What follows belongs to an exercise in optimizing a design on an open flow for small area; a production flow would make more cautious choices. In this exercise RTL edits were held to simulation tests only and were not proved equivalent to the original. Not every run is shown, and edits may drop behaviour that the tests do not exercise. Power is estimated from default activity; no workload was simulated.

### Routed metal per tile, run 1

The bar under the picture is 100 um long. 26 x 26 tiles, from white (low) to dark blue (high), scaled to the fullest tile. Values are wire area over tile area, all layers added.
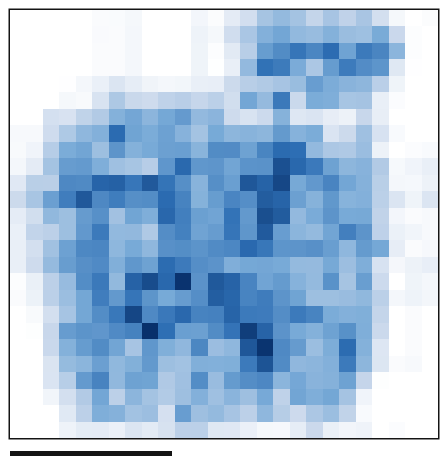
### Cell area per tile, run 1

The bar under the picture is 100 um long. 26 x 26 tiles, from white (low) to dark blue (high), 0 to 100% covered.
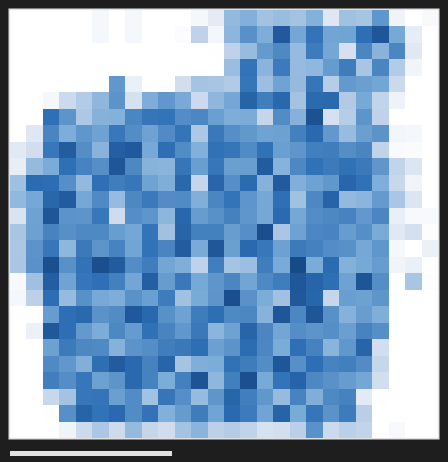
### Cells by drive strength, run 1

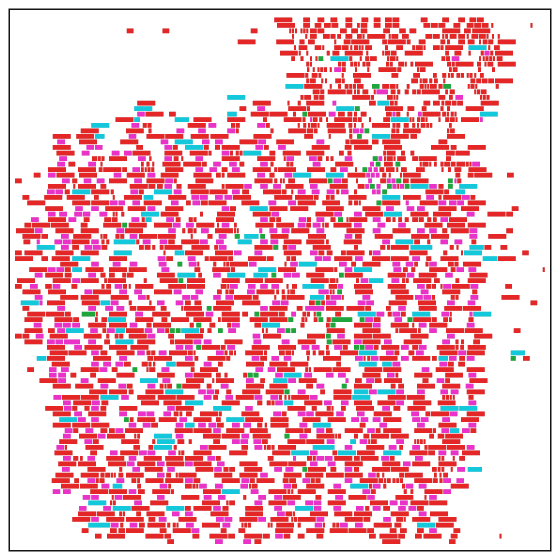
===== flow/config.mk =====
export PLATFORM = sky130hd
export DESIGN_NAME = master_ahb
export DESIGN_NICKNAME = master_ahb
export VERILOG_FILES = /design/flow/design.v
export SDC_FILE = /design/flow/constraint.sdc
export NUM_CORES = 4
export LEC_CHECK = 0
export CAP_MARGIN = 20
export CORE_MARGIN = 2
export CORE_UTILIZATION = 40
export PLACE_DENSITY = 0.6
export SLEW_MARGIN = 20

===== flow/constraint.sdc =====
create_clock -name core_clock -period 5.0 [get_ports {clk_master}]
set_input_delay 1.0000 -clock core_clock [delete_from_list [all_inputs] [get_ports {clk_master}]]
set_output_delay 1.0000 -clock core_clock [all_outputs]
set_load 0.01 [all_outputs]

===== flow/design.v =====
`timescale 1ns/1ps
module master_ahb(
  input  logic        clk_master,
  input  logic        rst_master,
  input  logic        HREADY,          
  input  logic [31:0] HRDATA,          
  input  logic [31:0] data_top,
  input  logic        write_top,       
  input  logic [3:0]  beat_length,     
  input  logic        enb,             
  input  logic [31:0] addr_top,
  input  logic        wrap_enb,        
  output logic [31:0] HADDR,
  output logic        HWRITE,
  output logic [2:0]  HSIZE,
  output logic [31:0] HWDATA,
  output logic [2:0]  HBURST,
  output logic [1:0]  HTRANS,
  output logic fifo_empty,
  output logic fifo_full
);
  typedef enum logic [2:0] {
    S_IDLE                = 3'b000,
    S_WRITE_ADDR          = 3'b001,
    S_WRITE_DATA          = 3'b010
  } state_t;
  state_t present_state, next_state;
  logic [31:0] addr_internal;
  logic [3:0]  count;         
  logic [3:0]  wr_ptr;
  logic [3:0]  rd_ptr;
  localparam int MEM_DEPTH = 16;
  logic [31:0] mem [0:MEM_DEPTH-1];
  logic next_HWRITE;
  logic [2:0] next_HSIZE;                
  logic [31:0] next_HWDATA;
  logic [2:0] next_HBURST;
  logic [1:0] next_HTRANS;
  logic [4:0] fifo_count;  
  logic push, pop;
  assign push = write_top && (fifo_count < MEM_DEPTH);
  assign pop  = (present_state == S_WRITE_DATA) && HREADY &&
                (HBURST == 3'b011 || HBURST == 3'b000) && (fifo_count > 0);
  assign fifo_empty = (fifo_count == 0);
  assign fifo_full  = (fifo_count >= MEM_DEPTH-1);  
  always_ff @(posedge clk_master or posedge rst_master) begin
    if (rst_master) begin
      wr_ptr        <= 4'd0;
      rd_ptr        <= 4'd0;
      addr_internal <= 32'h0;
      count         <= 4'd0;
      present_state <= S_IDLE;
      HWRITE        <= 1'b0;
      HSIZE         <= 3'b010;
      HWDATA        <= 32'h0;
      HBURST        <= 3'b000;
      HTRANS        <= 2'b00;
      fifo_count    <= 5'd0;
      for (int i = 0; i < MEM_DEPTH; i = i + 1) mem[i] <= 32'h0;
    end else begin
      if (push) begin
        mem[wr_ptr] <= data_top;
        wr_ptr <= wr_ptr + 1'b1;
      end
      if (pop) begin
        rd_ptr <= rd_ptr + 1'b1;
      end
      if (push && !pop)
        fifo_count <= fifo_count + 1'b1;
      else if (pop && !push)
        fifo_count <= fifo_count - 1'b1;
      present_state <= next_state;
      HWRITE <= next_HWRITE;
      HSIZE  <= next_HSIZE;
      HWDATA <= next_HWDATA;
      HBURST <= next_HBURST;
      HTRANS <= next_HTRANS;
      if (present_state == S_IDLE && next_state == S_WRITE_ADDR) begin
        addr_internal <= addr_top;
        count <= 4'd0;
      end
      if (present_state == S_WRITE_DATA && HREADY) begin
        if (HBURST == 3'b011) begin  
          count <= count + 1'b1;
          if (!wrap_enb) begin
            addr_internal <= addr_internal + 32'h4;
          end else begin
            if (addr_internal[3:0] == 4'hC)  
              addr_internal <= addr_internal - 32'hC;  
            else
              addr_internal <= addr_internal + 32'h4;
          end
        end else if (HBURST == 3'b000) begin  
          count <= 4'd0;  
        end
      end
    end
  end
  always_comb begin
    next_state    = present_state;
    next_HWRITE   = 1'b0;
    next_HSIZE    = 3'b010;
    next_HWDATA   = 32'h0;                 
    next_HBURST   = 3'b000;
    next_HTRANS   = 2'b00;
    case (present_state)
      S_IDLE: begin
        if (enb && HREADY && (fifo_count > 0)) begin
          if (beat_length == 1 && !wrap_enb) begin
            next_HWRITE = 1'b1;
            next_HBURST = 3'b000;  
            next_state = S_WRITE_ADDR;
          end else if (beat_length == 4) begin
            next_HWRITE = 1'b1;
            next_HBURST = 3'b011;  
            next_state = S_WRITE_ADDR;
          end
        end
      end
      S_WRITE_ADDR: begin
        next_HWRITE = 1'b1;
        next_HSIZE  = 3'b010;   
        next_HBURST = HBURST;   
        next_HTRANS = 2'b10;    
        next_state = S_WRITE_DATA;
      end
      S_WRITE_DATA: begin
        next_HWRITE = 1'b1;
        next_HSIZE  = 3'b010;
        next_HBURST = HBURST;   
        if (HBURST == 3'b000) begin
          if (fifo_count > 0)
            next_HWDATA = mem[rd_ptr];   
          else
            next_HWDATA = data_top;
          next_HTRANS = 2'b10;
          if (HREADY) next_state = S_IDLE;
        end
        else if (HBURST == 3'b011) begin
          if (fifo_count > 0) begin
            next_HWDATA = mem[rd_ptr];
          end else begin
            next_HWDATA = 32'h0;  
          end
          next_HTRANS = 2'b11;  
          if ((count == 4'd3) && HREADY) next_state = S_IDLE;
        end
      end
      default: next_state = S_IDLE;
    endcase
  end
  assign HADDR = addr_internal;
endmodule

===== flow/run.sh =====
#!/bin/bash
# synth_recipe.tcl (not shown) runs the flow's synth.tcl, then flattens the netlist and writes it again
# the make line also repeats each setting of config.mk as NAME=value (left out here)
make -C /OpenROAD-flow-scripts/flow DESIGN_CONFIG=/design/flow/config.mk WORK_HOME=/design/flow/orfs CLKGATE_MAP_FILE= SYNTH_SCRIPT=/design/flow/synth_recipe.tcl finish

==> impl_metrics.tcl, run 1 <==
set metrics [dict create \
    yosysMostFrequentCell "dfrtp_1" \
    syn_area_mm2 0.02715 \
    grt_start_max_net_pins 112 \
    fin_crit_sh_pct 74.41 \
    synth_top_family_by_area "multiplexers" \
    crit_buf_inv 2 \
    fin_skew_ns 0.03060 \
    grt_overflow 0 \
    max_stage_delay_ns 0.61 \
    cts_tree "yes" \
    slew_violations 0 \
    clockBufferDepth 3 \
    ys_top_cells_by_count "600 x dfrtp_1, 524 x mux2_2, 115 x nand2_1" \
    combinationalPowerShare_pct 25.6 \
    diodes 2 \
    max_cap_violations 0 \
    r2r-start "rd_ptr[0]" \
    path_class "reg -> out" \
    routed.top_layer "met5" \
    top_power_group "sequential cells" \
    dp_hpwl_mm 50.35 \
    ctsHoldBuffers 0 \
    synth_top_area_share_pct 55.29 \
    setup_viol 0 \
    synth_flop_cell "dfrtp_1" \
    start_util_pct 40.43 \
    met2_length_mm 41.81 \
    register_area_mm2 0.01502 \
    drt_iter0_markers 1719 \
    avgSynthCellArea_um2 12.43 \
    p_seq_share_pct 45.4 \
    synth_compound_area_share_pct 11.31 \
    grt_first_pass_wirelength_mm 131.0 \
    layout_setup_ws_ns 1.280 \
    ir_drop_uv 282.9 \
    fin_hold_ws_ns 0.4711 \
    critPathSlowestCell "clkdlybuf4s50_1" \
    wl_per_cell_um 27.48 \
    dp_worst_setup_slack_ns 1.045 \
    core-area_mm2 0.06716 \
    rsz0062_at_grt "no" \
    hold_end "present_state[1]" \
    multi_input_cells 1371 \
    die_y_um 264.5 \
    cts-root-buf "clkbuf_16" \
    seq_share_pct 47.05 \
    min_path_cells 1 \
    grt_use_total_pct 25.06 \
    top_regs "mem: 512 flops, HWDATA: 32 flops, addr_internal: 32 flops" \
    cts_buffers 67 \
    largest_reg_flops 512 \
    p_clk_share_pct 29.0 \
    yosysWarnings 2 \
    r2r_slack_ns 1.30 \
    status "no timing/DRC/antenna violations" \
    nFillCells 5877 \
    min_from "present_state[2]" \
    use_met1_pct 33.33 \
    critical_path.max_fanout 7 \
    crit_family "buffers and inverters" \
    syn_inst 2185 \
    wl_met3_mm 5.459 \
    max_clock_freq_mhz 268.8 \
    nNonClkInverters 20 \
    clock_area_share_pct 7.185 \
    reg2reg_depth 8 \
    ioPinCount 181 \
    crit_path_end_kind "primary output" \
    dr.pass1.iters 8 \
    slew_headroom_pct 21.95 \
    clk_latency_ns 0.62 \
    met2_usage_pct 40.70 \
]
-- 'Routed metal per tile' (at the start) --
The emptiest ninth of the die: north-west. The densest ninth of the die: centre. The mean over all tiles is 0.20. 16% of the tiles are nearly empty. The fullest tile reaches 0.58. 34% of the tiles are over half the peak.

-- 'Cell area per tile' (at the start) --
11% of the tiles are over 75% full. The emptiest ninth of the die: north-west. The mean over all tiles is 44%. 18% of the tiles are nearly empty. The fullest tile reaches 90%.

-- 'Cells by drive strength' (at the start) --
Key: cyan = drive 6 and up [cells 107, share 4.6%, most used clkbuf_16]; green = drive 3 to 4 [cells 62, share 2.7%, most used buf_4]; magenta = drive 2 [cells 570, share 25%, most used mux2_2]; red = drive 1 or less [cells 1584, share 68%, most used dfrtp_1]

### Routed metal, one colour a layer, run 1

Only two layers are drawn.
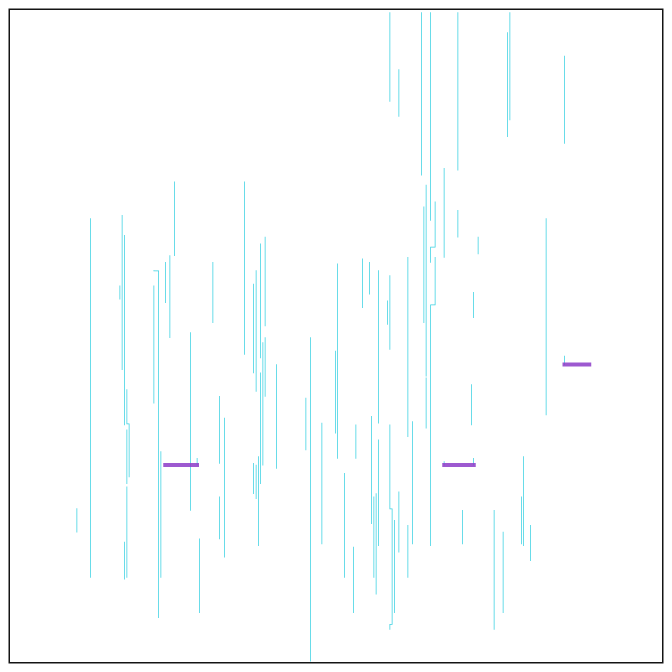

==> inputs of run 2 (changes only) <==
==> flow/design.v (replaced) <==
`timescale 1ns/1ps
module master_ahb(
  input  logic        clk_master,
  input  logic        rst_master,
  input  logic        HREADY,
  input  logic [31:0] HRDATA,
  input  logic [31:0] data_top,
  input  logic        write_top,
  input  logic [3:0]  beat_length,
  input  logic        enb,
  input  logic [31:0] addr_top,
  input  logic        wrap_enb,
  output logic [31:0] HADDR,
  output logic        HWRITE,
  output logic [2:0]  HSIZE,
  output logic [31:0] HWDATA,
  output logic [2:0]  HBURST,
  output logic [1:0]  HTRANS,
  output logic fifo_empty,
  output logic fifo_full
);
  logic [31:0] mem [0:15];
  logic [4:0]  fifo_count;    
  logic [3:0]  hw_ptr;        
  logic        hw_valid;      
  logic        st_addr, st_data;   
  logic        burst;              
  logic [1:0]  count;              
  logic push, pop, empty, shift, start;
  assign empty = (fifo_count == 5'd0);
  assign push  = write_top && !fifo_count[4];
  assign pop   = st_data && HREADY && !empty;
  assign start = !st_addr && !st_data && enb && HREADY && !empty &&
                 ((beat_length == 4'd1 && !wrap_enb) || beat_length == 4'd4);
  assign shift = push || empty;
  assign fifo_empty = empty;
  assign fifo_full  = fifo_count[4] || (fifo_count[3:0] == 4'hF);
  always_ff @(posedge clk_master) begin
    if (shift) begin
      mem[0] <= data_top;
      for (int i = 1; i < 16; i++) mem[i] <= mem[i-1];
    end
  end
  always_ff @(posedge clk_master) begin
    if (empty) hw_ptr <= 4'd0;
    else       hw_ptr <= fifo_count[3:0] - 4'd1 + {3'b0, push};
  end
  always_ff @(posedge clk_master or posedge rst_master) begin
    if (rst_master) begin
      fifo_count <= 5'd0;
      hw_valid   <= 1'b0;
      st_addr    <= 1'b0;
      st_data    <= 1'b0;
      burst      <= 1'b0;
      count      <= 2'd0;
      HADDR      <= 32'h0;
      HWRITE     <= 1'b0;
      HTRANS     <= 2'b00;
    end else begin
      if (push && !pop)      fifo_count <= fifo_count + 5'd1;
      else if (pop && !push) fifo_count <= fifo_count - 5'd1;
      hw_valid <= st_data && (!empty || !burst);
      HWRITE    <= start || st_addr || st_data;
      HTRANS[1] <= st_addr || st_data;
      HTRANS[0] <= st_data && burst;
      if (start) begin
        burst <= (beat_length == 4'd4);
        HADDR <= addr_top;
        count <= 2'd0;
      end else if (!st_addr && !st_data) begin
        burst <= 1'b0;
      end
      st_addr <= start;
      if (st_addr)
        st_data <= 1'b1;
      else if (st_data && HREADY && (!burst || count == 2'd3))
        st_data <= 1'b0;
      if (st_data && HREADY && burst) begin
        count <= count + 2'd1;
        if (wrap_enb && HADDR[3:0] == 4'hC)
          HADDR[3:2] <= 2'b00;
        else
          HADDR[31:2] <= HADDR[31:2] + 30'd1;
      end
    end
  end
  logic [15:0] rsel;
  always_comb begin
    for (int i = 0; i < 16; i++) rsel[i] = hw_valid && (hw_ptr == i[3:0]);
  end
  always_comb begin
    HWDATA = 32'h0;
    for (int i = 0; i < 16; i++) HWDATA = HWDATA | (mem[i] & {32{rsel[i]}});
  end
  assign HSIZE  = 3'b010;
  assign HBURST = {1'b0, burst, burst};
endmodule
--- a/flow/config.mk
+++ b/flow/config.mk
@@ -8,5 +8,6 @@
 export CAP_MARGIN = 20
 export CORE_MARGIN = 2
-export CORE_UTILIZATION = 40
+export CORE_UTILIZATION = 60
+export CTS_BUF_LIST = sky130_fd_sc_hd__clkbuf_4
 export PLACE_DENSITY = 0.6
 export SLEW_MARGIN = 20
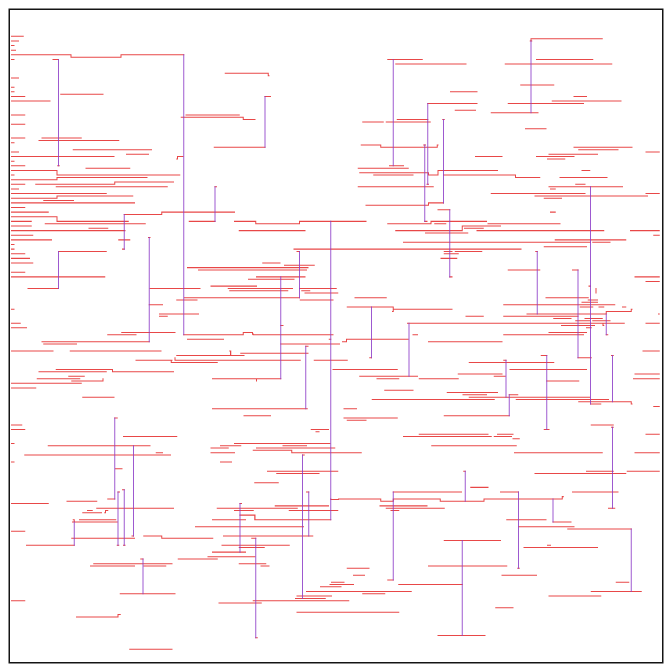
*Routed metal, one colour a layer, run 2*
Only two layers are drawn.
Key: purple = met4 [wire length 1010 um]; red = met3 [wire length 4650 um]

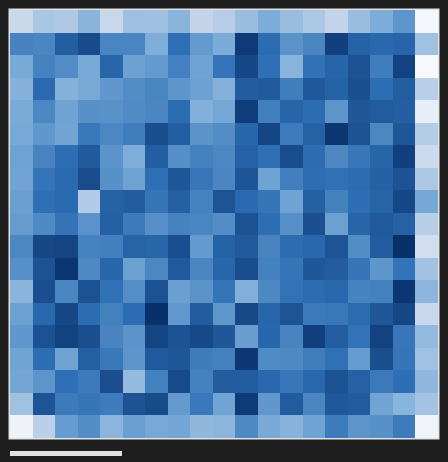
*Cell area per tile, run 2*
The bar under the picture is 50 um long. 19 x 19 tiles, from white (low) to dark blue (high), 0 to 100% covered.
The fullest tile reaches 100%. 38% of the tiles are over 75% full. The mean over all tiles is 67%.

==> run 2 against run 1 <==
Against the previous run: combinational power fell by 62%; still clean on timing, DRC and antenna; critical endpoint is now HWDATA[2]; register-to-register slack better by 0.84 ns; final cell count is 34% lower; area after synthesis decreased by 22%; clock skew grew 0.017 ns; die area down 48%.
==> impl_metrics.tcl, run 2 <==
set metrics [dict create \
    diodes 2 \
    r2r-start "fifo_count[1]" \
    fin_hold_ws_ns 0.4197 \
    wl_per_cell_um 23.09 \
    synth_edf_count 512 \
    wl_met3_mm 4.645 \
    combinationalPowerShare_pct 12.3 \
    reg2reg_depth 11 \
    die_y_um 191.7 \
    swShare_pct 27.60 \
    viasPerCell 6.200 \
    syn_area_mm2 0.02113 \
    max_clock_freq_mhz 212.2 \
    ir_drop_uv 316.0 \
    clk_latency_ns 0.82 \
    clock_area_share_pct 6.701 \
    critPathSlowestCell "nor2_4" \
    grt_first_pass_wirelength_mm 74.84 \
    final_area_mm2 0.02515 \
    fin_crit_sh_pct 94.24 \
    busiest_layer "met2" \
    crit_buf_inv 2 \
    dp_worst_setup_slack_ns 0.9921 \
    yosysMostFrequentCell "edfxtp_1" \
    use_met1_pct 39.12 \
    gp_congestion 0.8055 \
    drt_iter0_markers 1256 \
    yosysWarnings 2 \
    multi_input_cells 672 \
    route.vias.total 13090 \
    yosys-top-cells-area "edfxtp_1 73%, a22oi_1 9.1%, dfrtp_1 5.4%" \
    avgSynthCellArea_um2 16.12 \
    min_path_cells 0 \
    portBuffers 144 \
    p_clk_share_pct 26.7 \
    register_area_mm2 0.01661 \
    ioPinCount 181 \
    min_from "mem[3][0]" \
    start_util_pct 61.03 \
    dp_hpwl_mm 27.16 \
    max_cap_violations 0 \
    fin_total_pwr_mw 13.93 \
    path_class "reg -> out" \
    fin_skew_ns 0.04801 \
    synth_top_family_by_area "compound AO/OA/AOI/OAI gates" \
    hp-class "reg -> reg" \
    grt_overflow 0 \
    seq_share_pct 66.03 \
    largest_reg_flops 512 \
    p_seq_share_pct 60.9 \
    final_common_cell "edfxtp_1" \
    dr.pass1.iters 5 \
    setup_viol 0 \
    dieArea_mm2 0.03674 \
    crit_path_end_kind "primary output" \
    biggestCellCategory "registers" \
    multi_input_area_share_pct 17.23 \
    postRouteAntennaNets 0 \
    ctsHoldBuffers 0 \
    synth_flop_cell "edfxtp_1" \
    layout_setup_ws_ns 0.2881 \
    ys_top_cells_by_count "512 x edfxtp_1, 256 x a22oi_1, 164 x nand2_1" \
    crit_family "simple AND/OR/NAND/NOR gates" \
    top_regs "mem: 512 flops, HADDR: 32 flops, fifo_count: 5 flops" \
    status "no timing/DRC/antenna violations" \
    core-area_mm2 0.03463 \
    clockBufferDepth 3 \
    final.clkbuf_count 197 \
    routed.top_layer "met4" \
    cts_tree "yes" \
    synth_top_area_share_pct 72.75 \
    drt_wl_total_mm 48.78 \
    cp-startpoint "hw_ptr[2]" \
    top_power_group "sequential cells" \
    cp_cell_sequence "or3b_2 -> nor2_4 -> buf_12 -> a22oi_1 -> nand2_1 -> or4_1 -> clkdlybuf4s50_1" \
    seq_cells 562 \
    r2r_slack_ns 2.14 \
    rsz0062_at_grt "no" \
    yosysSeqAreaShare_pct 78.57 \
    grt_start_max_net_pins 107 \
    slew_violations 0 \
    regMostFlops "mem" \
    critical_path.max_fanout 17 \
    slew_headroom_pct 41.27 \
    met2_usage_pct 41.49 \
    max_stage_delay_ns 0.65 \
    met2_length_mm 22.99 \
    final-nonclk-buf-share_pct 7.522 \
    syn_inst 1311 \
    nNonClkInverters 15 \
    hold_end "mem[4][0]" \
    cp.depth 7 \
    ys_types 62 \
    grt_use_total_pct 27.42 \
    nFillCells 2224 \
    synth_compound_area_share_pct 11.40 \
]
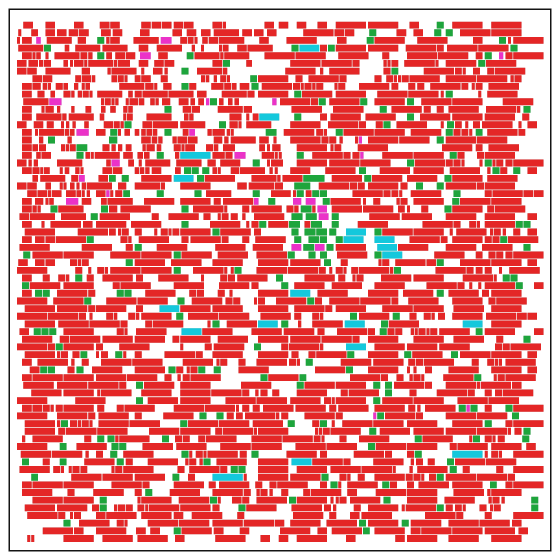
*Cells by drive strength, run 2*
Key: cyan = drive 6 and up [cells 19, share 1.1%, most used buf_12]; red = drive 1 or less [cells 1378, share 83%, most used edfxtp_1]; green = drive 3 to 4 [cells 233, share 14%, most used clkbuf_4]; magenta = drive 2 [cells 25, share 1.5%, most used inv_2]

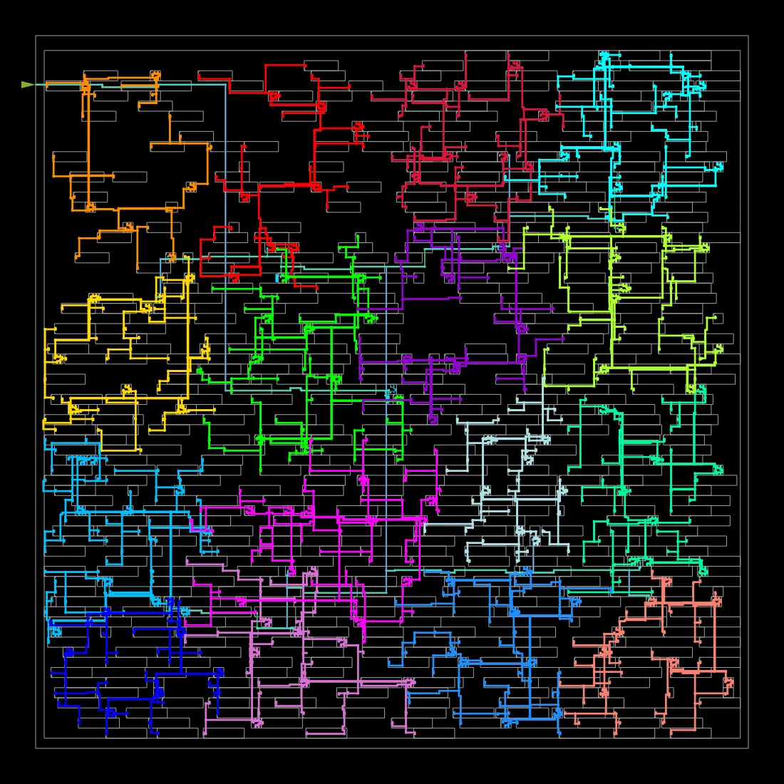
*The clock tree on the layout, run 2*
Root Buffer: clkbuf_4
Num CTS Buffers: 141

### The worst timing path, run 2

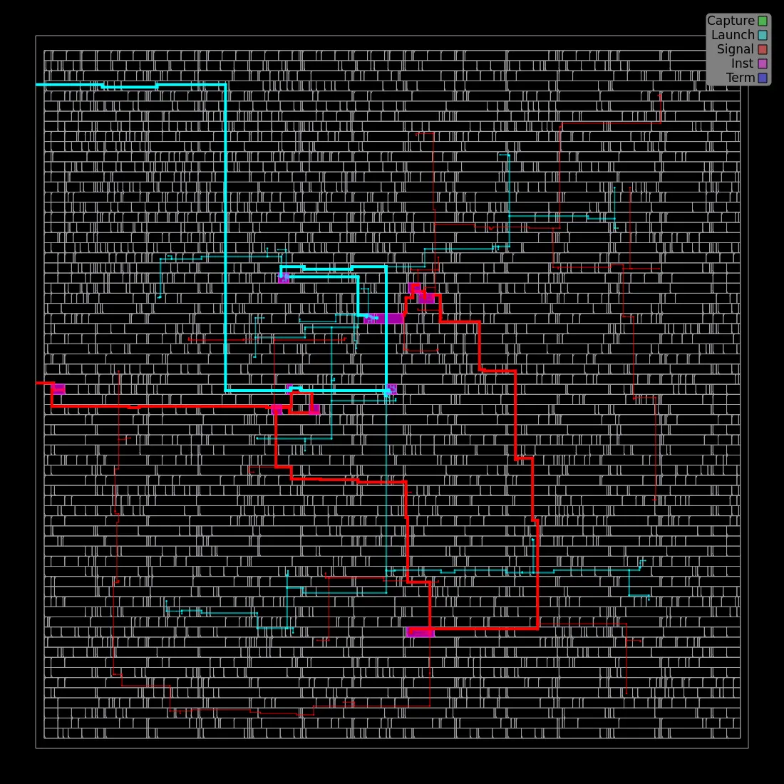

==> inputs of run 3 (changes only) <==
--- a/flow/config.mk
+++ b/flow/config.mk
@@ -8,6 +8,5 @@
 export CAP_MARGIN = 20
 export CORE_MARGIN = 2
-export CORE_UTILIZATION = 60
-export CTS_BUF_LIST = sky130_fd_sc_hd__clkbuf_4
+export CORE_UTILIZATION = 40
 export PLACE_DENSITY = 0.6
 export SLEW_MARGIN = 20
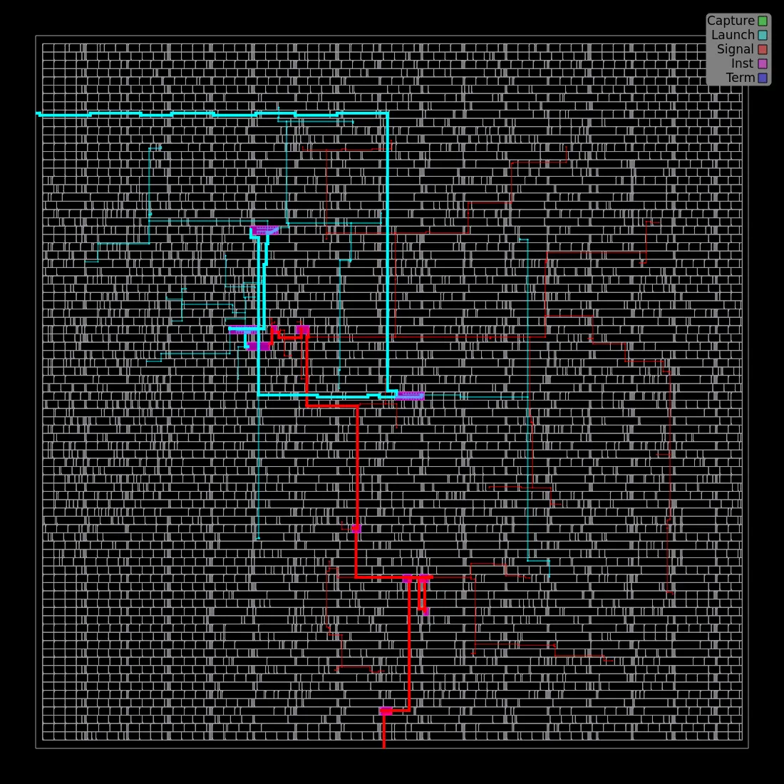
*The worst timing path, run 3*
Final min period: 4.669 ns
setup_tns: 0 ns
final worst slack: 0.3313 ns
Final Core Density: 48.90%

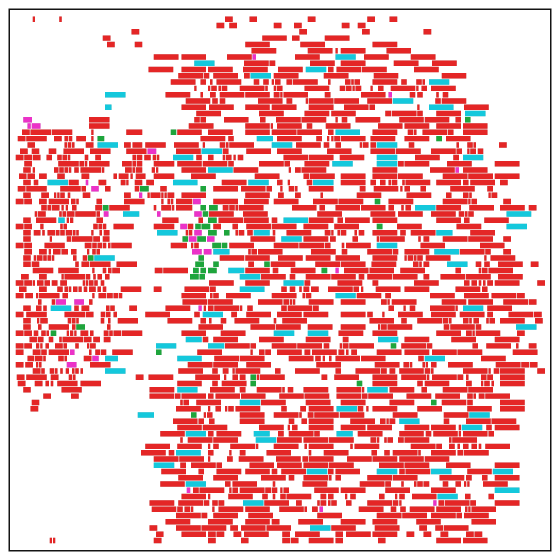
*Cells by drive strength, run 3*
Key: magenta = drive 2 [cells 30, share 2.0%, most used clkinv_2]; cyan = drive 6 and up [cells 83, share 5.4%, most used clkbuf_16]; green = drive 3 to 4 [cells 41, share 2.7%, most used buf_4]; red = drive 1 or less [cells 1378, share 90%, most used edfxtp_1]

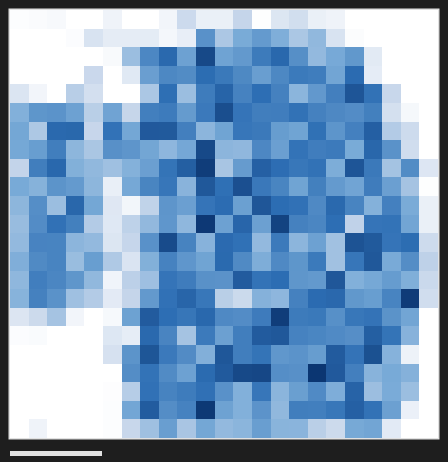
*Cell area per tile, run 3*
The bar under the picture is 50 um long. 23 x 23 tiles, from white (low) to dark blue (high), 0 to 100% covered.
The fullest tile reaches 98%. 16% of the tiles are nearly empty. The mean over all tiles is 45%.

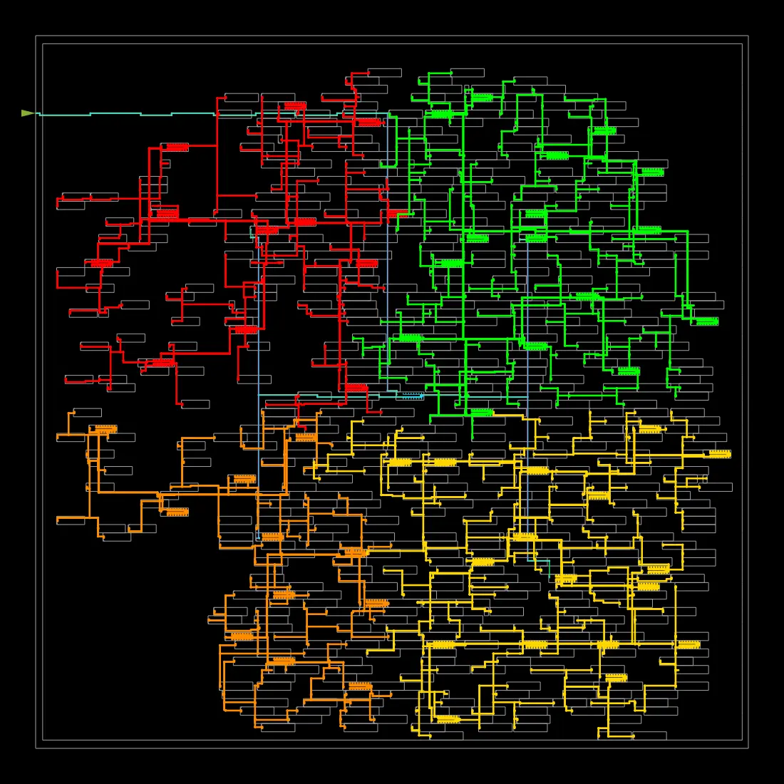
*The clock tree on the layout, run 3*
H-tree depth: 2
Num CTS Buffers: 57

==> run 3 against run 2 <==
Against the previous run: setup slack improved by 0.043 ns; fmax is 0.93% higher; combinational power is essentially flat; highest routed layer is now met5; sequential power barely moved; area after synthesis did not move.
==> impl_metrics.tcl, run 3 <==
set metrics [dict create \
    dp_worst_setup_slack_ns 0.9493 \
    setup_viol 0 \
    start_util_pct 40.30 \
    cp_cell_sequence "nand3_1 -> nor2_4 -> buf_4 -> a22oi_1 -> nand2_1 -> or4_1 -> clkdlybuf4s50_1" \
    route.vias.total 12730 \
    r2r_slack_ns 1.89 \
    clock_area_share_pct 7.728 \
    fin_total_pwr_mw 14.71 \
    p_clk_share_pct 30.5 \
    crit_path_end_kind "primary output" \
    hp-class "reg -> reg" \
    dp_hpwl_mm 28.48 \
    ir_drop_uv 286.6 \
    grt_overflow 0 \
    crit_family "simple AND/OR/NAND/NOR gates" \
    combinationalPowerShare_pct 11.7 \
    biggestCellCategory "registers" \
    diodes 0 \
    multi_input_cells 672 \
    final_area_mm2 0.02565 \
    wl_met3_mm 4.606 \
    yosysWarnings 2 \
    min_path_cells 0 \
    met2_length_mm 23.35 \
    final.clkbuf_count 70 \
    min_from "mem[9][21]" \
    largest_reg_flops 512 \
    critPathSlowestCell "nor2_4" \
    yosysSeqAreaShare_pct 78.57 \
    max_cap_violations 0 \
    drt_iter0_markers 1180 \
    dr.pass1.iters 5 \
    gp_congestion 0.8304 \
    multi_input_area_share_pct 16.86 \
    postRouteAntennaNets 0 \
    final_common_cell "edfxtp_1" \
    max_stage_delay_ns 0.91 \
    viasPerCell 5.736 \
    fin_crit_sh_pct 93.37 \
    synth_top_family_by_area "compound AO/OA/AOI/OAI gates" \
    clk_latency_ns 0.62 \
    syn_area_mm2 0.02113 \
    routed.top_layer "met5" \
    synth_edf_count 512 \
    nFillCells 4364 \
    synth_top_area_share_pct 72.75 \
    drt_wl_total_mm 51.38 \
    met2_usage_pct 28.28 \
    grt_first_pass_wirelength_mm 77.13 \
    top_regs "mem: 512 flops, HADDR: 32 flops, fifo_count: 5 flops" \
    reg2reg_depth 6 \
    slew_violations 0 \
    use_met1_pct 26.89 \
    slew_headroom_pct 29.98 \
    cp-startpoint "hw_ptr[2]" \
    regMostFlops "mem" \
    ioPinCount 181 \
    top_power_group "sequential cells" \
    clockBufferDepth 3 \
    status "no timing/DRC/antenna violations" \
]
### Routed metal per tile, run 3

The bar under the picture is 50 um long. 23 x 23 tiles, from white (low) to dark blue (high), scaled to the fullest tile. Values are wire area over tile area, all layers added.
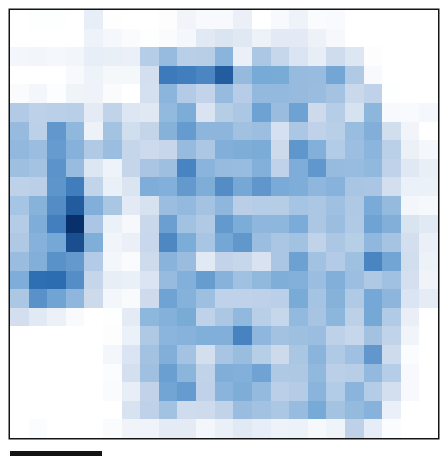

==> inputs of run 4 (changes only) <==
==> flow/flow/run.sh (new file) <==
#!/bin/bash
set -euo pipefail
cd "$(dirname "$0")/.."
export BUFFER_PORTS_ARGS="-buffer_cell sky130_fd_sc_hd__buf_1"
export CTS_ARGS="-sink_clustering_enable -repair_clock_nets -dont_use_dummy_load -buf_list sky130_fd_sc_hd__clkbuf_16 -sink_clustering_size 24 -sink_clustering_max_diameter 60"
bash standard.sh finish > flow_make.log 2>&1
==> flow/standard.sh (new file) <==
#!/bin/bash
# synth_recipe.tcl (not shown) runs the flow's synth.tcl, then flattens the netlist and writes it again
# the make line also repeats each setting of config.mk as NAME=value (left out here)
make -C /OpenROAD-flow-scripts/flow DESIGN_CONFIG=/design/flow/config.mk WORK_HOME=/design/flow/orfs CLKGATE_MAP_FILE= SYNTH_SCRIPT=/design/flow/synth_recipe.tcl "${@:-finish}"
--- a/flow/config.mk
+++ b/flow/config.mk
@@ -8,5 +8,5 @@
 export CAP_MARGIN = 20
 export CORE_MARGIN = 2
-export CORE_UTILIZATION = 40
+export CORE_UTILIZATION = 60
 export PLACE_DENSITY = 0.6
 export SLEW_MARGIN = 20
removed: flow/run.sh
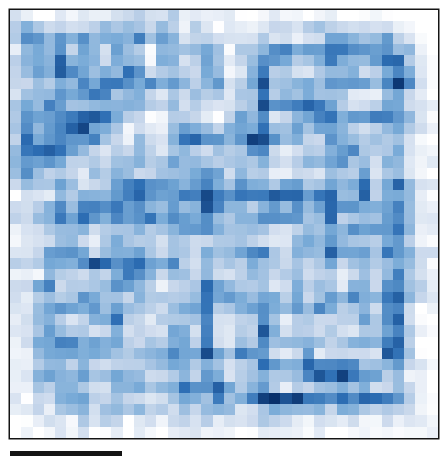
*Routed metal per tile, run 4*
The bar under the picture is 50 um long. 38 x 38 tiles, from white (low) to dark blue (high), scaled to the fullest tile. Values are wire area over tile area, all layers added.
The fullest tile reaches 0.57. The mean over all tiles is 0.21. 26% of the tiles are over half the peak.

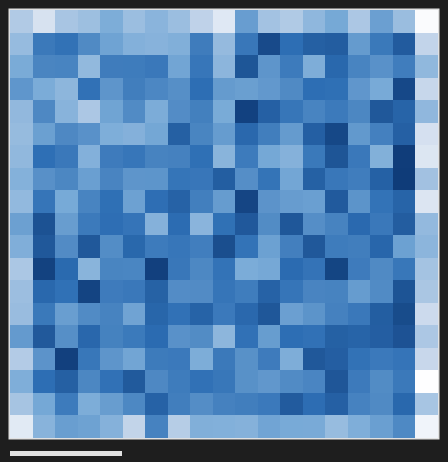
*Cell area per tile, run 4*
The bar under the picture is 50 um long. 19 x 19 tiles, from white (low) to dark blue (high), 0 to 100% covered.
The mean over all tiles is 62%. The emptiest ninth of the die: north-west. 0.30% of the tiles are nearly empty.

==> run 4 against run 3 <==
Against the previous run: combinational power decreased by 16%; clock skew increased by 0.011 ns; via count decreased by 2.5%; first-iteration DRC count increased by 1.0%; critical path depth unchanged; die area decreased by 33%; register-to-register slack improved by 0.25 ns.
==> impl_metrics.tcl, run 4 <==
set metrics [dict create \
    status "no timing/DRC/antenna violations" \
    final_common_cell "edfxtp_1" \
    routed.top_layer "met4" \
    use_met1_pct 39.44 \
    min_from "mem[9][17]" \
    drt_wl_total_mm 47.80 \
    clk_latency_ns 0.56 \
    ir_drop_uv 442.4 \
    nFillCells 2434 \
    hp-class "reg -> reg" \
    clockBufferDepth 3 \
    viasPerCell 6.469 \
    r2r_slack_ns 2.14 \
    dp_hpwl_mm 27.08 \
    met2_usage_pct 40.41 \
    final.clkbuf_count 37 \
    tns_ns 0 \
    crit_path_end_kind "primary output" \
    slew_headroom_pct 36.07 \
    met2_length_mm 22.69 \
    dp_worst_setup_slack_ns 1.416 \
    cp-startpoint "hw_ptr[2]" \
    cp_cell_sequence "or3b_2 -> nor2_4 -> buf_4 -> a22oi_1 -> nand2_1 -> or4_1 -> buf_1" \
    multi_input_cells 672 \
    wl_met3_mm 4.136 \
    yosysSeqAreaShare_pct 78.57 \
    final_area_mm2 0.02336 \
    grt_first_pass_wirelength_mm 71.79 \
    top_power_group "sequential cells" \
    layout_min_cycle_time_ns 4.084 \
    min_path_cells 0 \
    final_util_pct 67.45 \
    largest_reg_flops 512 \
    synth_top_family_by_area "compound AO/OA/AOI/OAI gates" \
    p_clk_share_pct 21.7 \
    gp_congestion 0.8190 \
    slew_violations 0 \
    cts_buffers 37 \
    biggestCellCategory "registers" \
    postRouteAntennaNets 0 \
    dr.pass1.iters 6 \
    regMostFlops "mem" \
    yosysWarnings 2 \
    fin_crit_sh_pct 81.68 \
    fin_total_pwr_mw 12.68 \
    synth_top_area_share_pct 72.75 \
    cts-htree-levels 2 \
    clock_area_share_pct 3.964 \
    ioPinCount 181 \
    max_cap_violations 0 \
    critPathSlowestCell "or3b_2" \
    start_util_pct 61.03 \
]
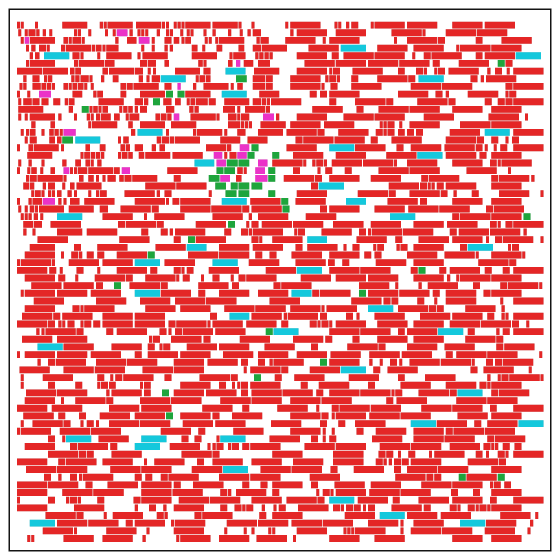
*Cells by drive strength, run 4*
Key: red = drive 1 or less [cells 1361, share 93%, most used edfxtp_1]; magenta = drive 2 [cells 20, share 1.4%, most used nor3_2]; cyan = drive 6 and up [cells 44, share 3.0%, most used clkbuf_16]; green = drive 3 to 4 [cells 40, share 2.7%, most used buf_4]

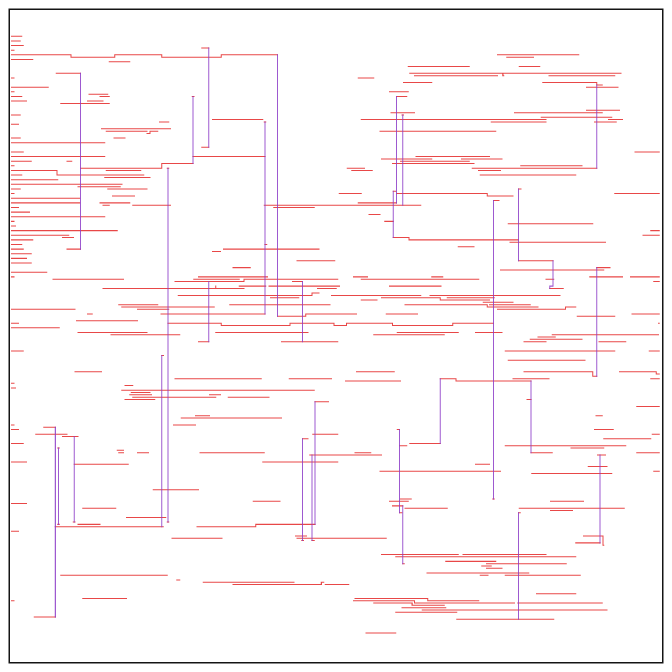
*Routed metal, one colour a layer, run 4*
Only two layers are drawn.
Key: red = met3 [wire length 4140 um]; purple = met4 [wire length 1000 um]

### The worst timing path, run 4

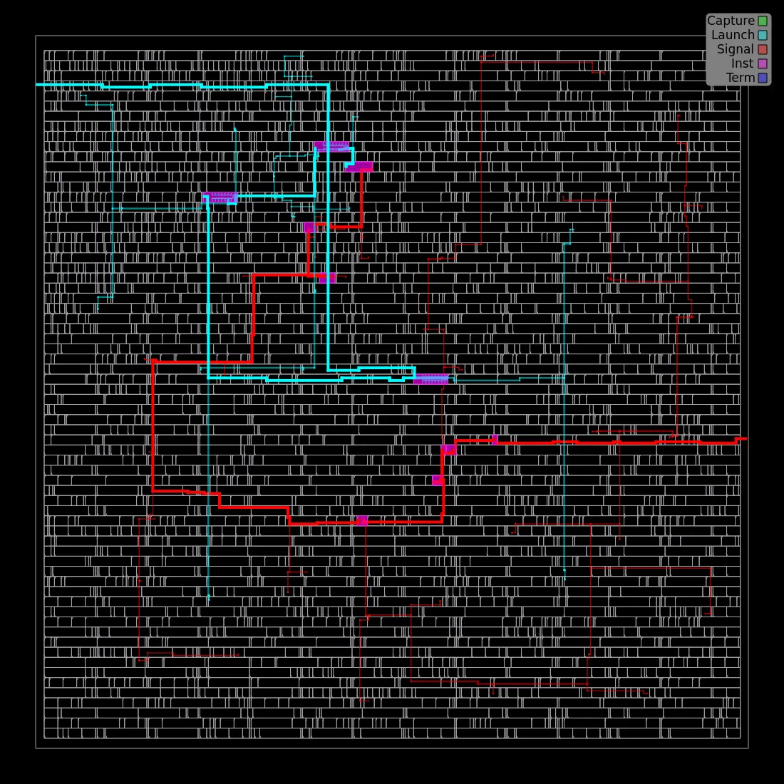

==> inputs of run 5 (changes only) <==
==> flow/flow/run.sh (replaced) <==
#!/bin/bash
set -euo pipefail
cd "$(dirname "$0")/.."
export BUFFER_PORTS_ARGS="-buffer_cell sky130_fd_sc_hd__buf_1"
export CTS_ARGS="-sink_clustering_enable -repair_clock_nets -dont_use_dummy_load -buf_list sky130_fd_sc_hd__clkbuf_8 -sink_clustering_size 16 -sink_clustering_max_diameter 50"
bash standard.sh finish > flow_make.log 2>&1
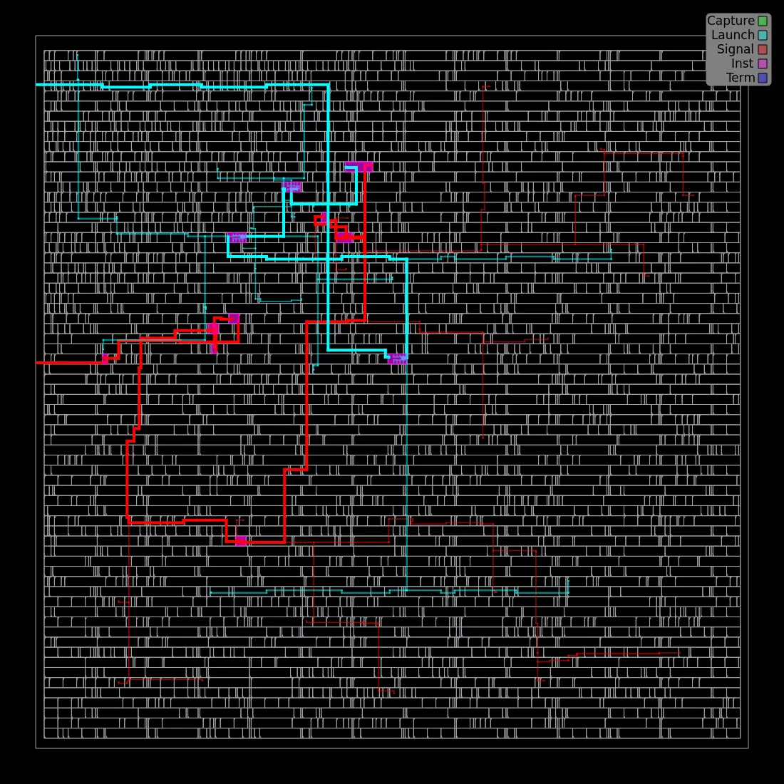
*The worst timing path, run 5*
Final Core Density: 66.69%
final worst slack: 0.8353 ns
Final min period: 4.165 ns

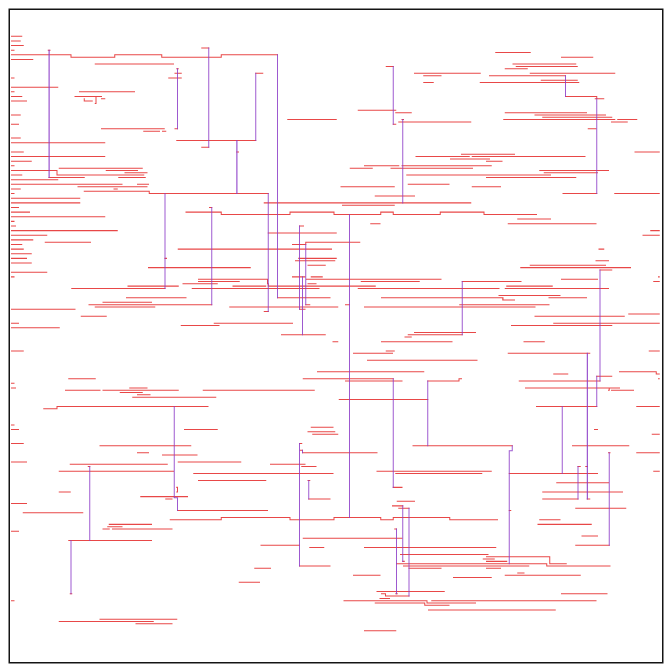
*Routed metal, one colour a layer, run 5*
Only two layers are drawn.
Key: purple = met4 [wire length 921 um]; red = met3 [wire length 4490 um]

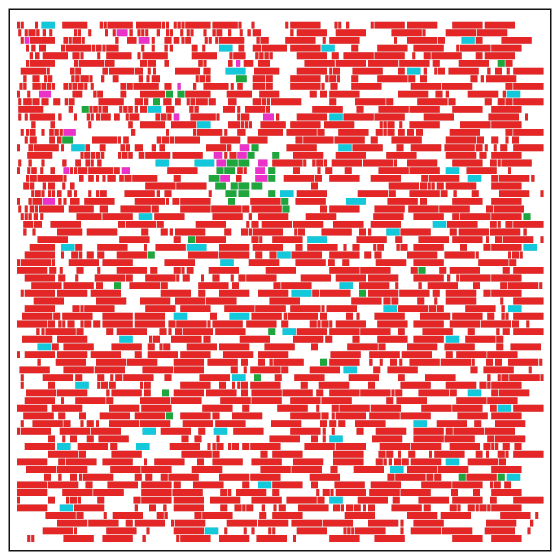
*Cells by drive strength, run 5*
Key: magenta = drive 2 [cells 20, share 1.4%, most used nor3_2]; red = drive 1 or less [cells 1361, share 92%, most used edfxtp_1]; cyan = drive 6 and up [cells 55, share 3.7%, most used clkbuf_8]; green = drive 3 to 4 [cells 40, share 2.7%, most used buf_4]

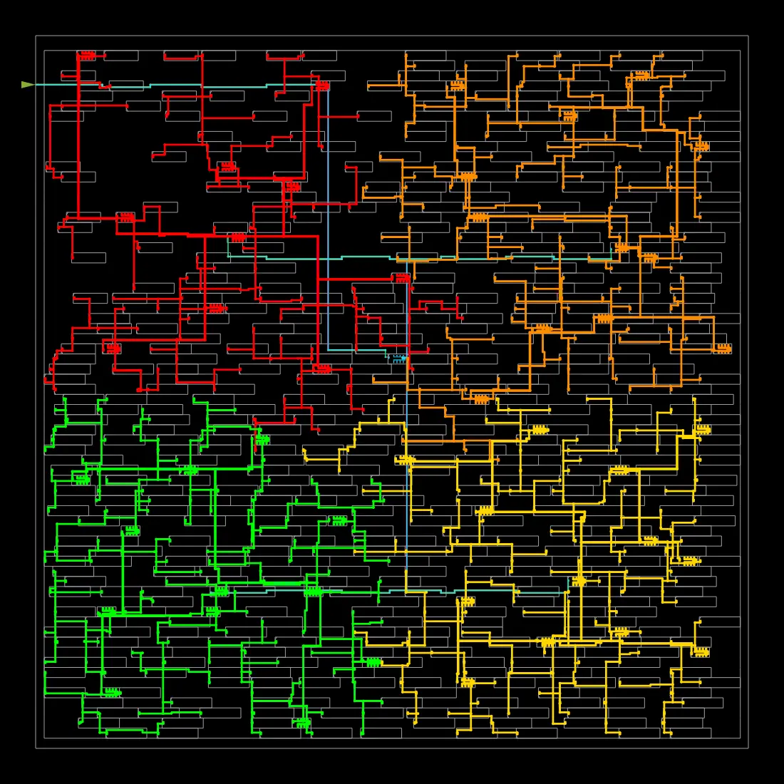
*The clock tree on the layout, run 5*
Root Buffer: clkbuf_8
Num CTS Buffers: 48
clk sinks: 562

==> run 5 against run 4 <==
Against the previous run: register-to-register slack worse by 0.06 ns; total power is 3.9% lower; still clean; first-iteration DRC count is 2.6% higher; fmax is 1.9% lower; sequential cell count stayed put; via count is 0.25% higher.
==> impl_metrics.tcl, run 5 <==
set metrics [dict create \
    fin_total_pwr_mw 12.19 \
    dr.pass1.iters 5 \
    min_path_cells 0 \
    max_cap_violations 0 \
    dp_worst_setup_slack_ns 1.416 \
    dp_hpwl_mm 27.08 \
    wl_met3_mm 4.493 \
    biggestCellCategory "registers" \
    clockBufferDepth 3 \
    crit_path_end_kind "primary output" \
    cp_cell_sequence "nand3_1 -> nor2_4 -> buf_4 -> a22oi_1 -> nand2_1 -> or4_1 -> buf_1" \
    ir_drop_uv 301.3 \
    largest_reg_flops 512 \
    clock_area_share_pct 2.861 \
    use_met1_pct 39.89 \
    grt_first_pass_wirelength_mm 72.17 \
    viasPerCell 6.448 \
    portBuffers 144 \
    yosysWarnings 2 \
    ioPinCount 181 \
    met2_usage_pct 40.22 \
    final_area_mm2 0.02309 \
    slew_violations 0 \
    postRouteAntennaNets 0 \
    min_from "mem[10][0]" \
    fin_crit_sh_pct 83.29 \
    gp_congestion 0.8190 \
    multi_input_cells 672 \
    final.clkbuf_count 48 \
    rsz0062_at_grt "no" \
    top_power_group "sequential cells" \
    slew_headroom_pct 36.52 \
    synth_top_family_by_area "compound AO/OA/AOI/OAI gates" \
    p_clk_share_pct 18.5 \
    status "no timing/DRC/antenna violations" \
    nFillCells 2493 \
    reg2reg_to "fifo_count[4]" \
    synth_xor_area_share_pct 0.3315 \
    cp-startpoint "hw_ptr[2]" \
    synth_top_area_share_pct 72.75 \
    r2r_slack_ns 2.08 \
    final_common_cell "edfxtp_1" \
    critPathSlowestCell "nor2_4" \
    yosysSeqAreaShare_pct 78.57 \
    start_util_pct 61.03 \
]
### Routed metal per tile, run 5

The bar under the picture is 50 um long. 38 x 38 tiles, from white (low) to dark blue (high), scaled to the fullest tile. Values are wire area over tile area, all layers added.
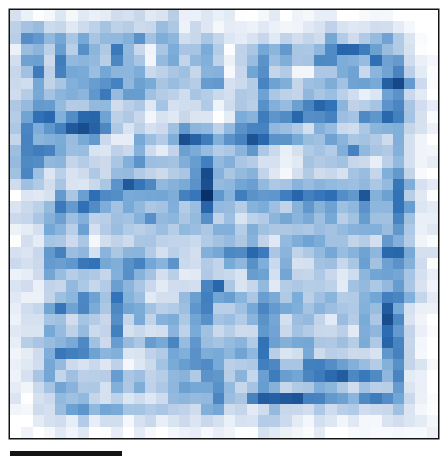

==> inputs of run 6 (changes only) <==
--- a/flow/design.v
+++ b/flow/design.v
@@ -55,5 +55,4 @@
       count      <= 2'd0;
       HADDR      <= 32'h0;
-      HWRITE     <= 1'b0;
       HTRANS     <= 2'b00;
     end else begin
@@ -61,5 +60,4 @@
       else if (pop && !push) fifo_count <= fifo_count - 5'd1;
       hw_valid <= st_data && (!empty || !burst);
-      HWRITE    <= start || st_addr || st_data;
       HTRANS[1] <= st_addr || st_data;
       HTRANS[0] <= st_data && burst;
@@ -93,4 +91,5 @@
     for (int i = 0; i < 16; i++) HWDATA = HWDATA | (mem[i] & {32{rsel[i]}});
   end
+  assign HWRITE = st_addr || HTRANS[1];
   assign HSIZE  = 3'b010;
   assign HBURST = {1'b0, burst, burst};
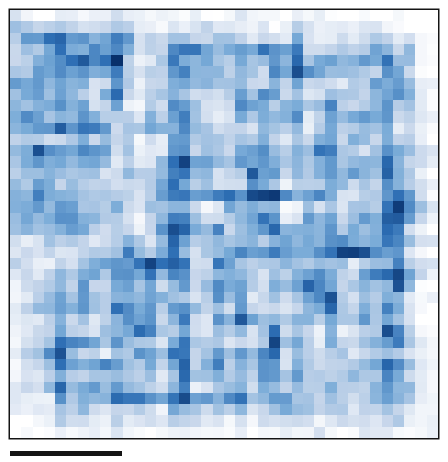
*Routed metal per tile, run 6*
The bar under the picture is 50 um long. 38 x 38 tiles, from white (low) to dark blue (high), scaled to the fullest tile. Values are wire area over tile area, all layers added.
The fullest tile reaches 0.58. The mean over all tiles is 0.21. 2.6% of the tiles are nearly empty. 25% of the tiles are over half the peak. The densest ninth of the die: centre.

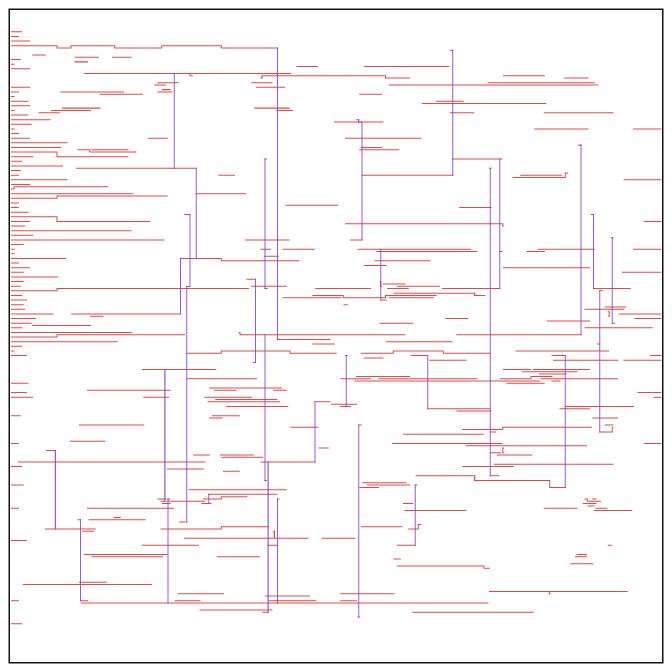
*Routed metal, one colour a layer, run 6*
Only two layers are drawn.
Key: purple = met4 [wire length 1070 um]; red = met3 [wire length 4160 um]

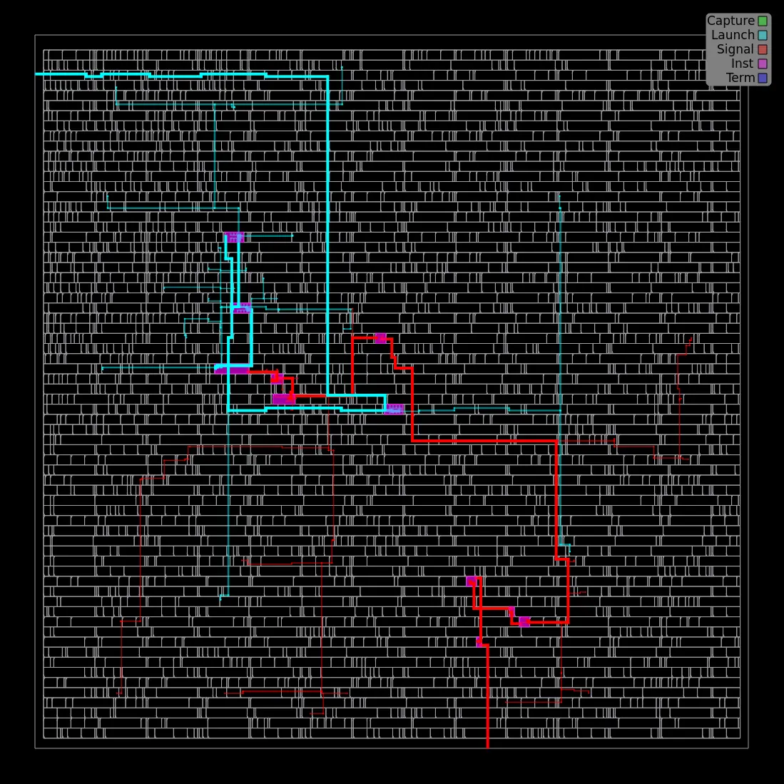
*The worst timing path, run 6*
Final Core Density: 66.71%
final non-filler cell total: 1922

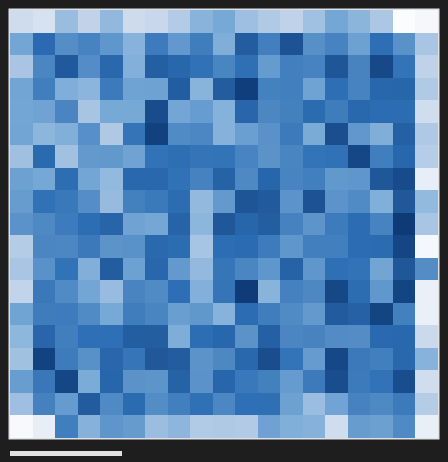
*Cell area per tile, run 6*
The bar under the picture is 50 um long. 19 x 19 tiles, from white (low) to dark blue (high), 0 to 100% covered.
0.30% of the tiles are nearly empty. The fullest tile reaches 96%. 25% of the tiles are over 75% full. The mean over all tiles is 61%.

==> run 6 against run 5 <==
Against the previous run: non-clock buffer count up 4; fmax is 0.38% lower; clock skew is 0.013 ns lower; critical path depth is the same; final cell count is 0.47% lower; critical path type unchanged; highest routed layer unchanged.
==> impl_metrics.tcl, run 6 <==
set metrics [dict create \
    status "no timing/DRC/antenna violations" \
    viasPerCell 6.458 \
    routed.top_layer "met4" \
    yosysSeqAreaShare_pct 78.42 \
    met3_usage_pct 5.153 \
    clock_area_share_pct 2.800 \
    ys_top_cells_by_count "512 x edfxtp_1, 250 x a22oi_1, 158 x nand2_1" \
    r2r_slack_ns 2.16 \
    cp_data_required_time_ns 4.00 \
    yosys-top-cells-area "edfxtp_1 73%, a22oi_1 8.9%, dfrtp_1 5.3%" \
    grt_first_pass_wirelength_mm 71.40 \
    synth_edf_count 512 \
    layout_setup_ws_ns 0.8194 \
    layout_min_cycle_time_ns 4.181 \
    p_clk_share_pct 18.3 \
    powerDensity_mw_per_mm2 527.9 \
    final_cell_mix "512 x edfxtp_1, 250 x a22oi_1, 158 x nand2_1, 144 x buf_1, 47 x clkbuf_8" \
    max_slew.worst_pin.slew_ns 0.8732 \
    use_met1_pct 38.50 \
    cts_sinks 561 \
    synth-seq-cells 561 \
    multi_input_cells 664 \
    top_power_group "sequential cells" \
    regMostFlops "mem" \
    wl_met3_mm 4.156 \
    clk_latency_ns 0.64 \
    critPathSlowestCell "nor3_4" \
    crit_path_end_kind "primary output" \
    grt_use_total_pct 26.15 \
    synth-simple-area-share_pct 7.137 \
    place_area_mm2 0.02245 \
    seq_share_pct 71.78 \
    biggestCellCategory "registers" \
    slew_violations 0 \
    taps 455 \
    multi_input_area_share_pct 18.76 \
    dp_hpwl_mm 27.76 \
    final_net_count 1584 \
    met2_usage_pct 39.93 \
    cp.depth 7 \
    hold_end "mem[10][31]" \
    dr.pass1.iters 5 \
    synth_compound_area_share_pct 11.68 \
    min_from "mem[9][31]" \
    arrival_ns 3.18 \
    final-nonclk-buf-share_pct 3.987 \
    final.clkbuf_count 47 \
    wl_met1_mm 19.99 \
    largest_reg_flops 512 \
    wl_per_cell_um 24.65 \
    busiest_layer "met2" \
    final_common_cell "edfxtp_1" \
    min_path_cells 0 \
    crit_family "simple AND/OR/NAND/NOR gates" \
    cts-htree-levels 2 \
    multi_input_area_mm2 0.004334 \
    slew_headroom_pct 41.65 \
    fin_crit_sh_pct 83.61 \
    clockBufferDepth 3 \
    crit_buf_inv 2 \
    cp-startpoint "hw_valid" \
    register_area_mm2 0.01658 \
    start_util_pct 61.06 \
    p_seq_share_pct 69.4 \
    cp_cell_sequence "or3b_2 -> nor3_4 -> buf_4 -> a22oi_1 -> nand2_1 -> or4_1 -> buf_1" \
    reg2reg_to "fifo_count[4]" \
    ir_drop_uv 310.9 \
    synth_flop_cell "edfxtp_1" \
    tns_ns 0 \
    drt_wl_total_mm 47.38 \
    max_cap_violations 0 \
    dp_worst_setup_slack_ns 1.441 \
    synth_top_family_by_area "compound AO/OA/AOI/OAI gates" \
    p_sw_mw 3.458 \
    cts_buffers 47 \
    synth_xor_area_share_pct 0.2900 \
    yosysWarnings 2 \
    synth_top_area_share_pct 72.72 \
    ioPinCount 181 \
    gp_congestion 0.7857 \
    cts.repair.resized 0 \
    syn_inst 1305 \
    rsz0062_at_grt "no" \
    nFillCells 2412 \
    final_area_mm2 0.02310 \
    hold_viol_final 0 \
    portBuffers 144 \
    cts-root-buf "clkbuf_8" \
    postRouteAntennaNets 0 \
    fin_total_pwr_mw 12.19 \
    met2_length_mm 22.16 \
]
### The clock tree on the layout, run 6

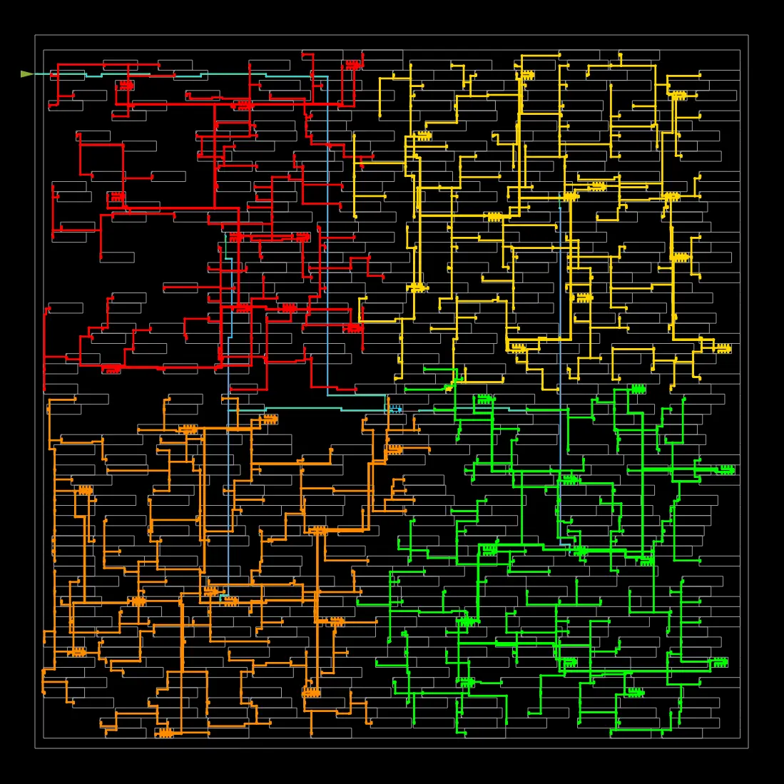

==> inputs of run 7 (changes only) <==
==> flow/flow/run.sh (replaced) <==
#!/bin/bash
set -euo pipefail
cd "$(dirname "$0")/.."
export BUFFER_PORTS_ARGS="-buffer_cell sky130_fd_sc_hd__buf_1"
export CTS_ARGS="-sink_clustering_enable -repair_clock_nets -dont_use_dummy_load -buf_list sky130_fd_sc_hd__clkbuf_4 -sink_clustering_size 10 -sink_clustering_max_diameter 40"
bash standard.sh finish > flow_make.log 2>&1
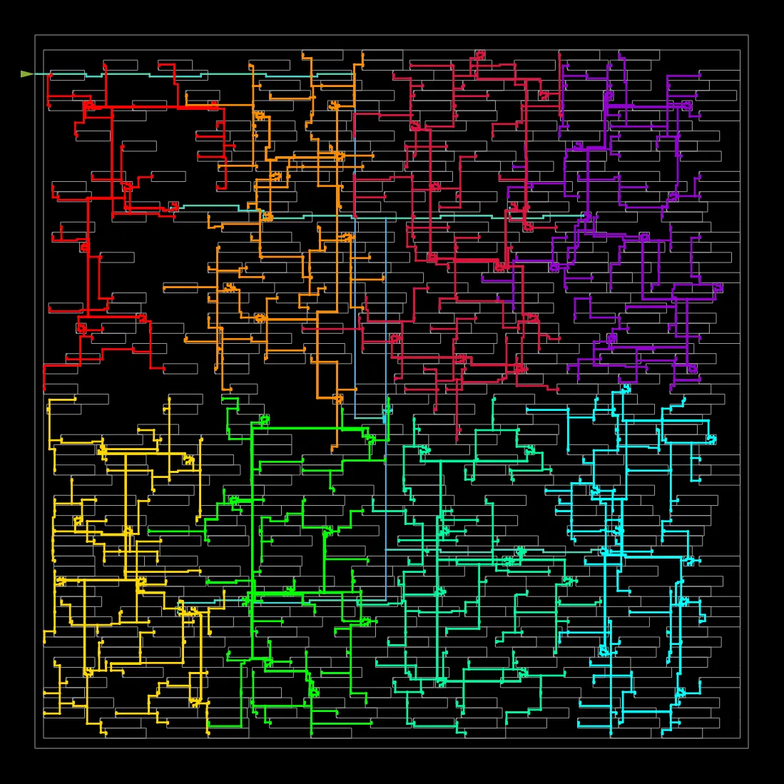
*The clock tree on the layout, run 7*
sequential cell count: 561
H-tree depth: 3
clk sinks: 561
Num CTS Buffers: 76

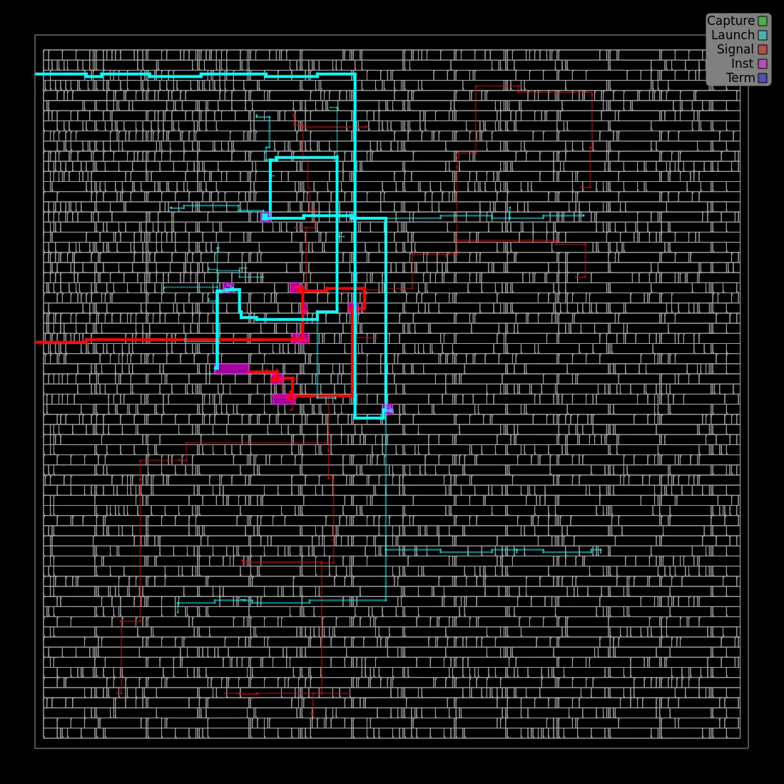
*The worst timing path, run 7*
final worst slack: 0.6759 ns
Final Core Density: 66.49%
Final min period: 4.324 ns
final non-filler cell total: 1952

==> run 7 against run 6 <==
Against the previous run: fmax fell by 3.3%; non-clock buffer count unchanged; clock-buffer cell count increased by 29; clock power is 5% lower; sequential cell count is the same; sequential share of layout area is 0.23 points higher; register-to-register slack is essentially flat; total power is 1.0% lower; synthesized cell count unchanged; core utilization down 0.21 points; largest power group unchanged.
==> impl_metrics.tcl, run 7 <==
set metrics [dict create \
    arrival_ns 3.32 \
    synth-seq-cells 561 \
    synth_flop_cell "edfxtp_1" \
    status "no timing/DRC/antenna violations" \
    final.clkbuf_count 76 \
    crit_buf_inv 2 \
    clockBufferDepth 3 \
    ir_drop_uv 310.8 \
    cp-startpoint "hw_valid" \
    p_sw_mw 3.479 \
    synth_top_area_share_pct 72.72 \
    yosysSeqAreaShare_pct 78.42 \
    powerDensity_mw_per_mm2 524.2 \
    min_path_cells 0 \
    synth_edf_count 512 \
    postRouteAntennaNets 0 \
    dr.pass1.iters 5 \
    hold_end "mem[10][15]" \
    taps 455 \
    grt_use_total_pct 26.55 \
    fin_total_pwr_mw 12.07 \
    synth_xor_area_share_pct 0.2900 \
    multi_input_area_mm2 0.004334 \
    clk_latency_ns 0.78 \
    routed.top_layer "met4" \
    seq_share_pct 72.01 \
    critPathSlowestCell "nor3_4" \
    cts.repair.resized 0 \
    met2_usage_pct 40.22 \
    dp_worst_setup_slack_ns 1.441 \
    p_clk_share_pct 17.5 \
    crit_path_end_kind "primary output" \
    regMostFlops "mem" \
    top_power_group "sequential cells" \
    rsz0062_at_grt "no" \
    wl_met3_mm 4.348 \
    met2_length_mm 22.26 \
    final_net_count 1613 \
    yosys-top-cells-area "edfxtp_1 73%, a22oi_1 8.9%, dfrtp_1 5.3%" \
    wl_per_cell_um 24.44 \
    biggestCellCategory "registers" \
    clock_area_share_pct 2.478 \
    final_area_mm2 0.02303 \
    place_area_mm2 0.02245 \
    multi_input_area_share_pct 18.82 \
    crit_family "simple AND/OR/NAND/NOR gates" \
    dp_hpwl_mm 27.76 \
    p_seq_share_pct 70.2 \
    wl_met1_mm 20.06 \
    largest_reg_flops 512 \
    cp_cell_sequence "or3b_2 -> nor3_4 -> buf_4 -> a22oi_1 -> nand2_1 -> or4_1 -> buf_1" \
    grt_first_pass_wirelength_mm 72.33 \
    multi_input_cells 664 \
    synth_top_family_by_area "compound AO/OA/AOI/OAI gates" \
    slew_violations 0 \
    min_from "mem[9][15]" \
    viasPerCell 6.467 \
    busiest_layer "met2" \
    portBuffers 144 \
    met3_usage_pct 6.486 \
    register_area_mm2 0.01658 \
]
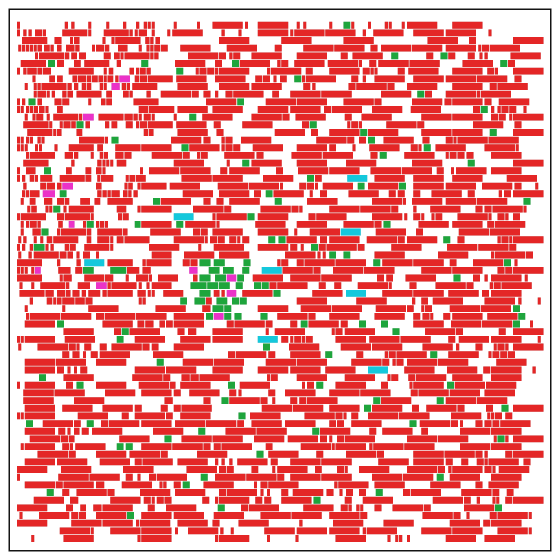
*Cells by drive strength, run 7*
Key: red = drive 1 or less [cells 1351, share 90%, most used edfxtp_1]; magenta = drive 2 [cells 12, share 0.80%]; cyan = drive 6 and up [cells 8, share 0.53%, most used buf_12]; green = drive 3 to 4 [cells 125, share 8.4%, most used clkbuf_4]

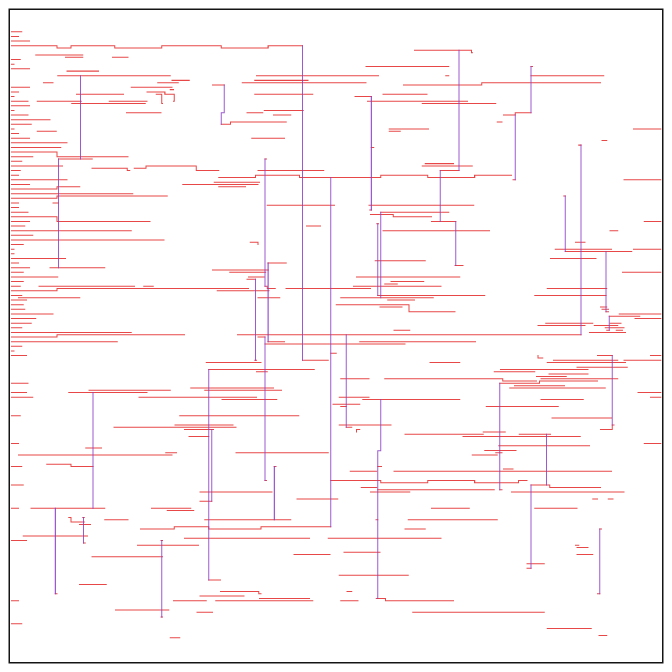
*Routed metal, one colour a layer, run 7*
Only two layers are drawn.
Key: purple = met4 [wire length 1040 um]; red = met3 [wire length 4350 um]

### Routed metal per tile, run 7

The bar under the picture is 50 um long. 38 x 38 tiles, from white (low) to dark blue (high), scaled to the fullest tile. Values are wire area over tile area, all layers added.
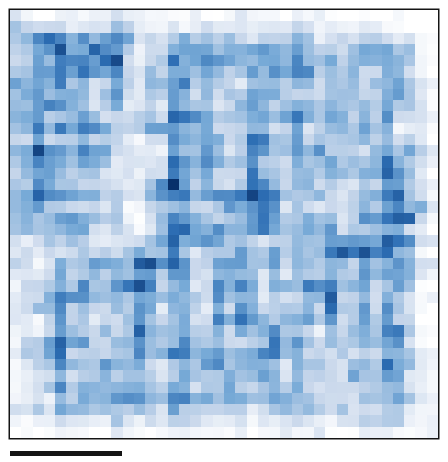

==> inputs of run 8 (changes only) <==
==> flow/flow/run.sh (replaced) <==
#!/bin/bash
# The standard layout (standard.sh) with these changes:
#  - after the standard synthesis, its combinational cells are re-mapped for
#    area (flow/remap.tcl; registers untouched);
#  - port buffers use the smallest buffer (buf_1);
#  - clock tree synthesis without dummy loads, with small clkbuf_4 clusters.
# Each tool's output goes to a log file in this folder (and ORFS's own logs
# under orfs/logs).
set -euo pipefail
cd "$(dirname "$0")/.."
W=$PWD
export BUFFER_PORTS_ARGS="-buffer_cell sky130_fd_sc_hd__buf_1"
export CTS_ARGS="-sink_clustering_enable -repair_clock_nets -dont_use_dummy_load -buf_list \"sky130_fd_sc_hd__clkbuf_8 sky130_fd_sc_hd__clkbuf_16\" -root_buf sky130_fd_sc_hd__clkbuf_16 -sink_clustering_buffer sky130_fd_sc_hd__clkbuf_8 -sink_clustering_size 24 -sink_clustering_max_diameter 40"

# 1. standard synthesis, unchanged
bash standard.sh synth > flow_synth.log 2>&1

# 2. re-map the combinational logic
R=$W/orfs/results/$FLOW_PLATFORM/master_ahb/base
cp "$R/1_2_yosys.v" "$W/standard_synth.v"
YOSYS=yosys
if [[ -x "$FLOW_HOME/../tools/install/yosys/bin/yosys" ]]; then YOSYS="$FLOW_HOME/../tools/install/yosys/bin/yosys"; fi
export REMAP_LIB="$FLOW_HOME/platforms/$FLOW_PLATFORM/lib/sky130_fd_sc_hd__tt_025C_1v80.lib"
export REMAP_DONT_USE="$(sed -n '/DONT_USE_CELLS/,/^$/p' "$FLOW_HOME/platforms/$FLOW_PLATFORM/config.mk" | grep -o 'sky130_fd_sc_hd__[a-z0-9_]*' | tr '\n' ' ')"
export REMAP_IN="$W/standard_synth.v" REMAP_OUT="$W/remapped.v" REMAP_DIR="$W" REMAP_SCRIPT="$W/flow/remap.abc"
"$YOSYS" -c "$W/flow/remap.tcl" > remap_yosys.log 2>&1
cp "$W/remapped.v" "$R/1_2_yosys.v"
sleep 1
touch "$R/1_2_yosys.v"

# 3. the rest of the standard layout, from the re-mapped netlist
bash standard.sh finish > flow_finish.log 2>&1
==> flow/flow/remap.abc (new file) <==
strash
&get -n
&fraig -x
&put
scorr
dc2
strash
&get -n
&dch -f
&nf -a -R 1000
&put
==> flow/flow/remap.tcl (new file) <==
# Re-map the combinational cells of the standard synthesis netlist for area.
# Flip-flop cells are kept as black boxes, so every register keeps its
# instance name, its cell type and its connections; only the logic between
# registers and ports is re-mapped (ABC, area-oriented), with the platform's
# don't-use cells excluded.
yosys -import
set lib $::env(REMAP_LIB)
read_liberty -ignore_miss_func $lib
blackbox sky130_fd_sc_hd__df* sky130_fd_sc_hd__edf* sky130_fd_sc_hd__sdf* sky130_fd_sc_hd__sedf* sky130_fd_sc_hd__dl* sky130_fd_sc_hd__conb_1
read_verilog $::env(REMAP_IN)
hierarchy -top $::env(FLOW_TOP)
tee -o $::env(REMAP_DIR)/remap_before.txt stat -liberty $lib
flatten
opt -fast
set dont_use {}
foreach c $::env(REMAP_DONT_USE) { lappend dont_use -dont_use $c }
abc -liberty $lib {*}$dont_use -script $::env(REMAP_SCRIPT)
# flatten dropped the cell modules: read them back as black boxes so that
# the checks below know the cells' pin directions
read_liberty -lib -overwrite $lib
# wires named after the flattened cells' pins (cell.pin) get internal names
yosys rename -hide w:*.*
setundef -zero
splitnets
opt_clean -purge
hilomap -singleton -hicell sky130_fd_sc_hd__conb_1 HI -locell sky130_fd_sc_hd__conb_1 LO
insbuf -buf sky130_fd_sc_hd__buf_1 A X
opt_clean -purge
check -assert -mapped
hierarchy -top $::env(FLOW_TOP)
tee -o $::env(REMAP_DIR)/remap_after.txt stat -liberty $lib
write_verilog -noattr -nohex -nodec $::env(REMAP_OUT)
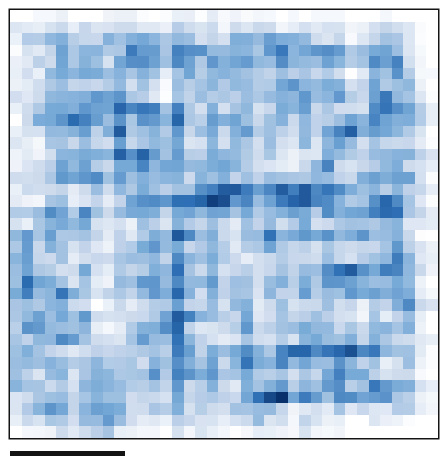
*Routed metal per tile, run 8*
The bar under the picture is 50 um long. 37 x 37 tiles, from white (low) to dark blue (high), scaled to the fullest tile. Values are wire area over tile area, all layers added.
The mean over all tiles is 0.21. 20% of the tiles are over half the peak. 4.2% of the tiles are nearly empty. The fullest tile reaches 0.62.

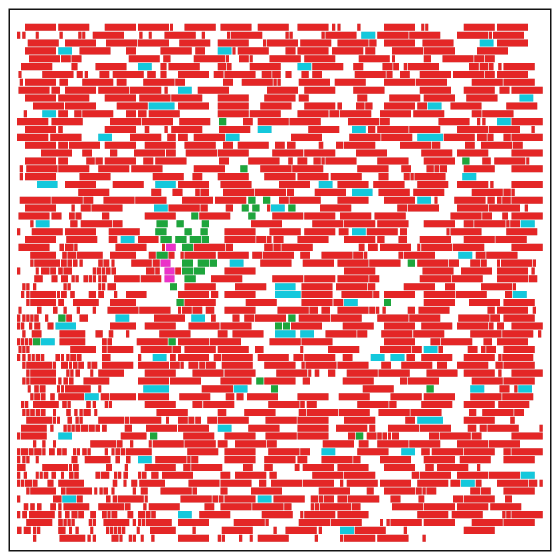
*Cells by drive strength, run 8*
Key: green = drive 3 to 4 [cells 43, share 3.3%, most used buf_4]; magenta = drive 2 [cells 4, share 0.30%, most used nor3_2]; red = drive 1 or less [cells 1211, share 92%, most used edfxtp_1]; cyan = drive 6 and up [cells 62, share 4.7%, most used clkbuf_8]

==> run 8 against run 7 <==
Against the previous run: setup slack improved by 0.21 ns; critical path depth increased by 1; synthesized cell count decreased by 17%; sequential power decreased by 4.7%; critical path type unchanged; largest power group unchanged.
==> impl_metrics.tcl, run 8 <==
set metrics [dict create \
    portBuffers 144 \
    min_path_cells 0 \
    slew_violations 0 \
    dp_worst_setup_slack_ns 1.152 \
    dp_cells 1706 \
    biggestCellCategory "registers" \
    multi_input_area_mm2 0.003573 \
    grt_pass1_vias 11500 \
    hold_end "mem[7][22]" \
    routed.top_layer "met4" \
    cts_sinks 561 \
    crit_path_end_kind "primary output" \
    cts-htree-levels 2 \
    powerDensity_mw_per_mm2 524.7 \
    grt_first_pass_wirelength_mm 68.14 \
    wl_met1_mm 18.90 \
    cp-startpoint "hw_ptr[0]" \
    cts.repair.resized 0 \
    status "no timing/DRC/antenna violations" \
    cts_buffers 56 \
    dr.pass1.iters 6 \
    seq_cells 561 \
    largest_reg_flops 512 \
    clock_area_share_pct 3.687 \
    final_net_count 1428 \
    ir_drop_uv 518.6 \
    critical_path.max_fanout 11 \
    multi_input_area_share_pct 15.93 \
    p_clk_share_pct 21.3 \
    seq_share_pct 73.91 \
    nFillCells 2206 \
    top_power_group "sequential cells" \
    dp_hpwl_mm 25.66 \
    met3_usage_pct 4.878 \
    crit_family "simple AND/OR/NAND/NOR gates" \
    clockBufferDepth 3 \
    wl_met3_mm 4.749 \
    fin_total_pwr_mw 11.77 \
    register_area_mm2 0.01658 \
    p_seq_share_pct 68.6 \
    clk_latency_ns 0.55 \
    multi_input_cells 517 \
    final.clkbuf_count 56 \
    rsz0062_at_grt "no" \
    arrival_ns 3.12 \
    regMostFlops "mem" \
    critPathSlowestCell "nor3_2" \
    met2_usage_pct 37.79 \
    wl_per_cell_um 25.48 \
    final_area_mm2 0.02243 \
    taps 442 \
    postRouteAntennaNets 0 \
]
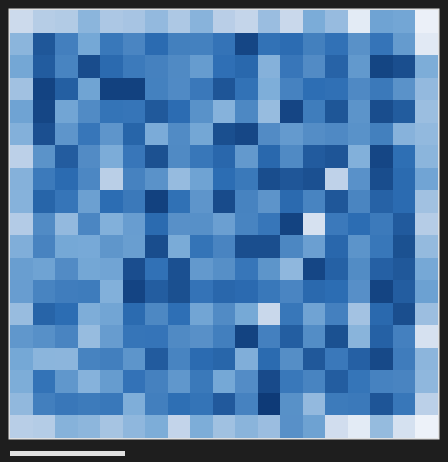
*Cell area per tile, run 8*
The bar under the picture is 50 um long. 19 x 19 tiles, from white (low) to dark blue (high), 0 to 100% covered.
26% of the tiles are over 75% full. The mean over all tiles is 63%. The fullest tile reaches 96%.

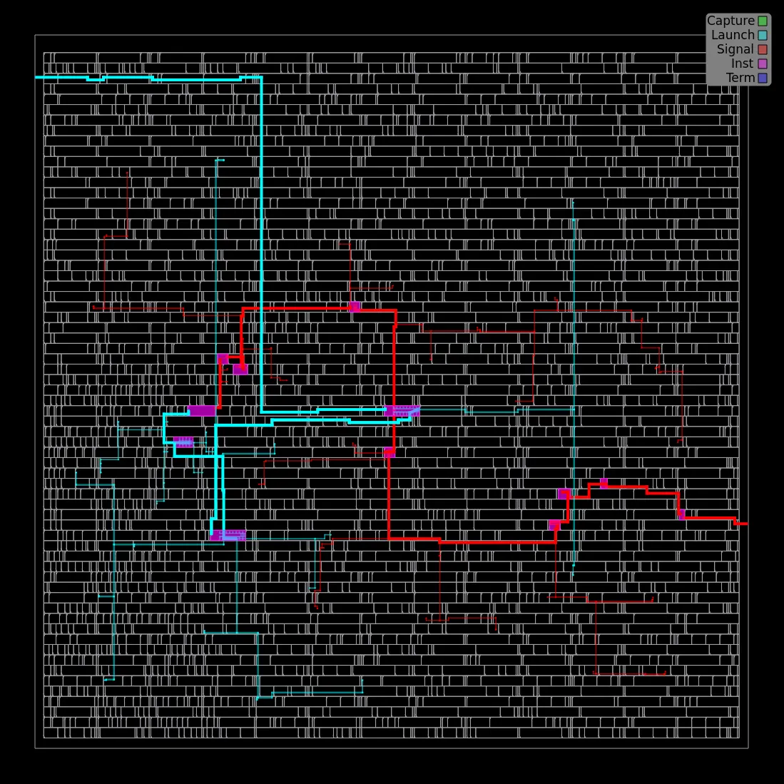
*The worst timing path, run 8*
final worst slack: 0.8811 ns
Final Core Density: 68.60%
final non-filler cell total: 1763
Final min period: 4.119 ns

### The clock tree on the layout, run 8

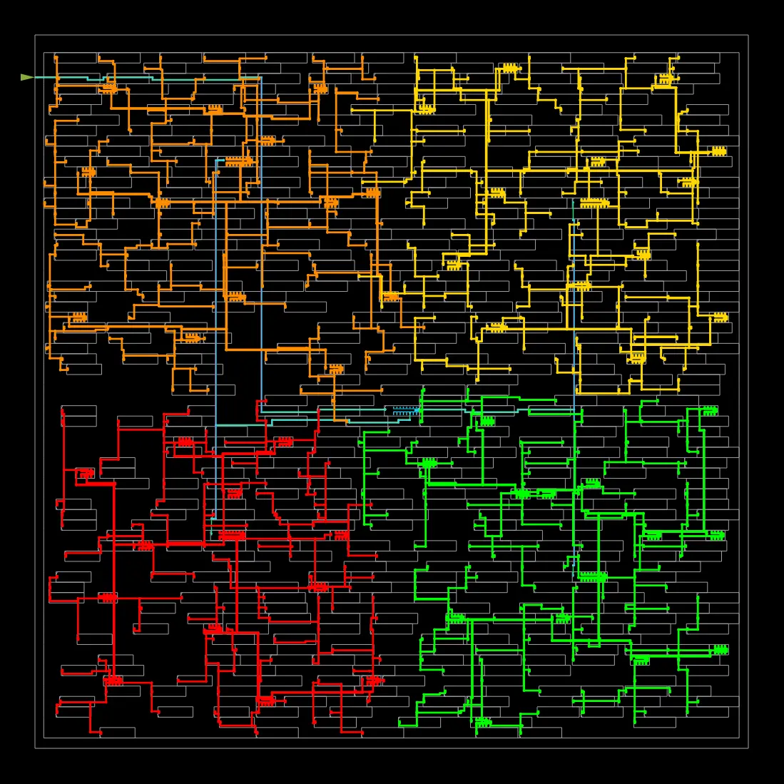

==> inputs of run 9 (changes only) <==
--- a/flow/flow/run.sh
+++ b/flow/flow/run.sh
@@ -11,5 +11,5 @@
 W=$PWD
 export BUFFER_PORTS_ARGS="-buffer_cell sky130_fd_sc_hd__buf_1"
-export CTS_ARGS="-sink_clustering_enable -repair_clock_nets -dont_use_dummy_load -buf_list \"sky130_fd_sc_hd__clkbuf_8 sky130_fd_sc_hd__clkbuf_16\" -root_buf sky130_fd_sc_hd__clkbuf_16 -sink_clustering_buffer sky130_fd_sc_hd__clkbuf_8 -sink_clustering_size 24 -sink_clustering_max_diameter 40"
+export CTS_ARGS="-sink_clustering_enable -repair_clock_nets -dont_use_dummy_load -buf_list sky130_fd_sc_hd__clkbuf_4 -sink_clustering_size 10 -sink_clustering_max_diameter 40"
 
 # 1. standard synthesis, unchanged
--- a/flow/config.mk
+++ b/flow/config.mk
@@ -8,5 +8,5 @@
 export CAP_MARGIN = 20
 export CORE_MARGIN = 2
-export CORE_UTILIZATION = 60
-export PLACE_DENSITY = 0.6
+export CORE_UTILIZATION = 75
+export PLACE_DENSITY = 0.8
 export SLEW_MARGIN = 20
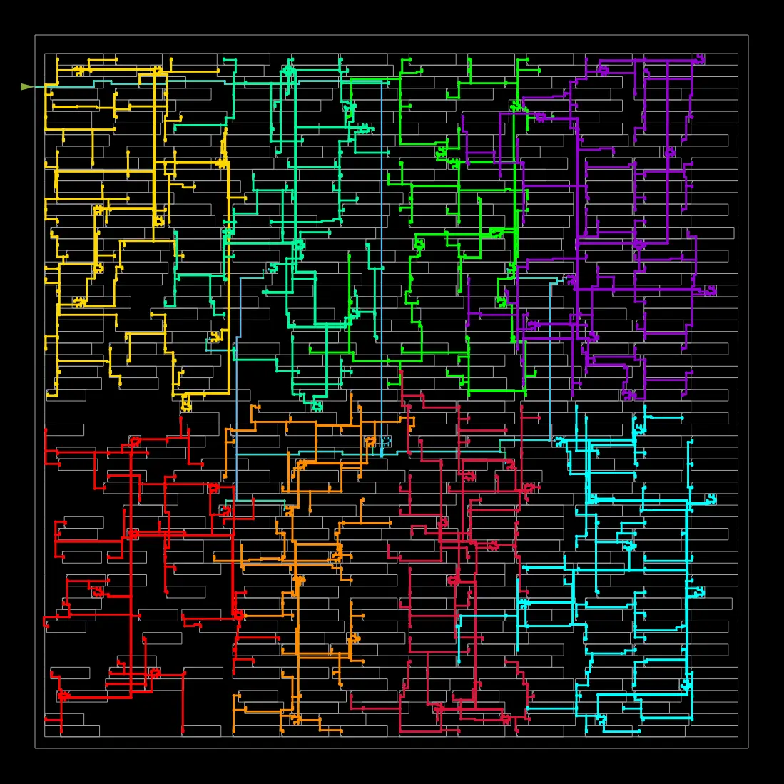
*The clock tree on the layout, run 9*
Root Buffer: clkbuf_4
Num CTS Buffers: 67

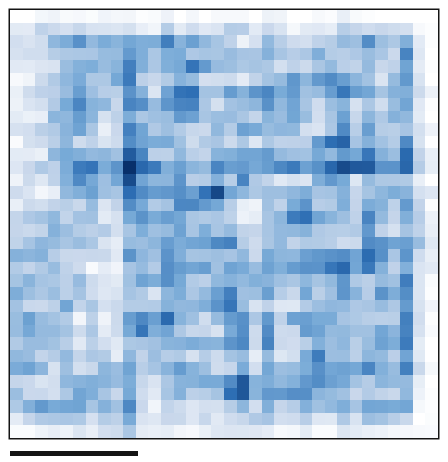
*Routed metal per tile, run 9*
The bar under the picture is 50 um long. 34 x 34 tiles, from white (low) to dark blue (high), scaled to the fullest tile. Values are wire area over tile area, all layers added.
21% of the tiles are over half the peak. The mean over all tiles is 0.28. 2.9% of the tiles are nearly empty. The fullest tile reaches 0.79.

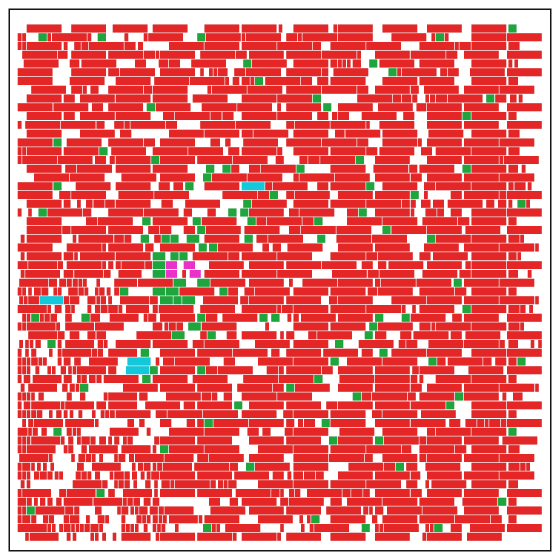
*Cells by drive strength, run 9*
Key: magenta = drive 2 [cells 4, share 0.30%, most used nor3_2]; cyan = drive 6 and up [cells 4, share 0.30%, most used buf_12]; green = drive 3 to 4 [cells 110, share 8.3%, most used clkbuf_4]; red = drive 1 or less [cells 1211, share 91%, most used edfxtp_1]

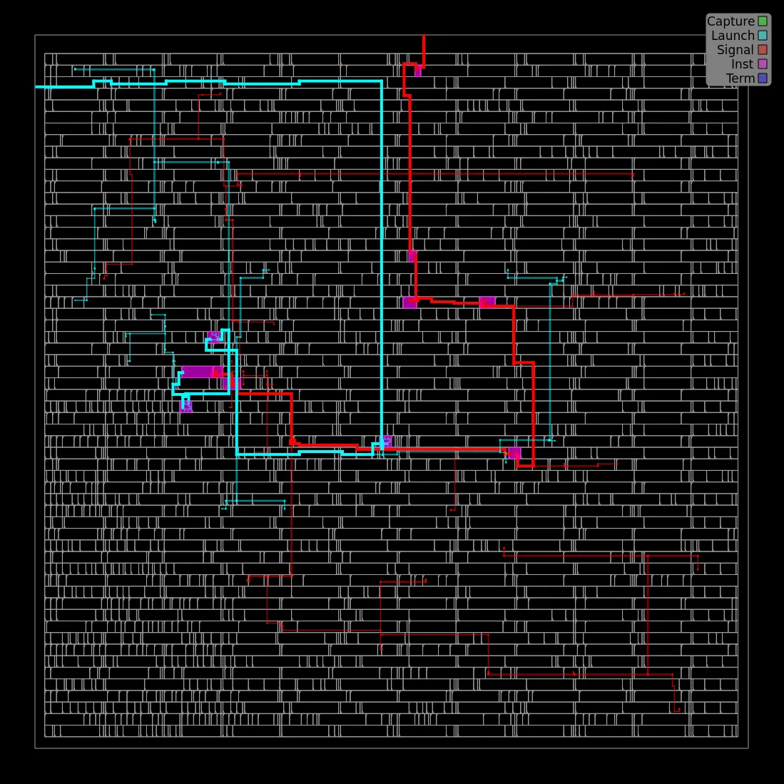
*The worst timing path, run 9*
final non-filler cell total: 1665
Final Core Density: 83.94%
Final min period: 4.262 ns
final worst slack: 0.7382 ns

==> run 9 against run 8 <==
Against the previous run: sequential share of layout area is 1.7 points higher; global-route usage up 6.5 points; sequential cell count is the same; critical path type unchanged; setup slack worse by 0.14 ns; still clean; via count increased by 3.1%; largest cell class unchanged; clock skew increased by 0.064 ns; area after synthesis unchanged; critical path depth down 1; total power fell by 4.2%; fmax is 3.4% lower; first-iteration DRC count rose by 32%; clock power fell by 22%.
==> impl_metrics.tcl, run 9 <==
set metrics [dict create \
    p_sw_mw 3.146 \
    top_power_group "sequential cells" \
    final_net_count 1437 \
    multi_input_area_mm2 0.003573 \
    critical_path.max_fanout 20 \
    taps 335 \
    biggestCellCategory "registers" \
    clk_latency_ns 0.74 \
    cp-startpoint "hw_ptr[3]" \
    multi_input_cells 517 \
    register_area_mm2 0.01658 \
    grt_first_pass_wirelength_mm 67.83 \
    crit_family "simple AND/OR/NAND/NOR gates" \
    slew_violations 0 \
    wl_per_cell_um 26.89 \
    place_area_mm2 0.02143 \
    largest_reg_flops 512 \
    clockBufferDepth 3 \
    p_seq_mw 8.12 \
    swShare_pct 27.91 \
    postRouteAntennaNets 0 \
    regMostFlops "mem" \
    met3_usage_pct 7.351 \
    fin_total_pwr_mw 11.27 \
    cts.repair.resized 0 \
    final_area_mm2 0.02193 \
    powerClk_mw 1.97 \
    final.clkbuf_count 67 \
    cts_sinks 561 \
    p_clk_share_pct 17.5 \
    top_regs "mem: 512 flops, HADDR: 32 flops, fifo_count: 5 flops" \
    setup_viol 0 \
    multi_input_area_share_pct 16.29 \
    cts-htree-levels 3 \
    arrival_ns 3.26 \
    drive_above_1_share_pct 8.879 \
    powerDensity_mw_per_mm2 513.9 \
    dp_hpwl_mm 26.28 \
    p_comb_mw 1.18 \
    wl_met1_mm 16.37 \
    ir_drop_uv 550.0 \
    dp_worst_setup_slack_ns 1.194 \
    portBuffers 144 \
    grt_pass1_vias 11900 \
    met2_usage_pct 48.39 \
    routed.top_layer "met4" \
    clock_area_share_pct 2.293 \
    status "no timing/DRC/antenna violations" \
    hold_end "mem[14][18]" \
    seq_share_pct 75.59 \
    min_path_cells 0 \
    critPathSlowestCell "nor2_4" \
    dp_cells 1597 \
    crit_path_end_kind "primary output" \
    syn_inst 1088 \
    rsz0062_at_grt "no" \
    seq_cells 561 \
    wl_met3_mm 6.553 \
    nFillCells 1187 \
    dr.pass1.iters 10 \
]
### Cell area per tile, run 9

The bar under the picture is 50 um long. 17 x 17 tiles, from white (low) to dark blue (high), 0 to 100% covered.
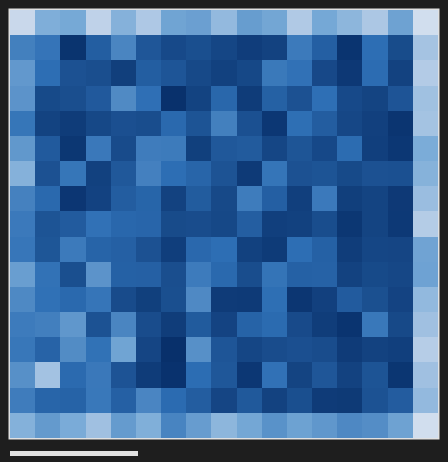

==> inputs of run 10 (changes only) <==
--- a/flow/config.mk
+++ b/flow/config.mk
@@ -8,5 +8,5 @@
 export CAP_MARGIN = 20
 export CORE_MARGIN = 2
-export CORE_UTILIZATION = 75
-export PLACE_DENSITY = 0.8
+export CORE_UTILIZATION = 60
+export PLACE_DENSITY = 0.6
 export SLEW_MARGIN = 20
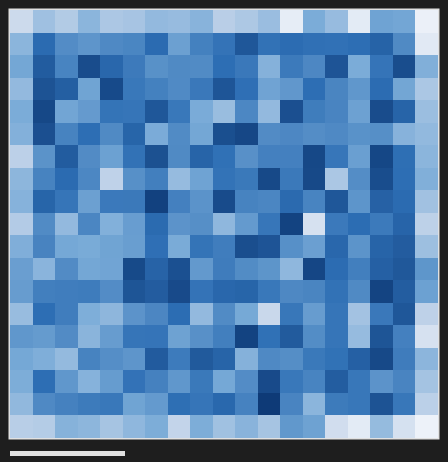
*Cell area per tile, run 10*
The bar under the picture is 50 um long. 19 x 19 tiles, from white (low) to dark blue (high), 0 to 100% covered.
The mean over all tiles is 62%. The fullest tile reaches 96%. 23% of the tiles are over 75% full.

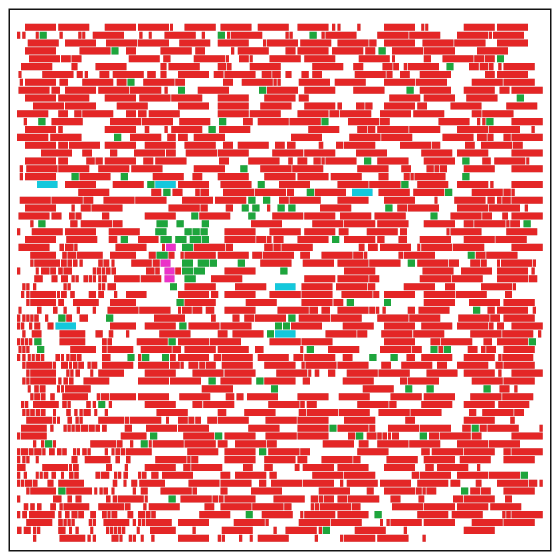
*Cells by drive strength, run 10*
Key: green = drive 3 to 4 [cells 114, share 8.5%, most used clkbuf_4]; cyan = drive 6 and up [cells 6, share 0.45%, most used buf_12]; red = drive 1 or less [cells 1211, share 91%, most used edfxtp_1]; magenta = drive 2 [cells 4, share 0.30%, most used nor3_2]

==> run 10 against run 9 <==
Against the previous run: sequential share of layout area down 0.70 points; clock power up 3%; clock-buffer cell count up 4; combinational power about the same; global-route usage down 6.5 points; fmax down 0.38%; total power about the same; non-clock buffer count up 2; highest routed layer unchanged.
==> impl_metrics.tcl, run 10 <==
set metrics [dict create \
    multi_input_cells 517 \
    dp_hpwl_mm 25.66 \
    dp_cells 1706 \
    seq_cells 561 \
    status "no timing/DRC/antenna violations" \
    grt_overflow 0 \
    register_area_mm2 0.01658 \
    multi_input_area_mm2 0.003573 \
    wl_per_cell_um 25.14 \
    powerDensity_mw_per_mm2 509.3 \
    cts_tree "yes" \
    hold_viol_final 0 \
    clock_area_share_pct 2.407 \
    swShare_pct 27.61 \
    die_width_um 186.9 \
    start_util_pct 61.36 \
    met2_usage_pct 38.13 \
    route.vias.total 11880 \
    p_comb_mw 1.19 \
    wl_met1_mm 18.65 \
    use_met1_pct 39.66 \
    cp-startpoint "hw_ptr[0]" \
    wl_met3_mm 4.965 \
    num_rows 66 \
    ir_drop_uv 538.7 \
    r2r-start "fifo_count[1]" \
    critical_path.max_fanout 11 \
    busiest_layer "met1" \
    final_area_mm2 0.02214 \
    cts-htree-levels 3 \
    yosysWarnings 2 \
    layout_min_cycle_time_ns 4.278 \
    antenna_found_initial 2 \
    cp-endpoint "HWDATA[26]" \
    max_cap_violations 0 \
    avgSynthCellArea_um2 18.44 \
    layout_setup_ws_ns 0.7220 \
    seq_share_pct 74.89 \
    p_clk_share_pct 18.0 \
    portBuffers 144 \
    rsz0062_at_grt "no" \
    fin_skew_ns 0.06556 \
    final_util_pct 67.71 \
    powerClk_mw 2.02 \
    grt_pass1_vias 11590 \
    dp_worst_setup_slack_ns 1.152 \
    final_cell_mix "512 x edfxtp_1, 144 x buf_1, 114 x a222oi_1, 77 x nand2_1, 71 x clkbuf_4" \
    max_stage_delay_ns 0.64 \
    cts-root-buf "clkbuf_4" \
    grt_first_pass_wirelength_mm 68.34 \
    slew_headroom_pct 37.51 \
    met3_usage_pct 5.028 \
    syn_area_mm2 0.02007 \
    drive_above_1_share_pct 9.288 \
    cts.repair.resized 0 \
    slew_violations 0 \
    cts_sinks 561 \
    reg2reg_depth 7 \
    max_clock_freq_mhz 233.8 \
    p_sw_mw 3.113 \
    crit_path_end_kind "primary output" \
    clk_latency_ns 0.73 \
    diodes 2 \
    syn_inst 1088 \
    biggestCellCategory "registers" \
    top_regs "mem: 512 flops, HADDR: 32 flops, fifo_count: 5 flops" \
    grt_use_total_pct 25.78 \
    postRouteAntennaNets 0 \
    viasPerCell 6.676 \
    p_seq_mw 8.06 \
    largest_reg_flops 512 \
    r2r_slack_ns 1.57 \
    crit_family "simple AND/OR/NAND/NOR gates" \
    die_y_um 186.9 \
    nNonClkInverters 6 \
    nFillCells 2274 \
    ctsHoldBuffers 0 \
    top_power_group "sequential cells" \
    core-area_mm2 0.03270 \
    regMostFlops "mem" \
    arrival_ns 3.28 \
    critPathSlowestCell "nor3_2" \
    setup_viol 0 \
    final.clkbuf_count 71 \
    final_cells 1779 \
    dr.pass1.iters 10 \
    place_area_mm2 0.02160 \
    multi_input_area_share_pct 16.14 \
    hp-class "in -> async" \
    p_seq_share_pct 71.5 \
    taps 442 \
    final_net_count 1443 \
    fin_total_pwr_mw 11.28 \
    reg2reg_to "HADDR[21]" \
    clockBufferDepth 3 \
    routed.top_layer "met4" \
]
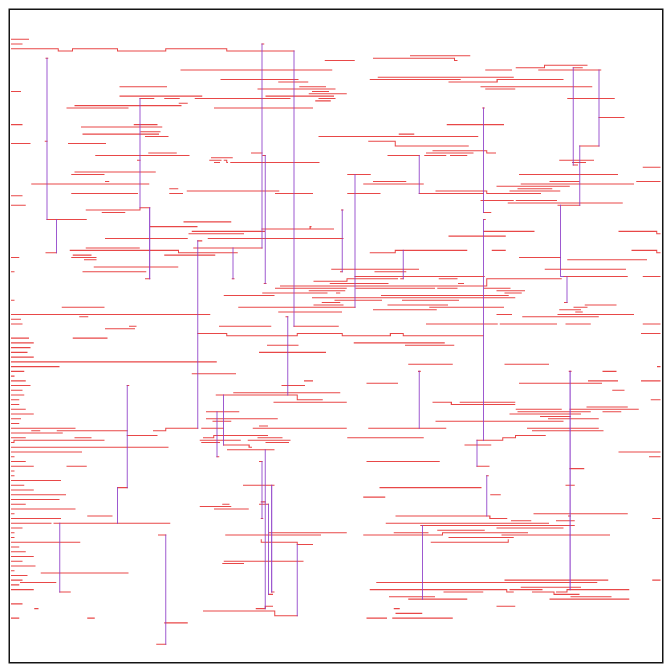
*Routed metal, one colour a layer, run 10*
Only two layers are drawn.
Key: purple = met4 [wire length 1010 um]; red = met3 [wire length 4970 um]

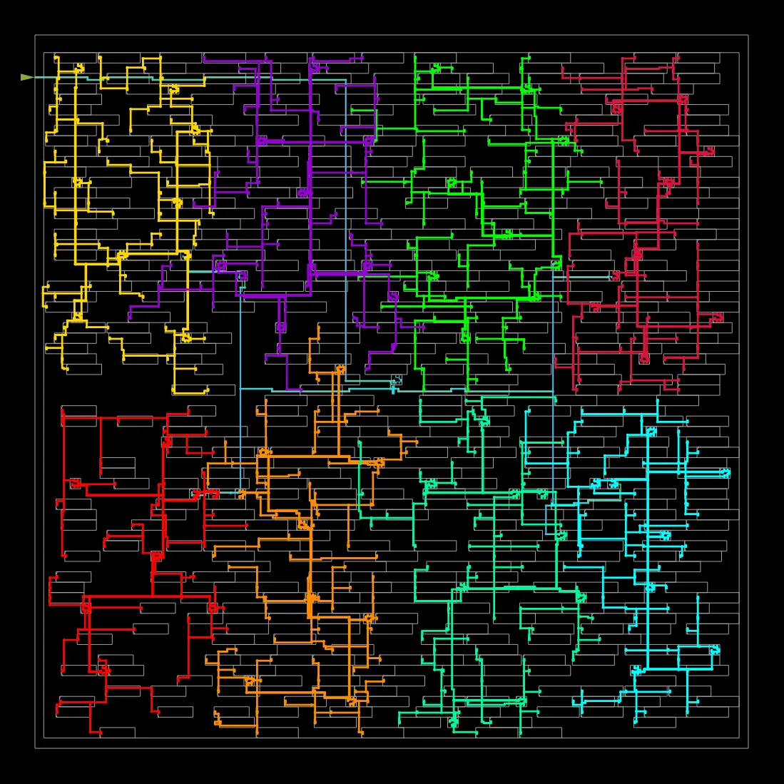
*The clock tree on the layout, run 10*
Num CTS Buffers: 71

### The worst timing path, run 10

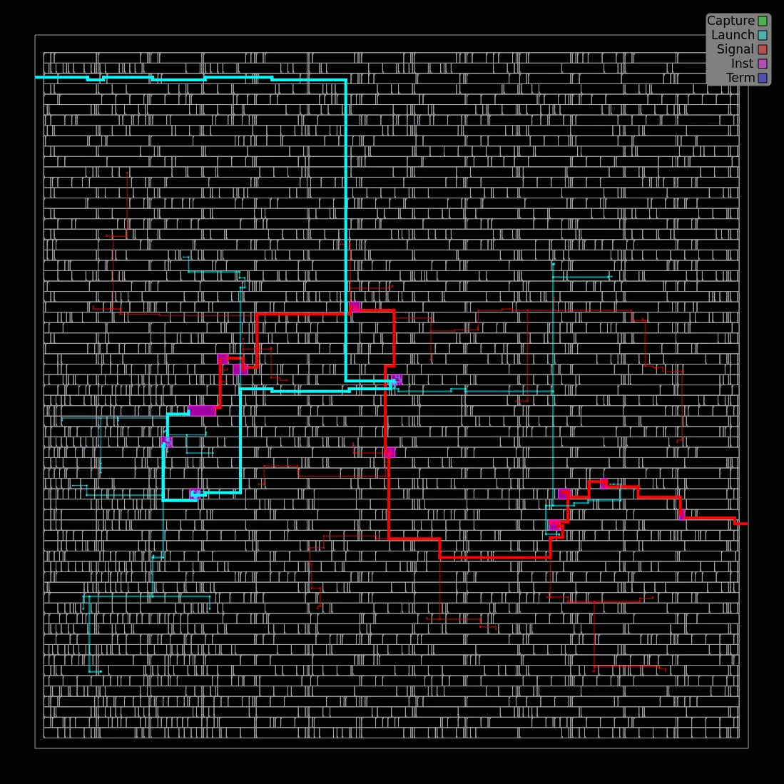

==> inputs of run 11 (changes only) <==
==> flow/flow/remap.abc (replaced) <==
strash
 &get -n
 &fraig -x
 &put
 scorr
 dc2
 dc2
 dc2
 strash
 &get -n
 &dch -f
 &nf -a -R 1000
 &put
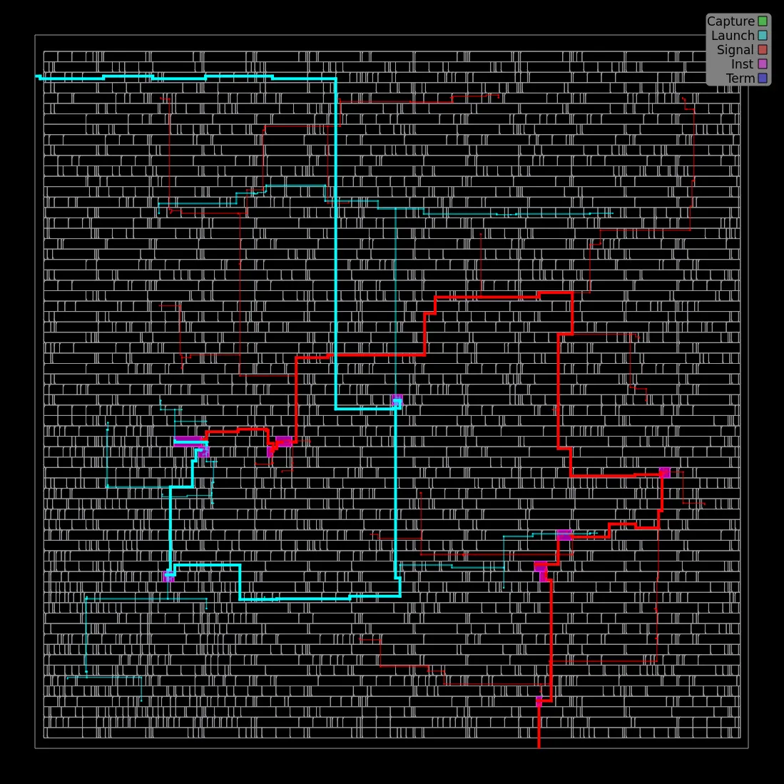
*The worst timing path, run 11*
final worst slack: 0.6469 ns
Final Core Density: 67.76%
Final min period: 4.353 ns
final non-filler cell total: 1763

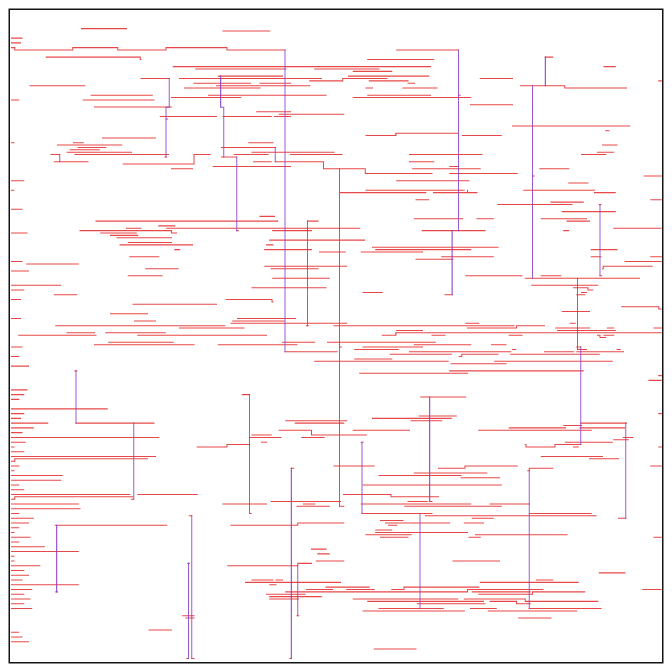
*Routed metal, one colour a layer, run 11*
Only two layers are drawn.
Key: red = met3 [wire length 5170 um]; purple = met4 [wire length 860 um]

==> run 11 against run 10 <==
Against the previous run: non-clock buffer count is 5 higher; global-route usage increased by 0.29 points; register-to-register slack got worse by 0.91 ns; cell area barely moved; critical path depth fell by 1; final cell count fell by 0.90%; first-iteration DRC count increased by 1.6%; synthesized cell count is 1.8% lower; die area down 0.35%; combinational power hardly changed; core utilization rose by 0.054 points; total power rose by 0.13%; largest cell class unchanged.
==> impl_metrics.tcl, run 11 <==
set metrics [dict create \
    status "no timing/DRC/antenna violations" \
    p_comb_mw 1.22 \
    max_cap_violations 0 \
    fin_skew_ns 0.06343 \
    reg2reg_depth 20 \
    top_power_group "sequential cells" \
    grt_pass1_vias 11420 \
    hp-class "in -> async" \
    cts_tree "yes" \
    die_width_um 186.5 \
    clock_area_share_pct 2.405 \
    crit_path_end_kind "primary output" \
    dp_cells 1690 \
    avgSynthCellArea_um2 18.72 \
    cp-endpoint "HWDATA[1]" \
    fin_total_pwr_mw 11.29 \
    met3_usage_pct 6.865 \
    final_cell_mix "512 x edfxtp_1, 144 x buf_1, 121 x a222oi_1, 74 x nand2_1, 71 x clkbuf_4" \
    p_seq_mw 8.01 \
    register_area_mm2 0.01658 \
    antenna_found_initial 1 \
    p_clk_share_pct 18.3 \
    grt_use_total_pct 26.06 \
    core-area_mm2 0.03270 \
    final_area_mm2 0.02216 \
    largest_reg_flops 512 \
    powerDensity_mw_per_mm2 509.5 \
    start_util_pct 61.14 \
    crit_family "simple AND/OR/NAND/NOR gates" \
    place_area_mm2 0.02160 \
    reg2reg_to "HADDR[31]" \
    postRouteAntennaNets 0 \
    die_y_um 186.5 \
    hold_viol_final 0 \
    grt_overflow 0 \
    dp_worst_setup_slack_ns 0.1507 \
    busiest_layer "met1" \
    arrival_ns 3.35 \
    multi_input_cells 497 \
    cts-root-buf "clkbuf_4" \
    ir_drop_uv 274.3 \
    cts_buffers 71 \
    r2r_slack_ns 0.66 \
    p_sw_mw 3.138 \
    powerClk_mw 2.06 \
    critical_path.max_fanout 24 \
    wl_met3_mm 5.167 \
    final_net_count 1428 \
    route.vias.total 11690 \
    top_regs "mem: 512 flops, HADDR: 32 flops, fifo_count: 5 flops" \
    nNonClkInverters 6 \
    clk_latency_ns 0.76 \
    slew_violations 0 \
    routed.top_layer "met4" \
    max_stage_delay_ns 0.84 \
    rsz0062_at_grt "no" \
    cts_sinks 561 \
    dr.pass1.iters 6 \
    critPathSlowestCell "nor2_4" \
    clockBufferDepth 3 \
    slew_headroom_pct 34.27 \
    yosysWarnings 2 \
    max_clock_freq_mhz 229.7 \
    syn_area_mm2 0.01999 \
    seq_share_pct 74.83 \
    nFillCells 2283 \
    p_seq_share_pct 70.9 \
    cp-startpoint "hw_ptr[3]" \
    taps 442 \
    cts.repair.resized 0 \
    viasPerCell 6.631 \
    r2r-start "burst" \
    cp_cell_sequence "nand2_1 -> nor2_4 -> buf_4 -> a222oi_1 -> and4_1 -> nand3_1 -> buf_1" \
    portBuffers 144 \
    wl_met1_mm 19.02 \
    regMostFlops "mem" \
    grt_first_pass_wirelength_mm 68.17 \
    multi_input_area_mm2 0.003506 \
    setup_viol 0 \
]
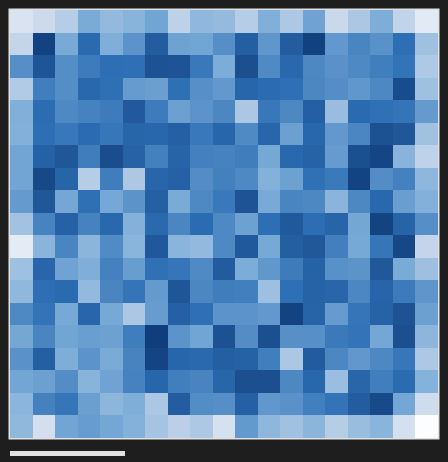
*Cell area per tile, run 11*
The bar under the picture is 50 um long. 19 x 19 tiles, from white (low) to dark blue (high), 0 to 100% covered.
28% of the tiles are over 75% full. The fullest tile reaches 95%. 0.30% of the tiles are nearly empty.

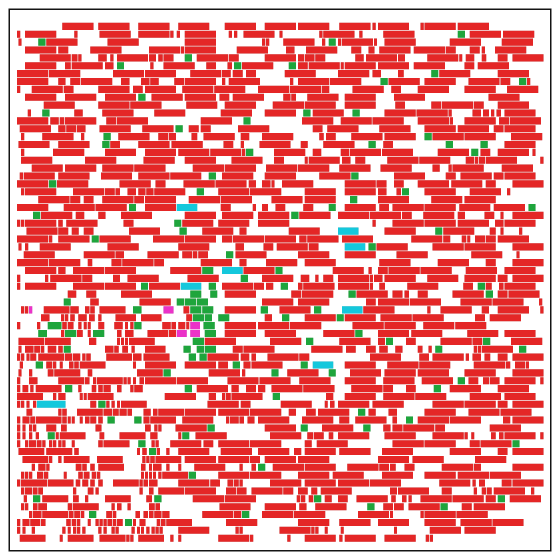
*Cells by drive strength, run 11*
Key: magenta = drive 2 [cells 5, share 0.38%, most used nor3_2]; red = drive 1 or less [cells 1186, share 90%, most used edfxtp_1]; cyan = drive 6 and up [cells 8, share 0.61%, most used buf_12]; green = drive 3 to 4 [cells 121, share 9.2%, most used clkbuf_4]

### Routed metal per tile, run 11

The bar under the picture is 50 um long. 37 x 37 tiles, from white (low) to dark blue (high), scaled to the fullest tile. Values are wire area over tile area, all layers added.
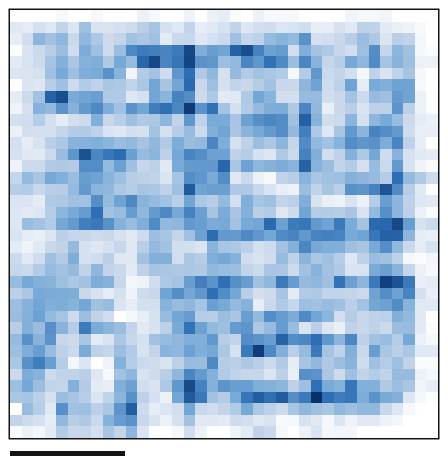

==> inputs of run 12 (changes only) <==
==> flow/flow/remap.abc (replaced) <==
strash
&get -n
&fraig -x
&put
scorr
dc2
strash
&get -n
&dch -f
&nf -a -R 1000
&put
--- a/flow/config.mk
+++ b/flow/config.mk
@@ -6,7 +6,7 @@
 export NUM_CORES = 4
 export LEC_CHECK = 0
-export CAP_MARGIN = 20
+export CAP_MARGIN = 0
 export CORE_MARGIN = 2
 export CORE_UTILIZATION = 60
 export PLACE_DENSITY = 0.6
-export SLEW_MARGIN = 20
+export SLEW_MARGIN = 0
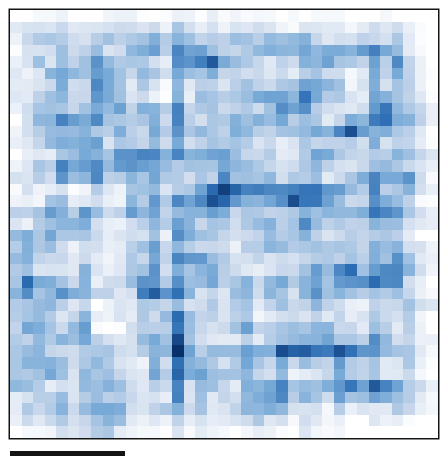
*Routed metal per tile, run 12*
The bar under the picture is 50 um long. 37 x 37 tiles, from white (low) to dark blue (high), scaled to the fullest tile. Values are wire area over tile area, all layers added.
4.5% of the tiles are nearly empty. The fullest tile reaches 0.69. 14% of the tiles are over half the peak. The mean over all tiles is 0.22. The densest ninth of the die: centre.

==> run 12 against run 11 <==
Against the previous run: clock-buffer cell count unchanged; hold slack better by 0.12 ns; final cell count up 0.91%; area after synthesis up 0.36%; clock power down 2%; total power down 0.13%; largest cell class unchanged; via count up 1.6%; core utilization down 0.054 points; setup slack better by 0.075 ns.
==> impl_metrics.tcl, run 12 <==
set metrics [dict create \
    status "no timing/DRC/antenna violations" \
    ir_drop_uv 538.7 \
    grt_first_pass_wirelength_mm 68.34 \
    cp-endpoint "HWDATA[26]" \
    crit_family "simple AND/OR/NAND/NOR gates" \
    nFillCells 2274 \
    dp_cells 1706 \
    die_y_um 186.9 \
    wl_met3_mm 4.965 \
    p_clk_share_pct 18.0 \
    grt_pass1_vias 11590 \
    wl_met1_mm 18.65 \
    top_regs "mem: 512 flops, HADDR: 32 flops, fifo_count: 5 flops" \
    met3_usage_pct 5.028 \
    max_clock_freq_mhz 233.8 \
    busiest_layer "met1" \
    nNonClkInverters 6 \
    p_seq_mw 8.06 \
    crit_path_end_kind "primary output" \
    reg2reg_depth 7 \
    avgSynthCellArea_um2 18.44 \
    place_area_mm2 0.02160 \
    critPathSlowestCell "nor3_2" \
    r2r_slack_ns 1.57 \
    cts_buffers 71 \
    seq_share_pct 74.89 \
    route.vias.total 11880 \
    arrival_ns 3.28 \
    core-area_mm2 0.03270 \
    cts-root-buf "clkbuf_4" \
    clock_area_share_pct 2.407 \
    layout_min_cycle_time_ns 4.278 \
    postRouteAntennaNets 0 \
    fin_total_pwr_mw 11.28 \
    powerDensity_mw_per_mm2 509.3 \
    routed.top_layer "met4" \
    slew_violations 0 \
    setup_viol 0 \
    final_cells 1779 \
    final_cell_mix "512 x edfxtp_1, 144 x buf_1, 114 x a222oi_1, 77 x nand2_1, 71 x clkbuf_4" \
]
==> inputs of run 13 (changes only) <==
--- a/flow/flow/run.sh
+++ b/flow/flow/run.sh
@@ -11,5 +11,5 @@
 W=$PWD
 export BUFFER_PORTS_ARGS="-buffer_cell sky130_fd_sc_hd__buf_1"
-export CTS_ARGS="-sink_clustering_enable -repair_clock_nets -dont_use_dummy_load -buf_list sky130_fd_sc_hd__clkbuf_4 -sink_clustering_size 10 -sink_clustering_max_diameter 40"
+export CTS_ARGS="-sink_clustering_enable -repair_clock_nets -dont_use_dummy_load -buf_list sky130_fd_sc_hd__clkbuf_4 -sink_clustering_size 12 -sink_clustering_max_diameter 30"
 
 # 1. standard synthesis, unchanged
--- a/flow/config.mk
+++ b/flow/config.mk
@@ -6,7 +6,7 @@
 export NUM_CORES = 4
 export LEC_CHECK = 0
-export CAP_MARGIN = 0
+export CAP_MARGIN = 20
 export CORE_MARGIN = 2
 export CORE_UTILIZATION = 60
 export PLACE_DENSITY = 0.6
-export SLEW_MARGIN = 0
+export SLEW_MARGIN = 20
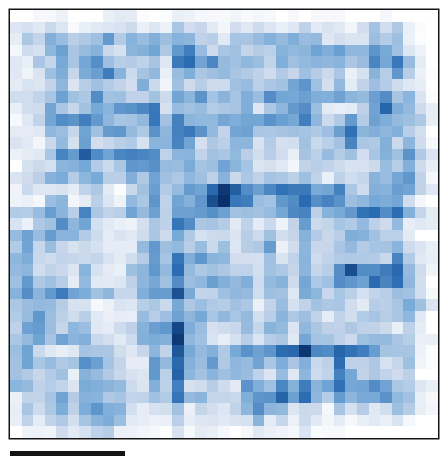
*Routed metal per tile, run 13*
The bar under the picture is 50 um long. 37 x 37 tiles, from white (low) to dark blue (high), scaled to the fullest tile. Values are wire area over tile area, all layers added.
The densest ninth of the die: centre. The fullest tile reaches 0.65. The mean over all tiles is 0.22. 18% of the tiles are over half the peak. 3.7% of the tiles are nearly empty.

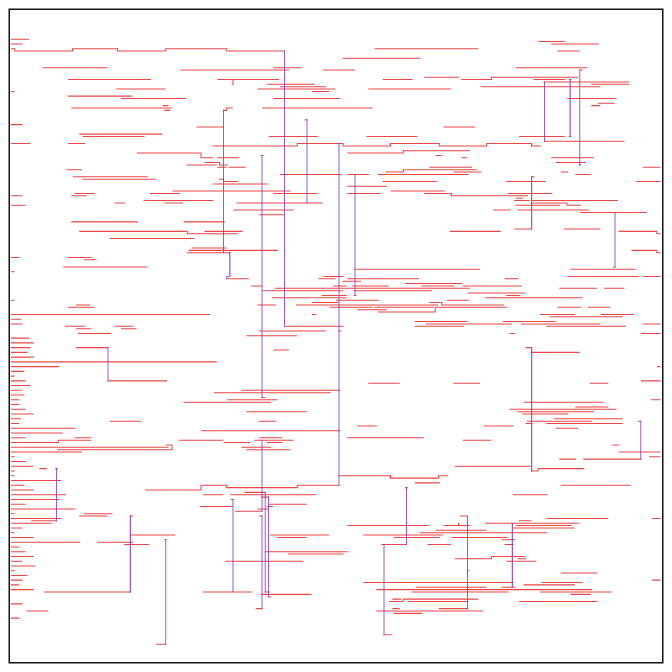
*Routed metal, one colour a layer, run 13*
Only two layers are drawn.
Key: purple = met4 [wire length 784 um]; red = met3 [wire length 4740 um]

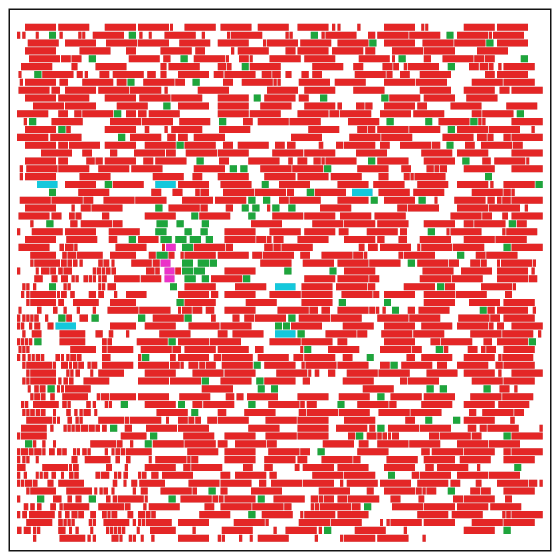
*Cells by drive strength, run 13*
Key: red = drive 1 or less [cells 1211, share 89%, most used edfxtp_1]; cyan = drive 6 and up [cells 6, share 0.44%, most used buf_12]; magenta = drive 2 [cells 4, share 0.29%, most used nor3_2]; green = drive 3 to 4 [cells 144, share 11%, most used clkbuf_4]

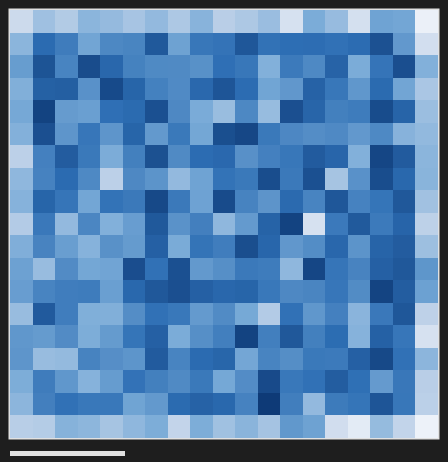
*Cell area per tile, run 13*
The bar under the picture is 50 um long. 19 x 19 tiles, from white (low) to dark blue (high), 0 to 100% covered.
The fullest tile reaches 96%. The mean over all tiles is 63%. 26% of the tiles are over 75% full.

==> run 13 against run 12 <==
Against the previous run: still clean on timing, DRC and antenna; clock-buffer cell count is 30 higher; core utilization is 0.69 points higher; clock power is 17% higher; largest cell class unchanged.
==> impl_metrics.tcl, run 13 <==
set metrics [dict create \
    crit_path_end_kind "primary output" \
    p_comb_mw 1.20 \
    reg2reg_to "HADDR[21]" \
    ir_drop_uv 605.2 \
    met2_length_mm 20.55 \
    cts-root-buf "clkbuf_4" \
    cp_cell_sequence "nand3b_1 -> nor3_2 -> buf_4 -> buf_4 -> a22oi_1 -> and4_1 -> nand3_1 -> buf_1" \
    crit_family "simple AND/OR/NAND/NOR gates" \
    final.clkbuf_count 101 \
    crit_buf_inv 3 \
    biggestCellCategory "registers" \
    timing.critical_path.mode_cell "buf_4" \
    clock_area_share_pct 3.390 \
    synthToLayoutAreaGrowth_pct 11.47 \
    p_sw_mw 3.208 \
    slew_violations 0 \
    final_common_cell "edfxtp_1" \
    p_seq_mw 8.07 \
    max_clock_freq_mhz 232.3 \
    portBuffers 144 \
    arrival_ns 3.30 \
    fin_hold_ws_ns 0.3261 \
    final_cell_mix "512 x edfxtp_1, 144 x buf_1, 114 x a222oi_1, 101 x clkbuf_4, 77 x nand2_1" \
    slew_headroom_pct 36.31 \
    dp_cells 1706 \
    cts-htree-levels 3 \
    drive_above_1_share_pct 11.28 \
    grt_first_pass_wirelength_mm 69.08 \
    cp_data_required_time_ns 4.00 \
    drt_iter0_markers 1677 \
    wl_met1_mm 19.28 \
    avgSynthCellArea_um2 18.44 \
    core-area_mm2 0.03270 \
    yosysWarnings 2 \
    grt_use_total_pct 26.13 \
    max_slew.worst_pin.slew_ns 0.9494 \
    layout_min_cycle_time_ns 4.305 \
    final_util_pct 68.40 \
    route.vias.total 11930 \
    taps 442 \
    final_area_mm2 0.02237 \
    start_util_pct 61.36 \
    r2r_slack_ns 1.52 \
    clk_pin_slew_ns 0.11 \
    fin_crit_sh_pct 86.10 \
    cts_sinks 561 \
    swShare_pct 27.55 \
    seq_cells 561 \
    critPathSlowestCell "nor3_2" \
    clk_latency_ns 0.78 \
    regMostFlops "mem" \
    busiest_layer "met1" \
    routed.top_layer "met4" \
    final_cells 1809 \
    cts_buffers 101 \
    top_regs "mem: 512 flops, HADDR: 32 flops, fifo_count: 5 flops" \
    viasPerCell 6.596 \
    gp_congestion 0.7717 \
    diodes 2 \
    cp.depth 8 \
    tns_ns 0 \
    max_stage_delay_ns 0.63 \
    hold_viol_final 0 \
    setup_viol 0 \
    combinationalPowerShare_pct 10.3 \
    dr.pass1.iters 6 \
    die_y_um 186.9 \
    grt_overflow 0 \
    multi_input_cells 517 \
    max_cap_violations 0 \
    drt_wl_total_mm 45.35 \
    seq_share_pct 74.13 \
    fin_total_pwr_mw 11.64 \
    wl_met3_mm 4.739 \
    cp-endpoint "HWDATA[26]" \
    layout_setup_ws_ns 0.6951 \
    syn_inst 1088 \
    path_class "reg -> out" \
    reg2reg_depth 7 \
    met3_usage_pct 6.173 \
    dp_hpwl_mm 25.66 \
    leakagePower_nw 7.345 \
    nFillCells 2252 \
    start_kind "flip-flop" \
    place_area_mm2 0.02160 \
    status "no timing/DRC/antenna violations" \
    postRouteAntennaNets 0 \
    r2r-start "fifo_count[1]" \
    num_rows 66 \
    wl_per_cell_um 25.07 \
    cts_setup_buffers 0 \
    grt_pass1_vias 11890 \
    grt_start_max_net_pins 97 \
    final_net_count 1473 \
    p_clk_share_pct 20.4 \
    cts.repair.resized 0 \
    use_met1_pct 39.60 \
    powerClk_mw 2.37 \
    hp-class "in -> async" \
    register_area_mm2 0.01658 \
    nNonClkInverters 6 \
    top_power_group "sequential cells" \
    dp_worst_setup_slack_ns 1.152 \
    rsz0062_at_grt "no" \
    num-nonclk-buffers 180 \
    antenna_found_initial 2 \
    intPower_mw 8.434 \
    powerDensity_mw_per_mm2 520.5 \
    p_seq_share_pct 69.3 \
]

==> re-timing with driven ports <==
No port has a modelled driver above. Below, the same layouts with a new extraction and two added sets of constraints.
Step 1 sets driving cells, clkbuf_16 on the clock port and buf_2 on the other inputs (assumed; they add their load-dependent delay and slew).
Step 2 also shifts input and output timing later by t, the mid clock arrival at the registers, as if the neighbouring blocks saw the same clock.
Slacks: ideal / step 1 / step 2; pairs: ideal / step 1.
| run | t, ns | setup WS [ns] | hold WS [ns] | worst setup path at the end | worst data-port slew with drivers (ns) |
|---|---|---|---|---|---|
| run 1 | 0.658 | 1.280 / 1.224 / 0.974 | 0.471 / 0.471 / 0.471 | input to register | 0.10 |
| run 2 | 0.849 | 0.288 / 0.237 / 1.085 | 0.420 / 0.420 / 0.420 | register to output | 0.06 |
| run 3 | 0.667 | 0.331 / 0.274 / 0.942 | 0.427 / 0.427 / 0.427 | register to output | 0.08 |
| run 4 | 0.595 | 0.916 / 0.863 / 1.458 | 0.407 / 0.407 / 0.407 | register to output | 0.07 |
| run 5 | 0.667 | 0.835 / 0.788 / 1.456 | 0.426 / 0.426 / 0.426 | register to output | 0.07 |
| run 6 | 0.662 | 0.819 / 0.768 / 1.430 | 0.394 / 0.394 / 0.394 | register to output | 0.07 |
| run 7 | 0.776 | 0.676 / 0.623 / 1.399 | 0.366 / 0.353 / 0.366 | register to output | 0.07 |
| run 8 | 0.593 | 0.881 / 0.826 / 1.122 | 0.430 / 0.430 / 0.430 | input to register | 0.07 |
| run 9 | 0.733 | 0.738 / 0.689 / 1.135 | 0.364 / 0.364 / 0.364 | input to register | 0.10 |
| run 10 | 0.742 | 0.722 / 0.675 / 1.150 | 0.389 / 0.361 / 0.393 | input to register | 0.07 |
| run 11 | 0.774 | 0.647 / 0.597 / 0.091 | 0.264 / 0.235 / 0.399 | input to register | 0.06 |
| run 12 | 0.742 | 0.722 / 0.675 / 1.150 | 0.389 / 0.361 / 0.393 | input to register | 0.07 |
| run 13 | 0.793 | 0.695 / 0.646 / 1.144 | 0.326 / 0.297 / 0.376 | input to register | 0.07 |
After both steps every run listed still meets setup and hold. For run 11, which loses most, drivers alone change the setup slack by -0.050 ns; drivers and shift together by -0.556 ns.
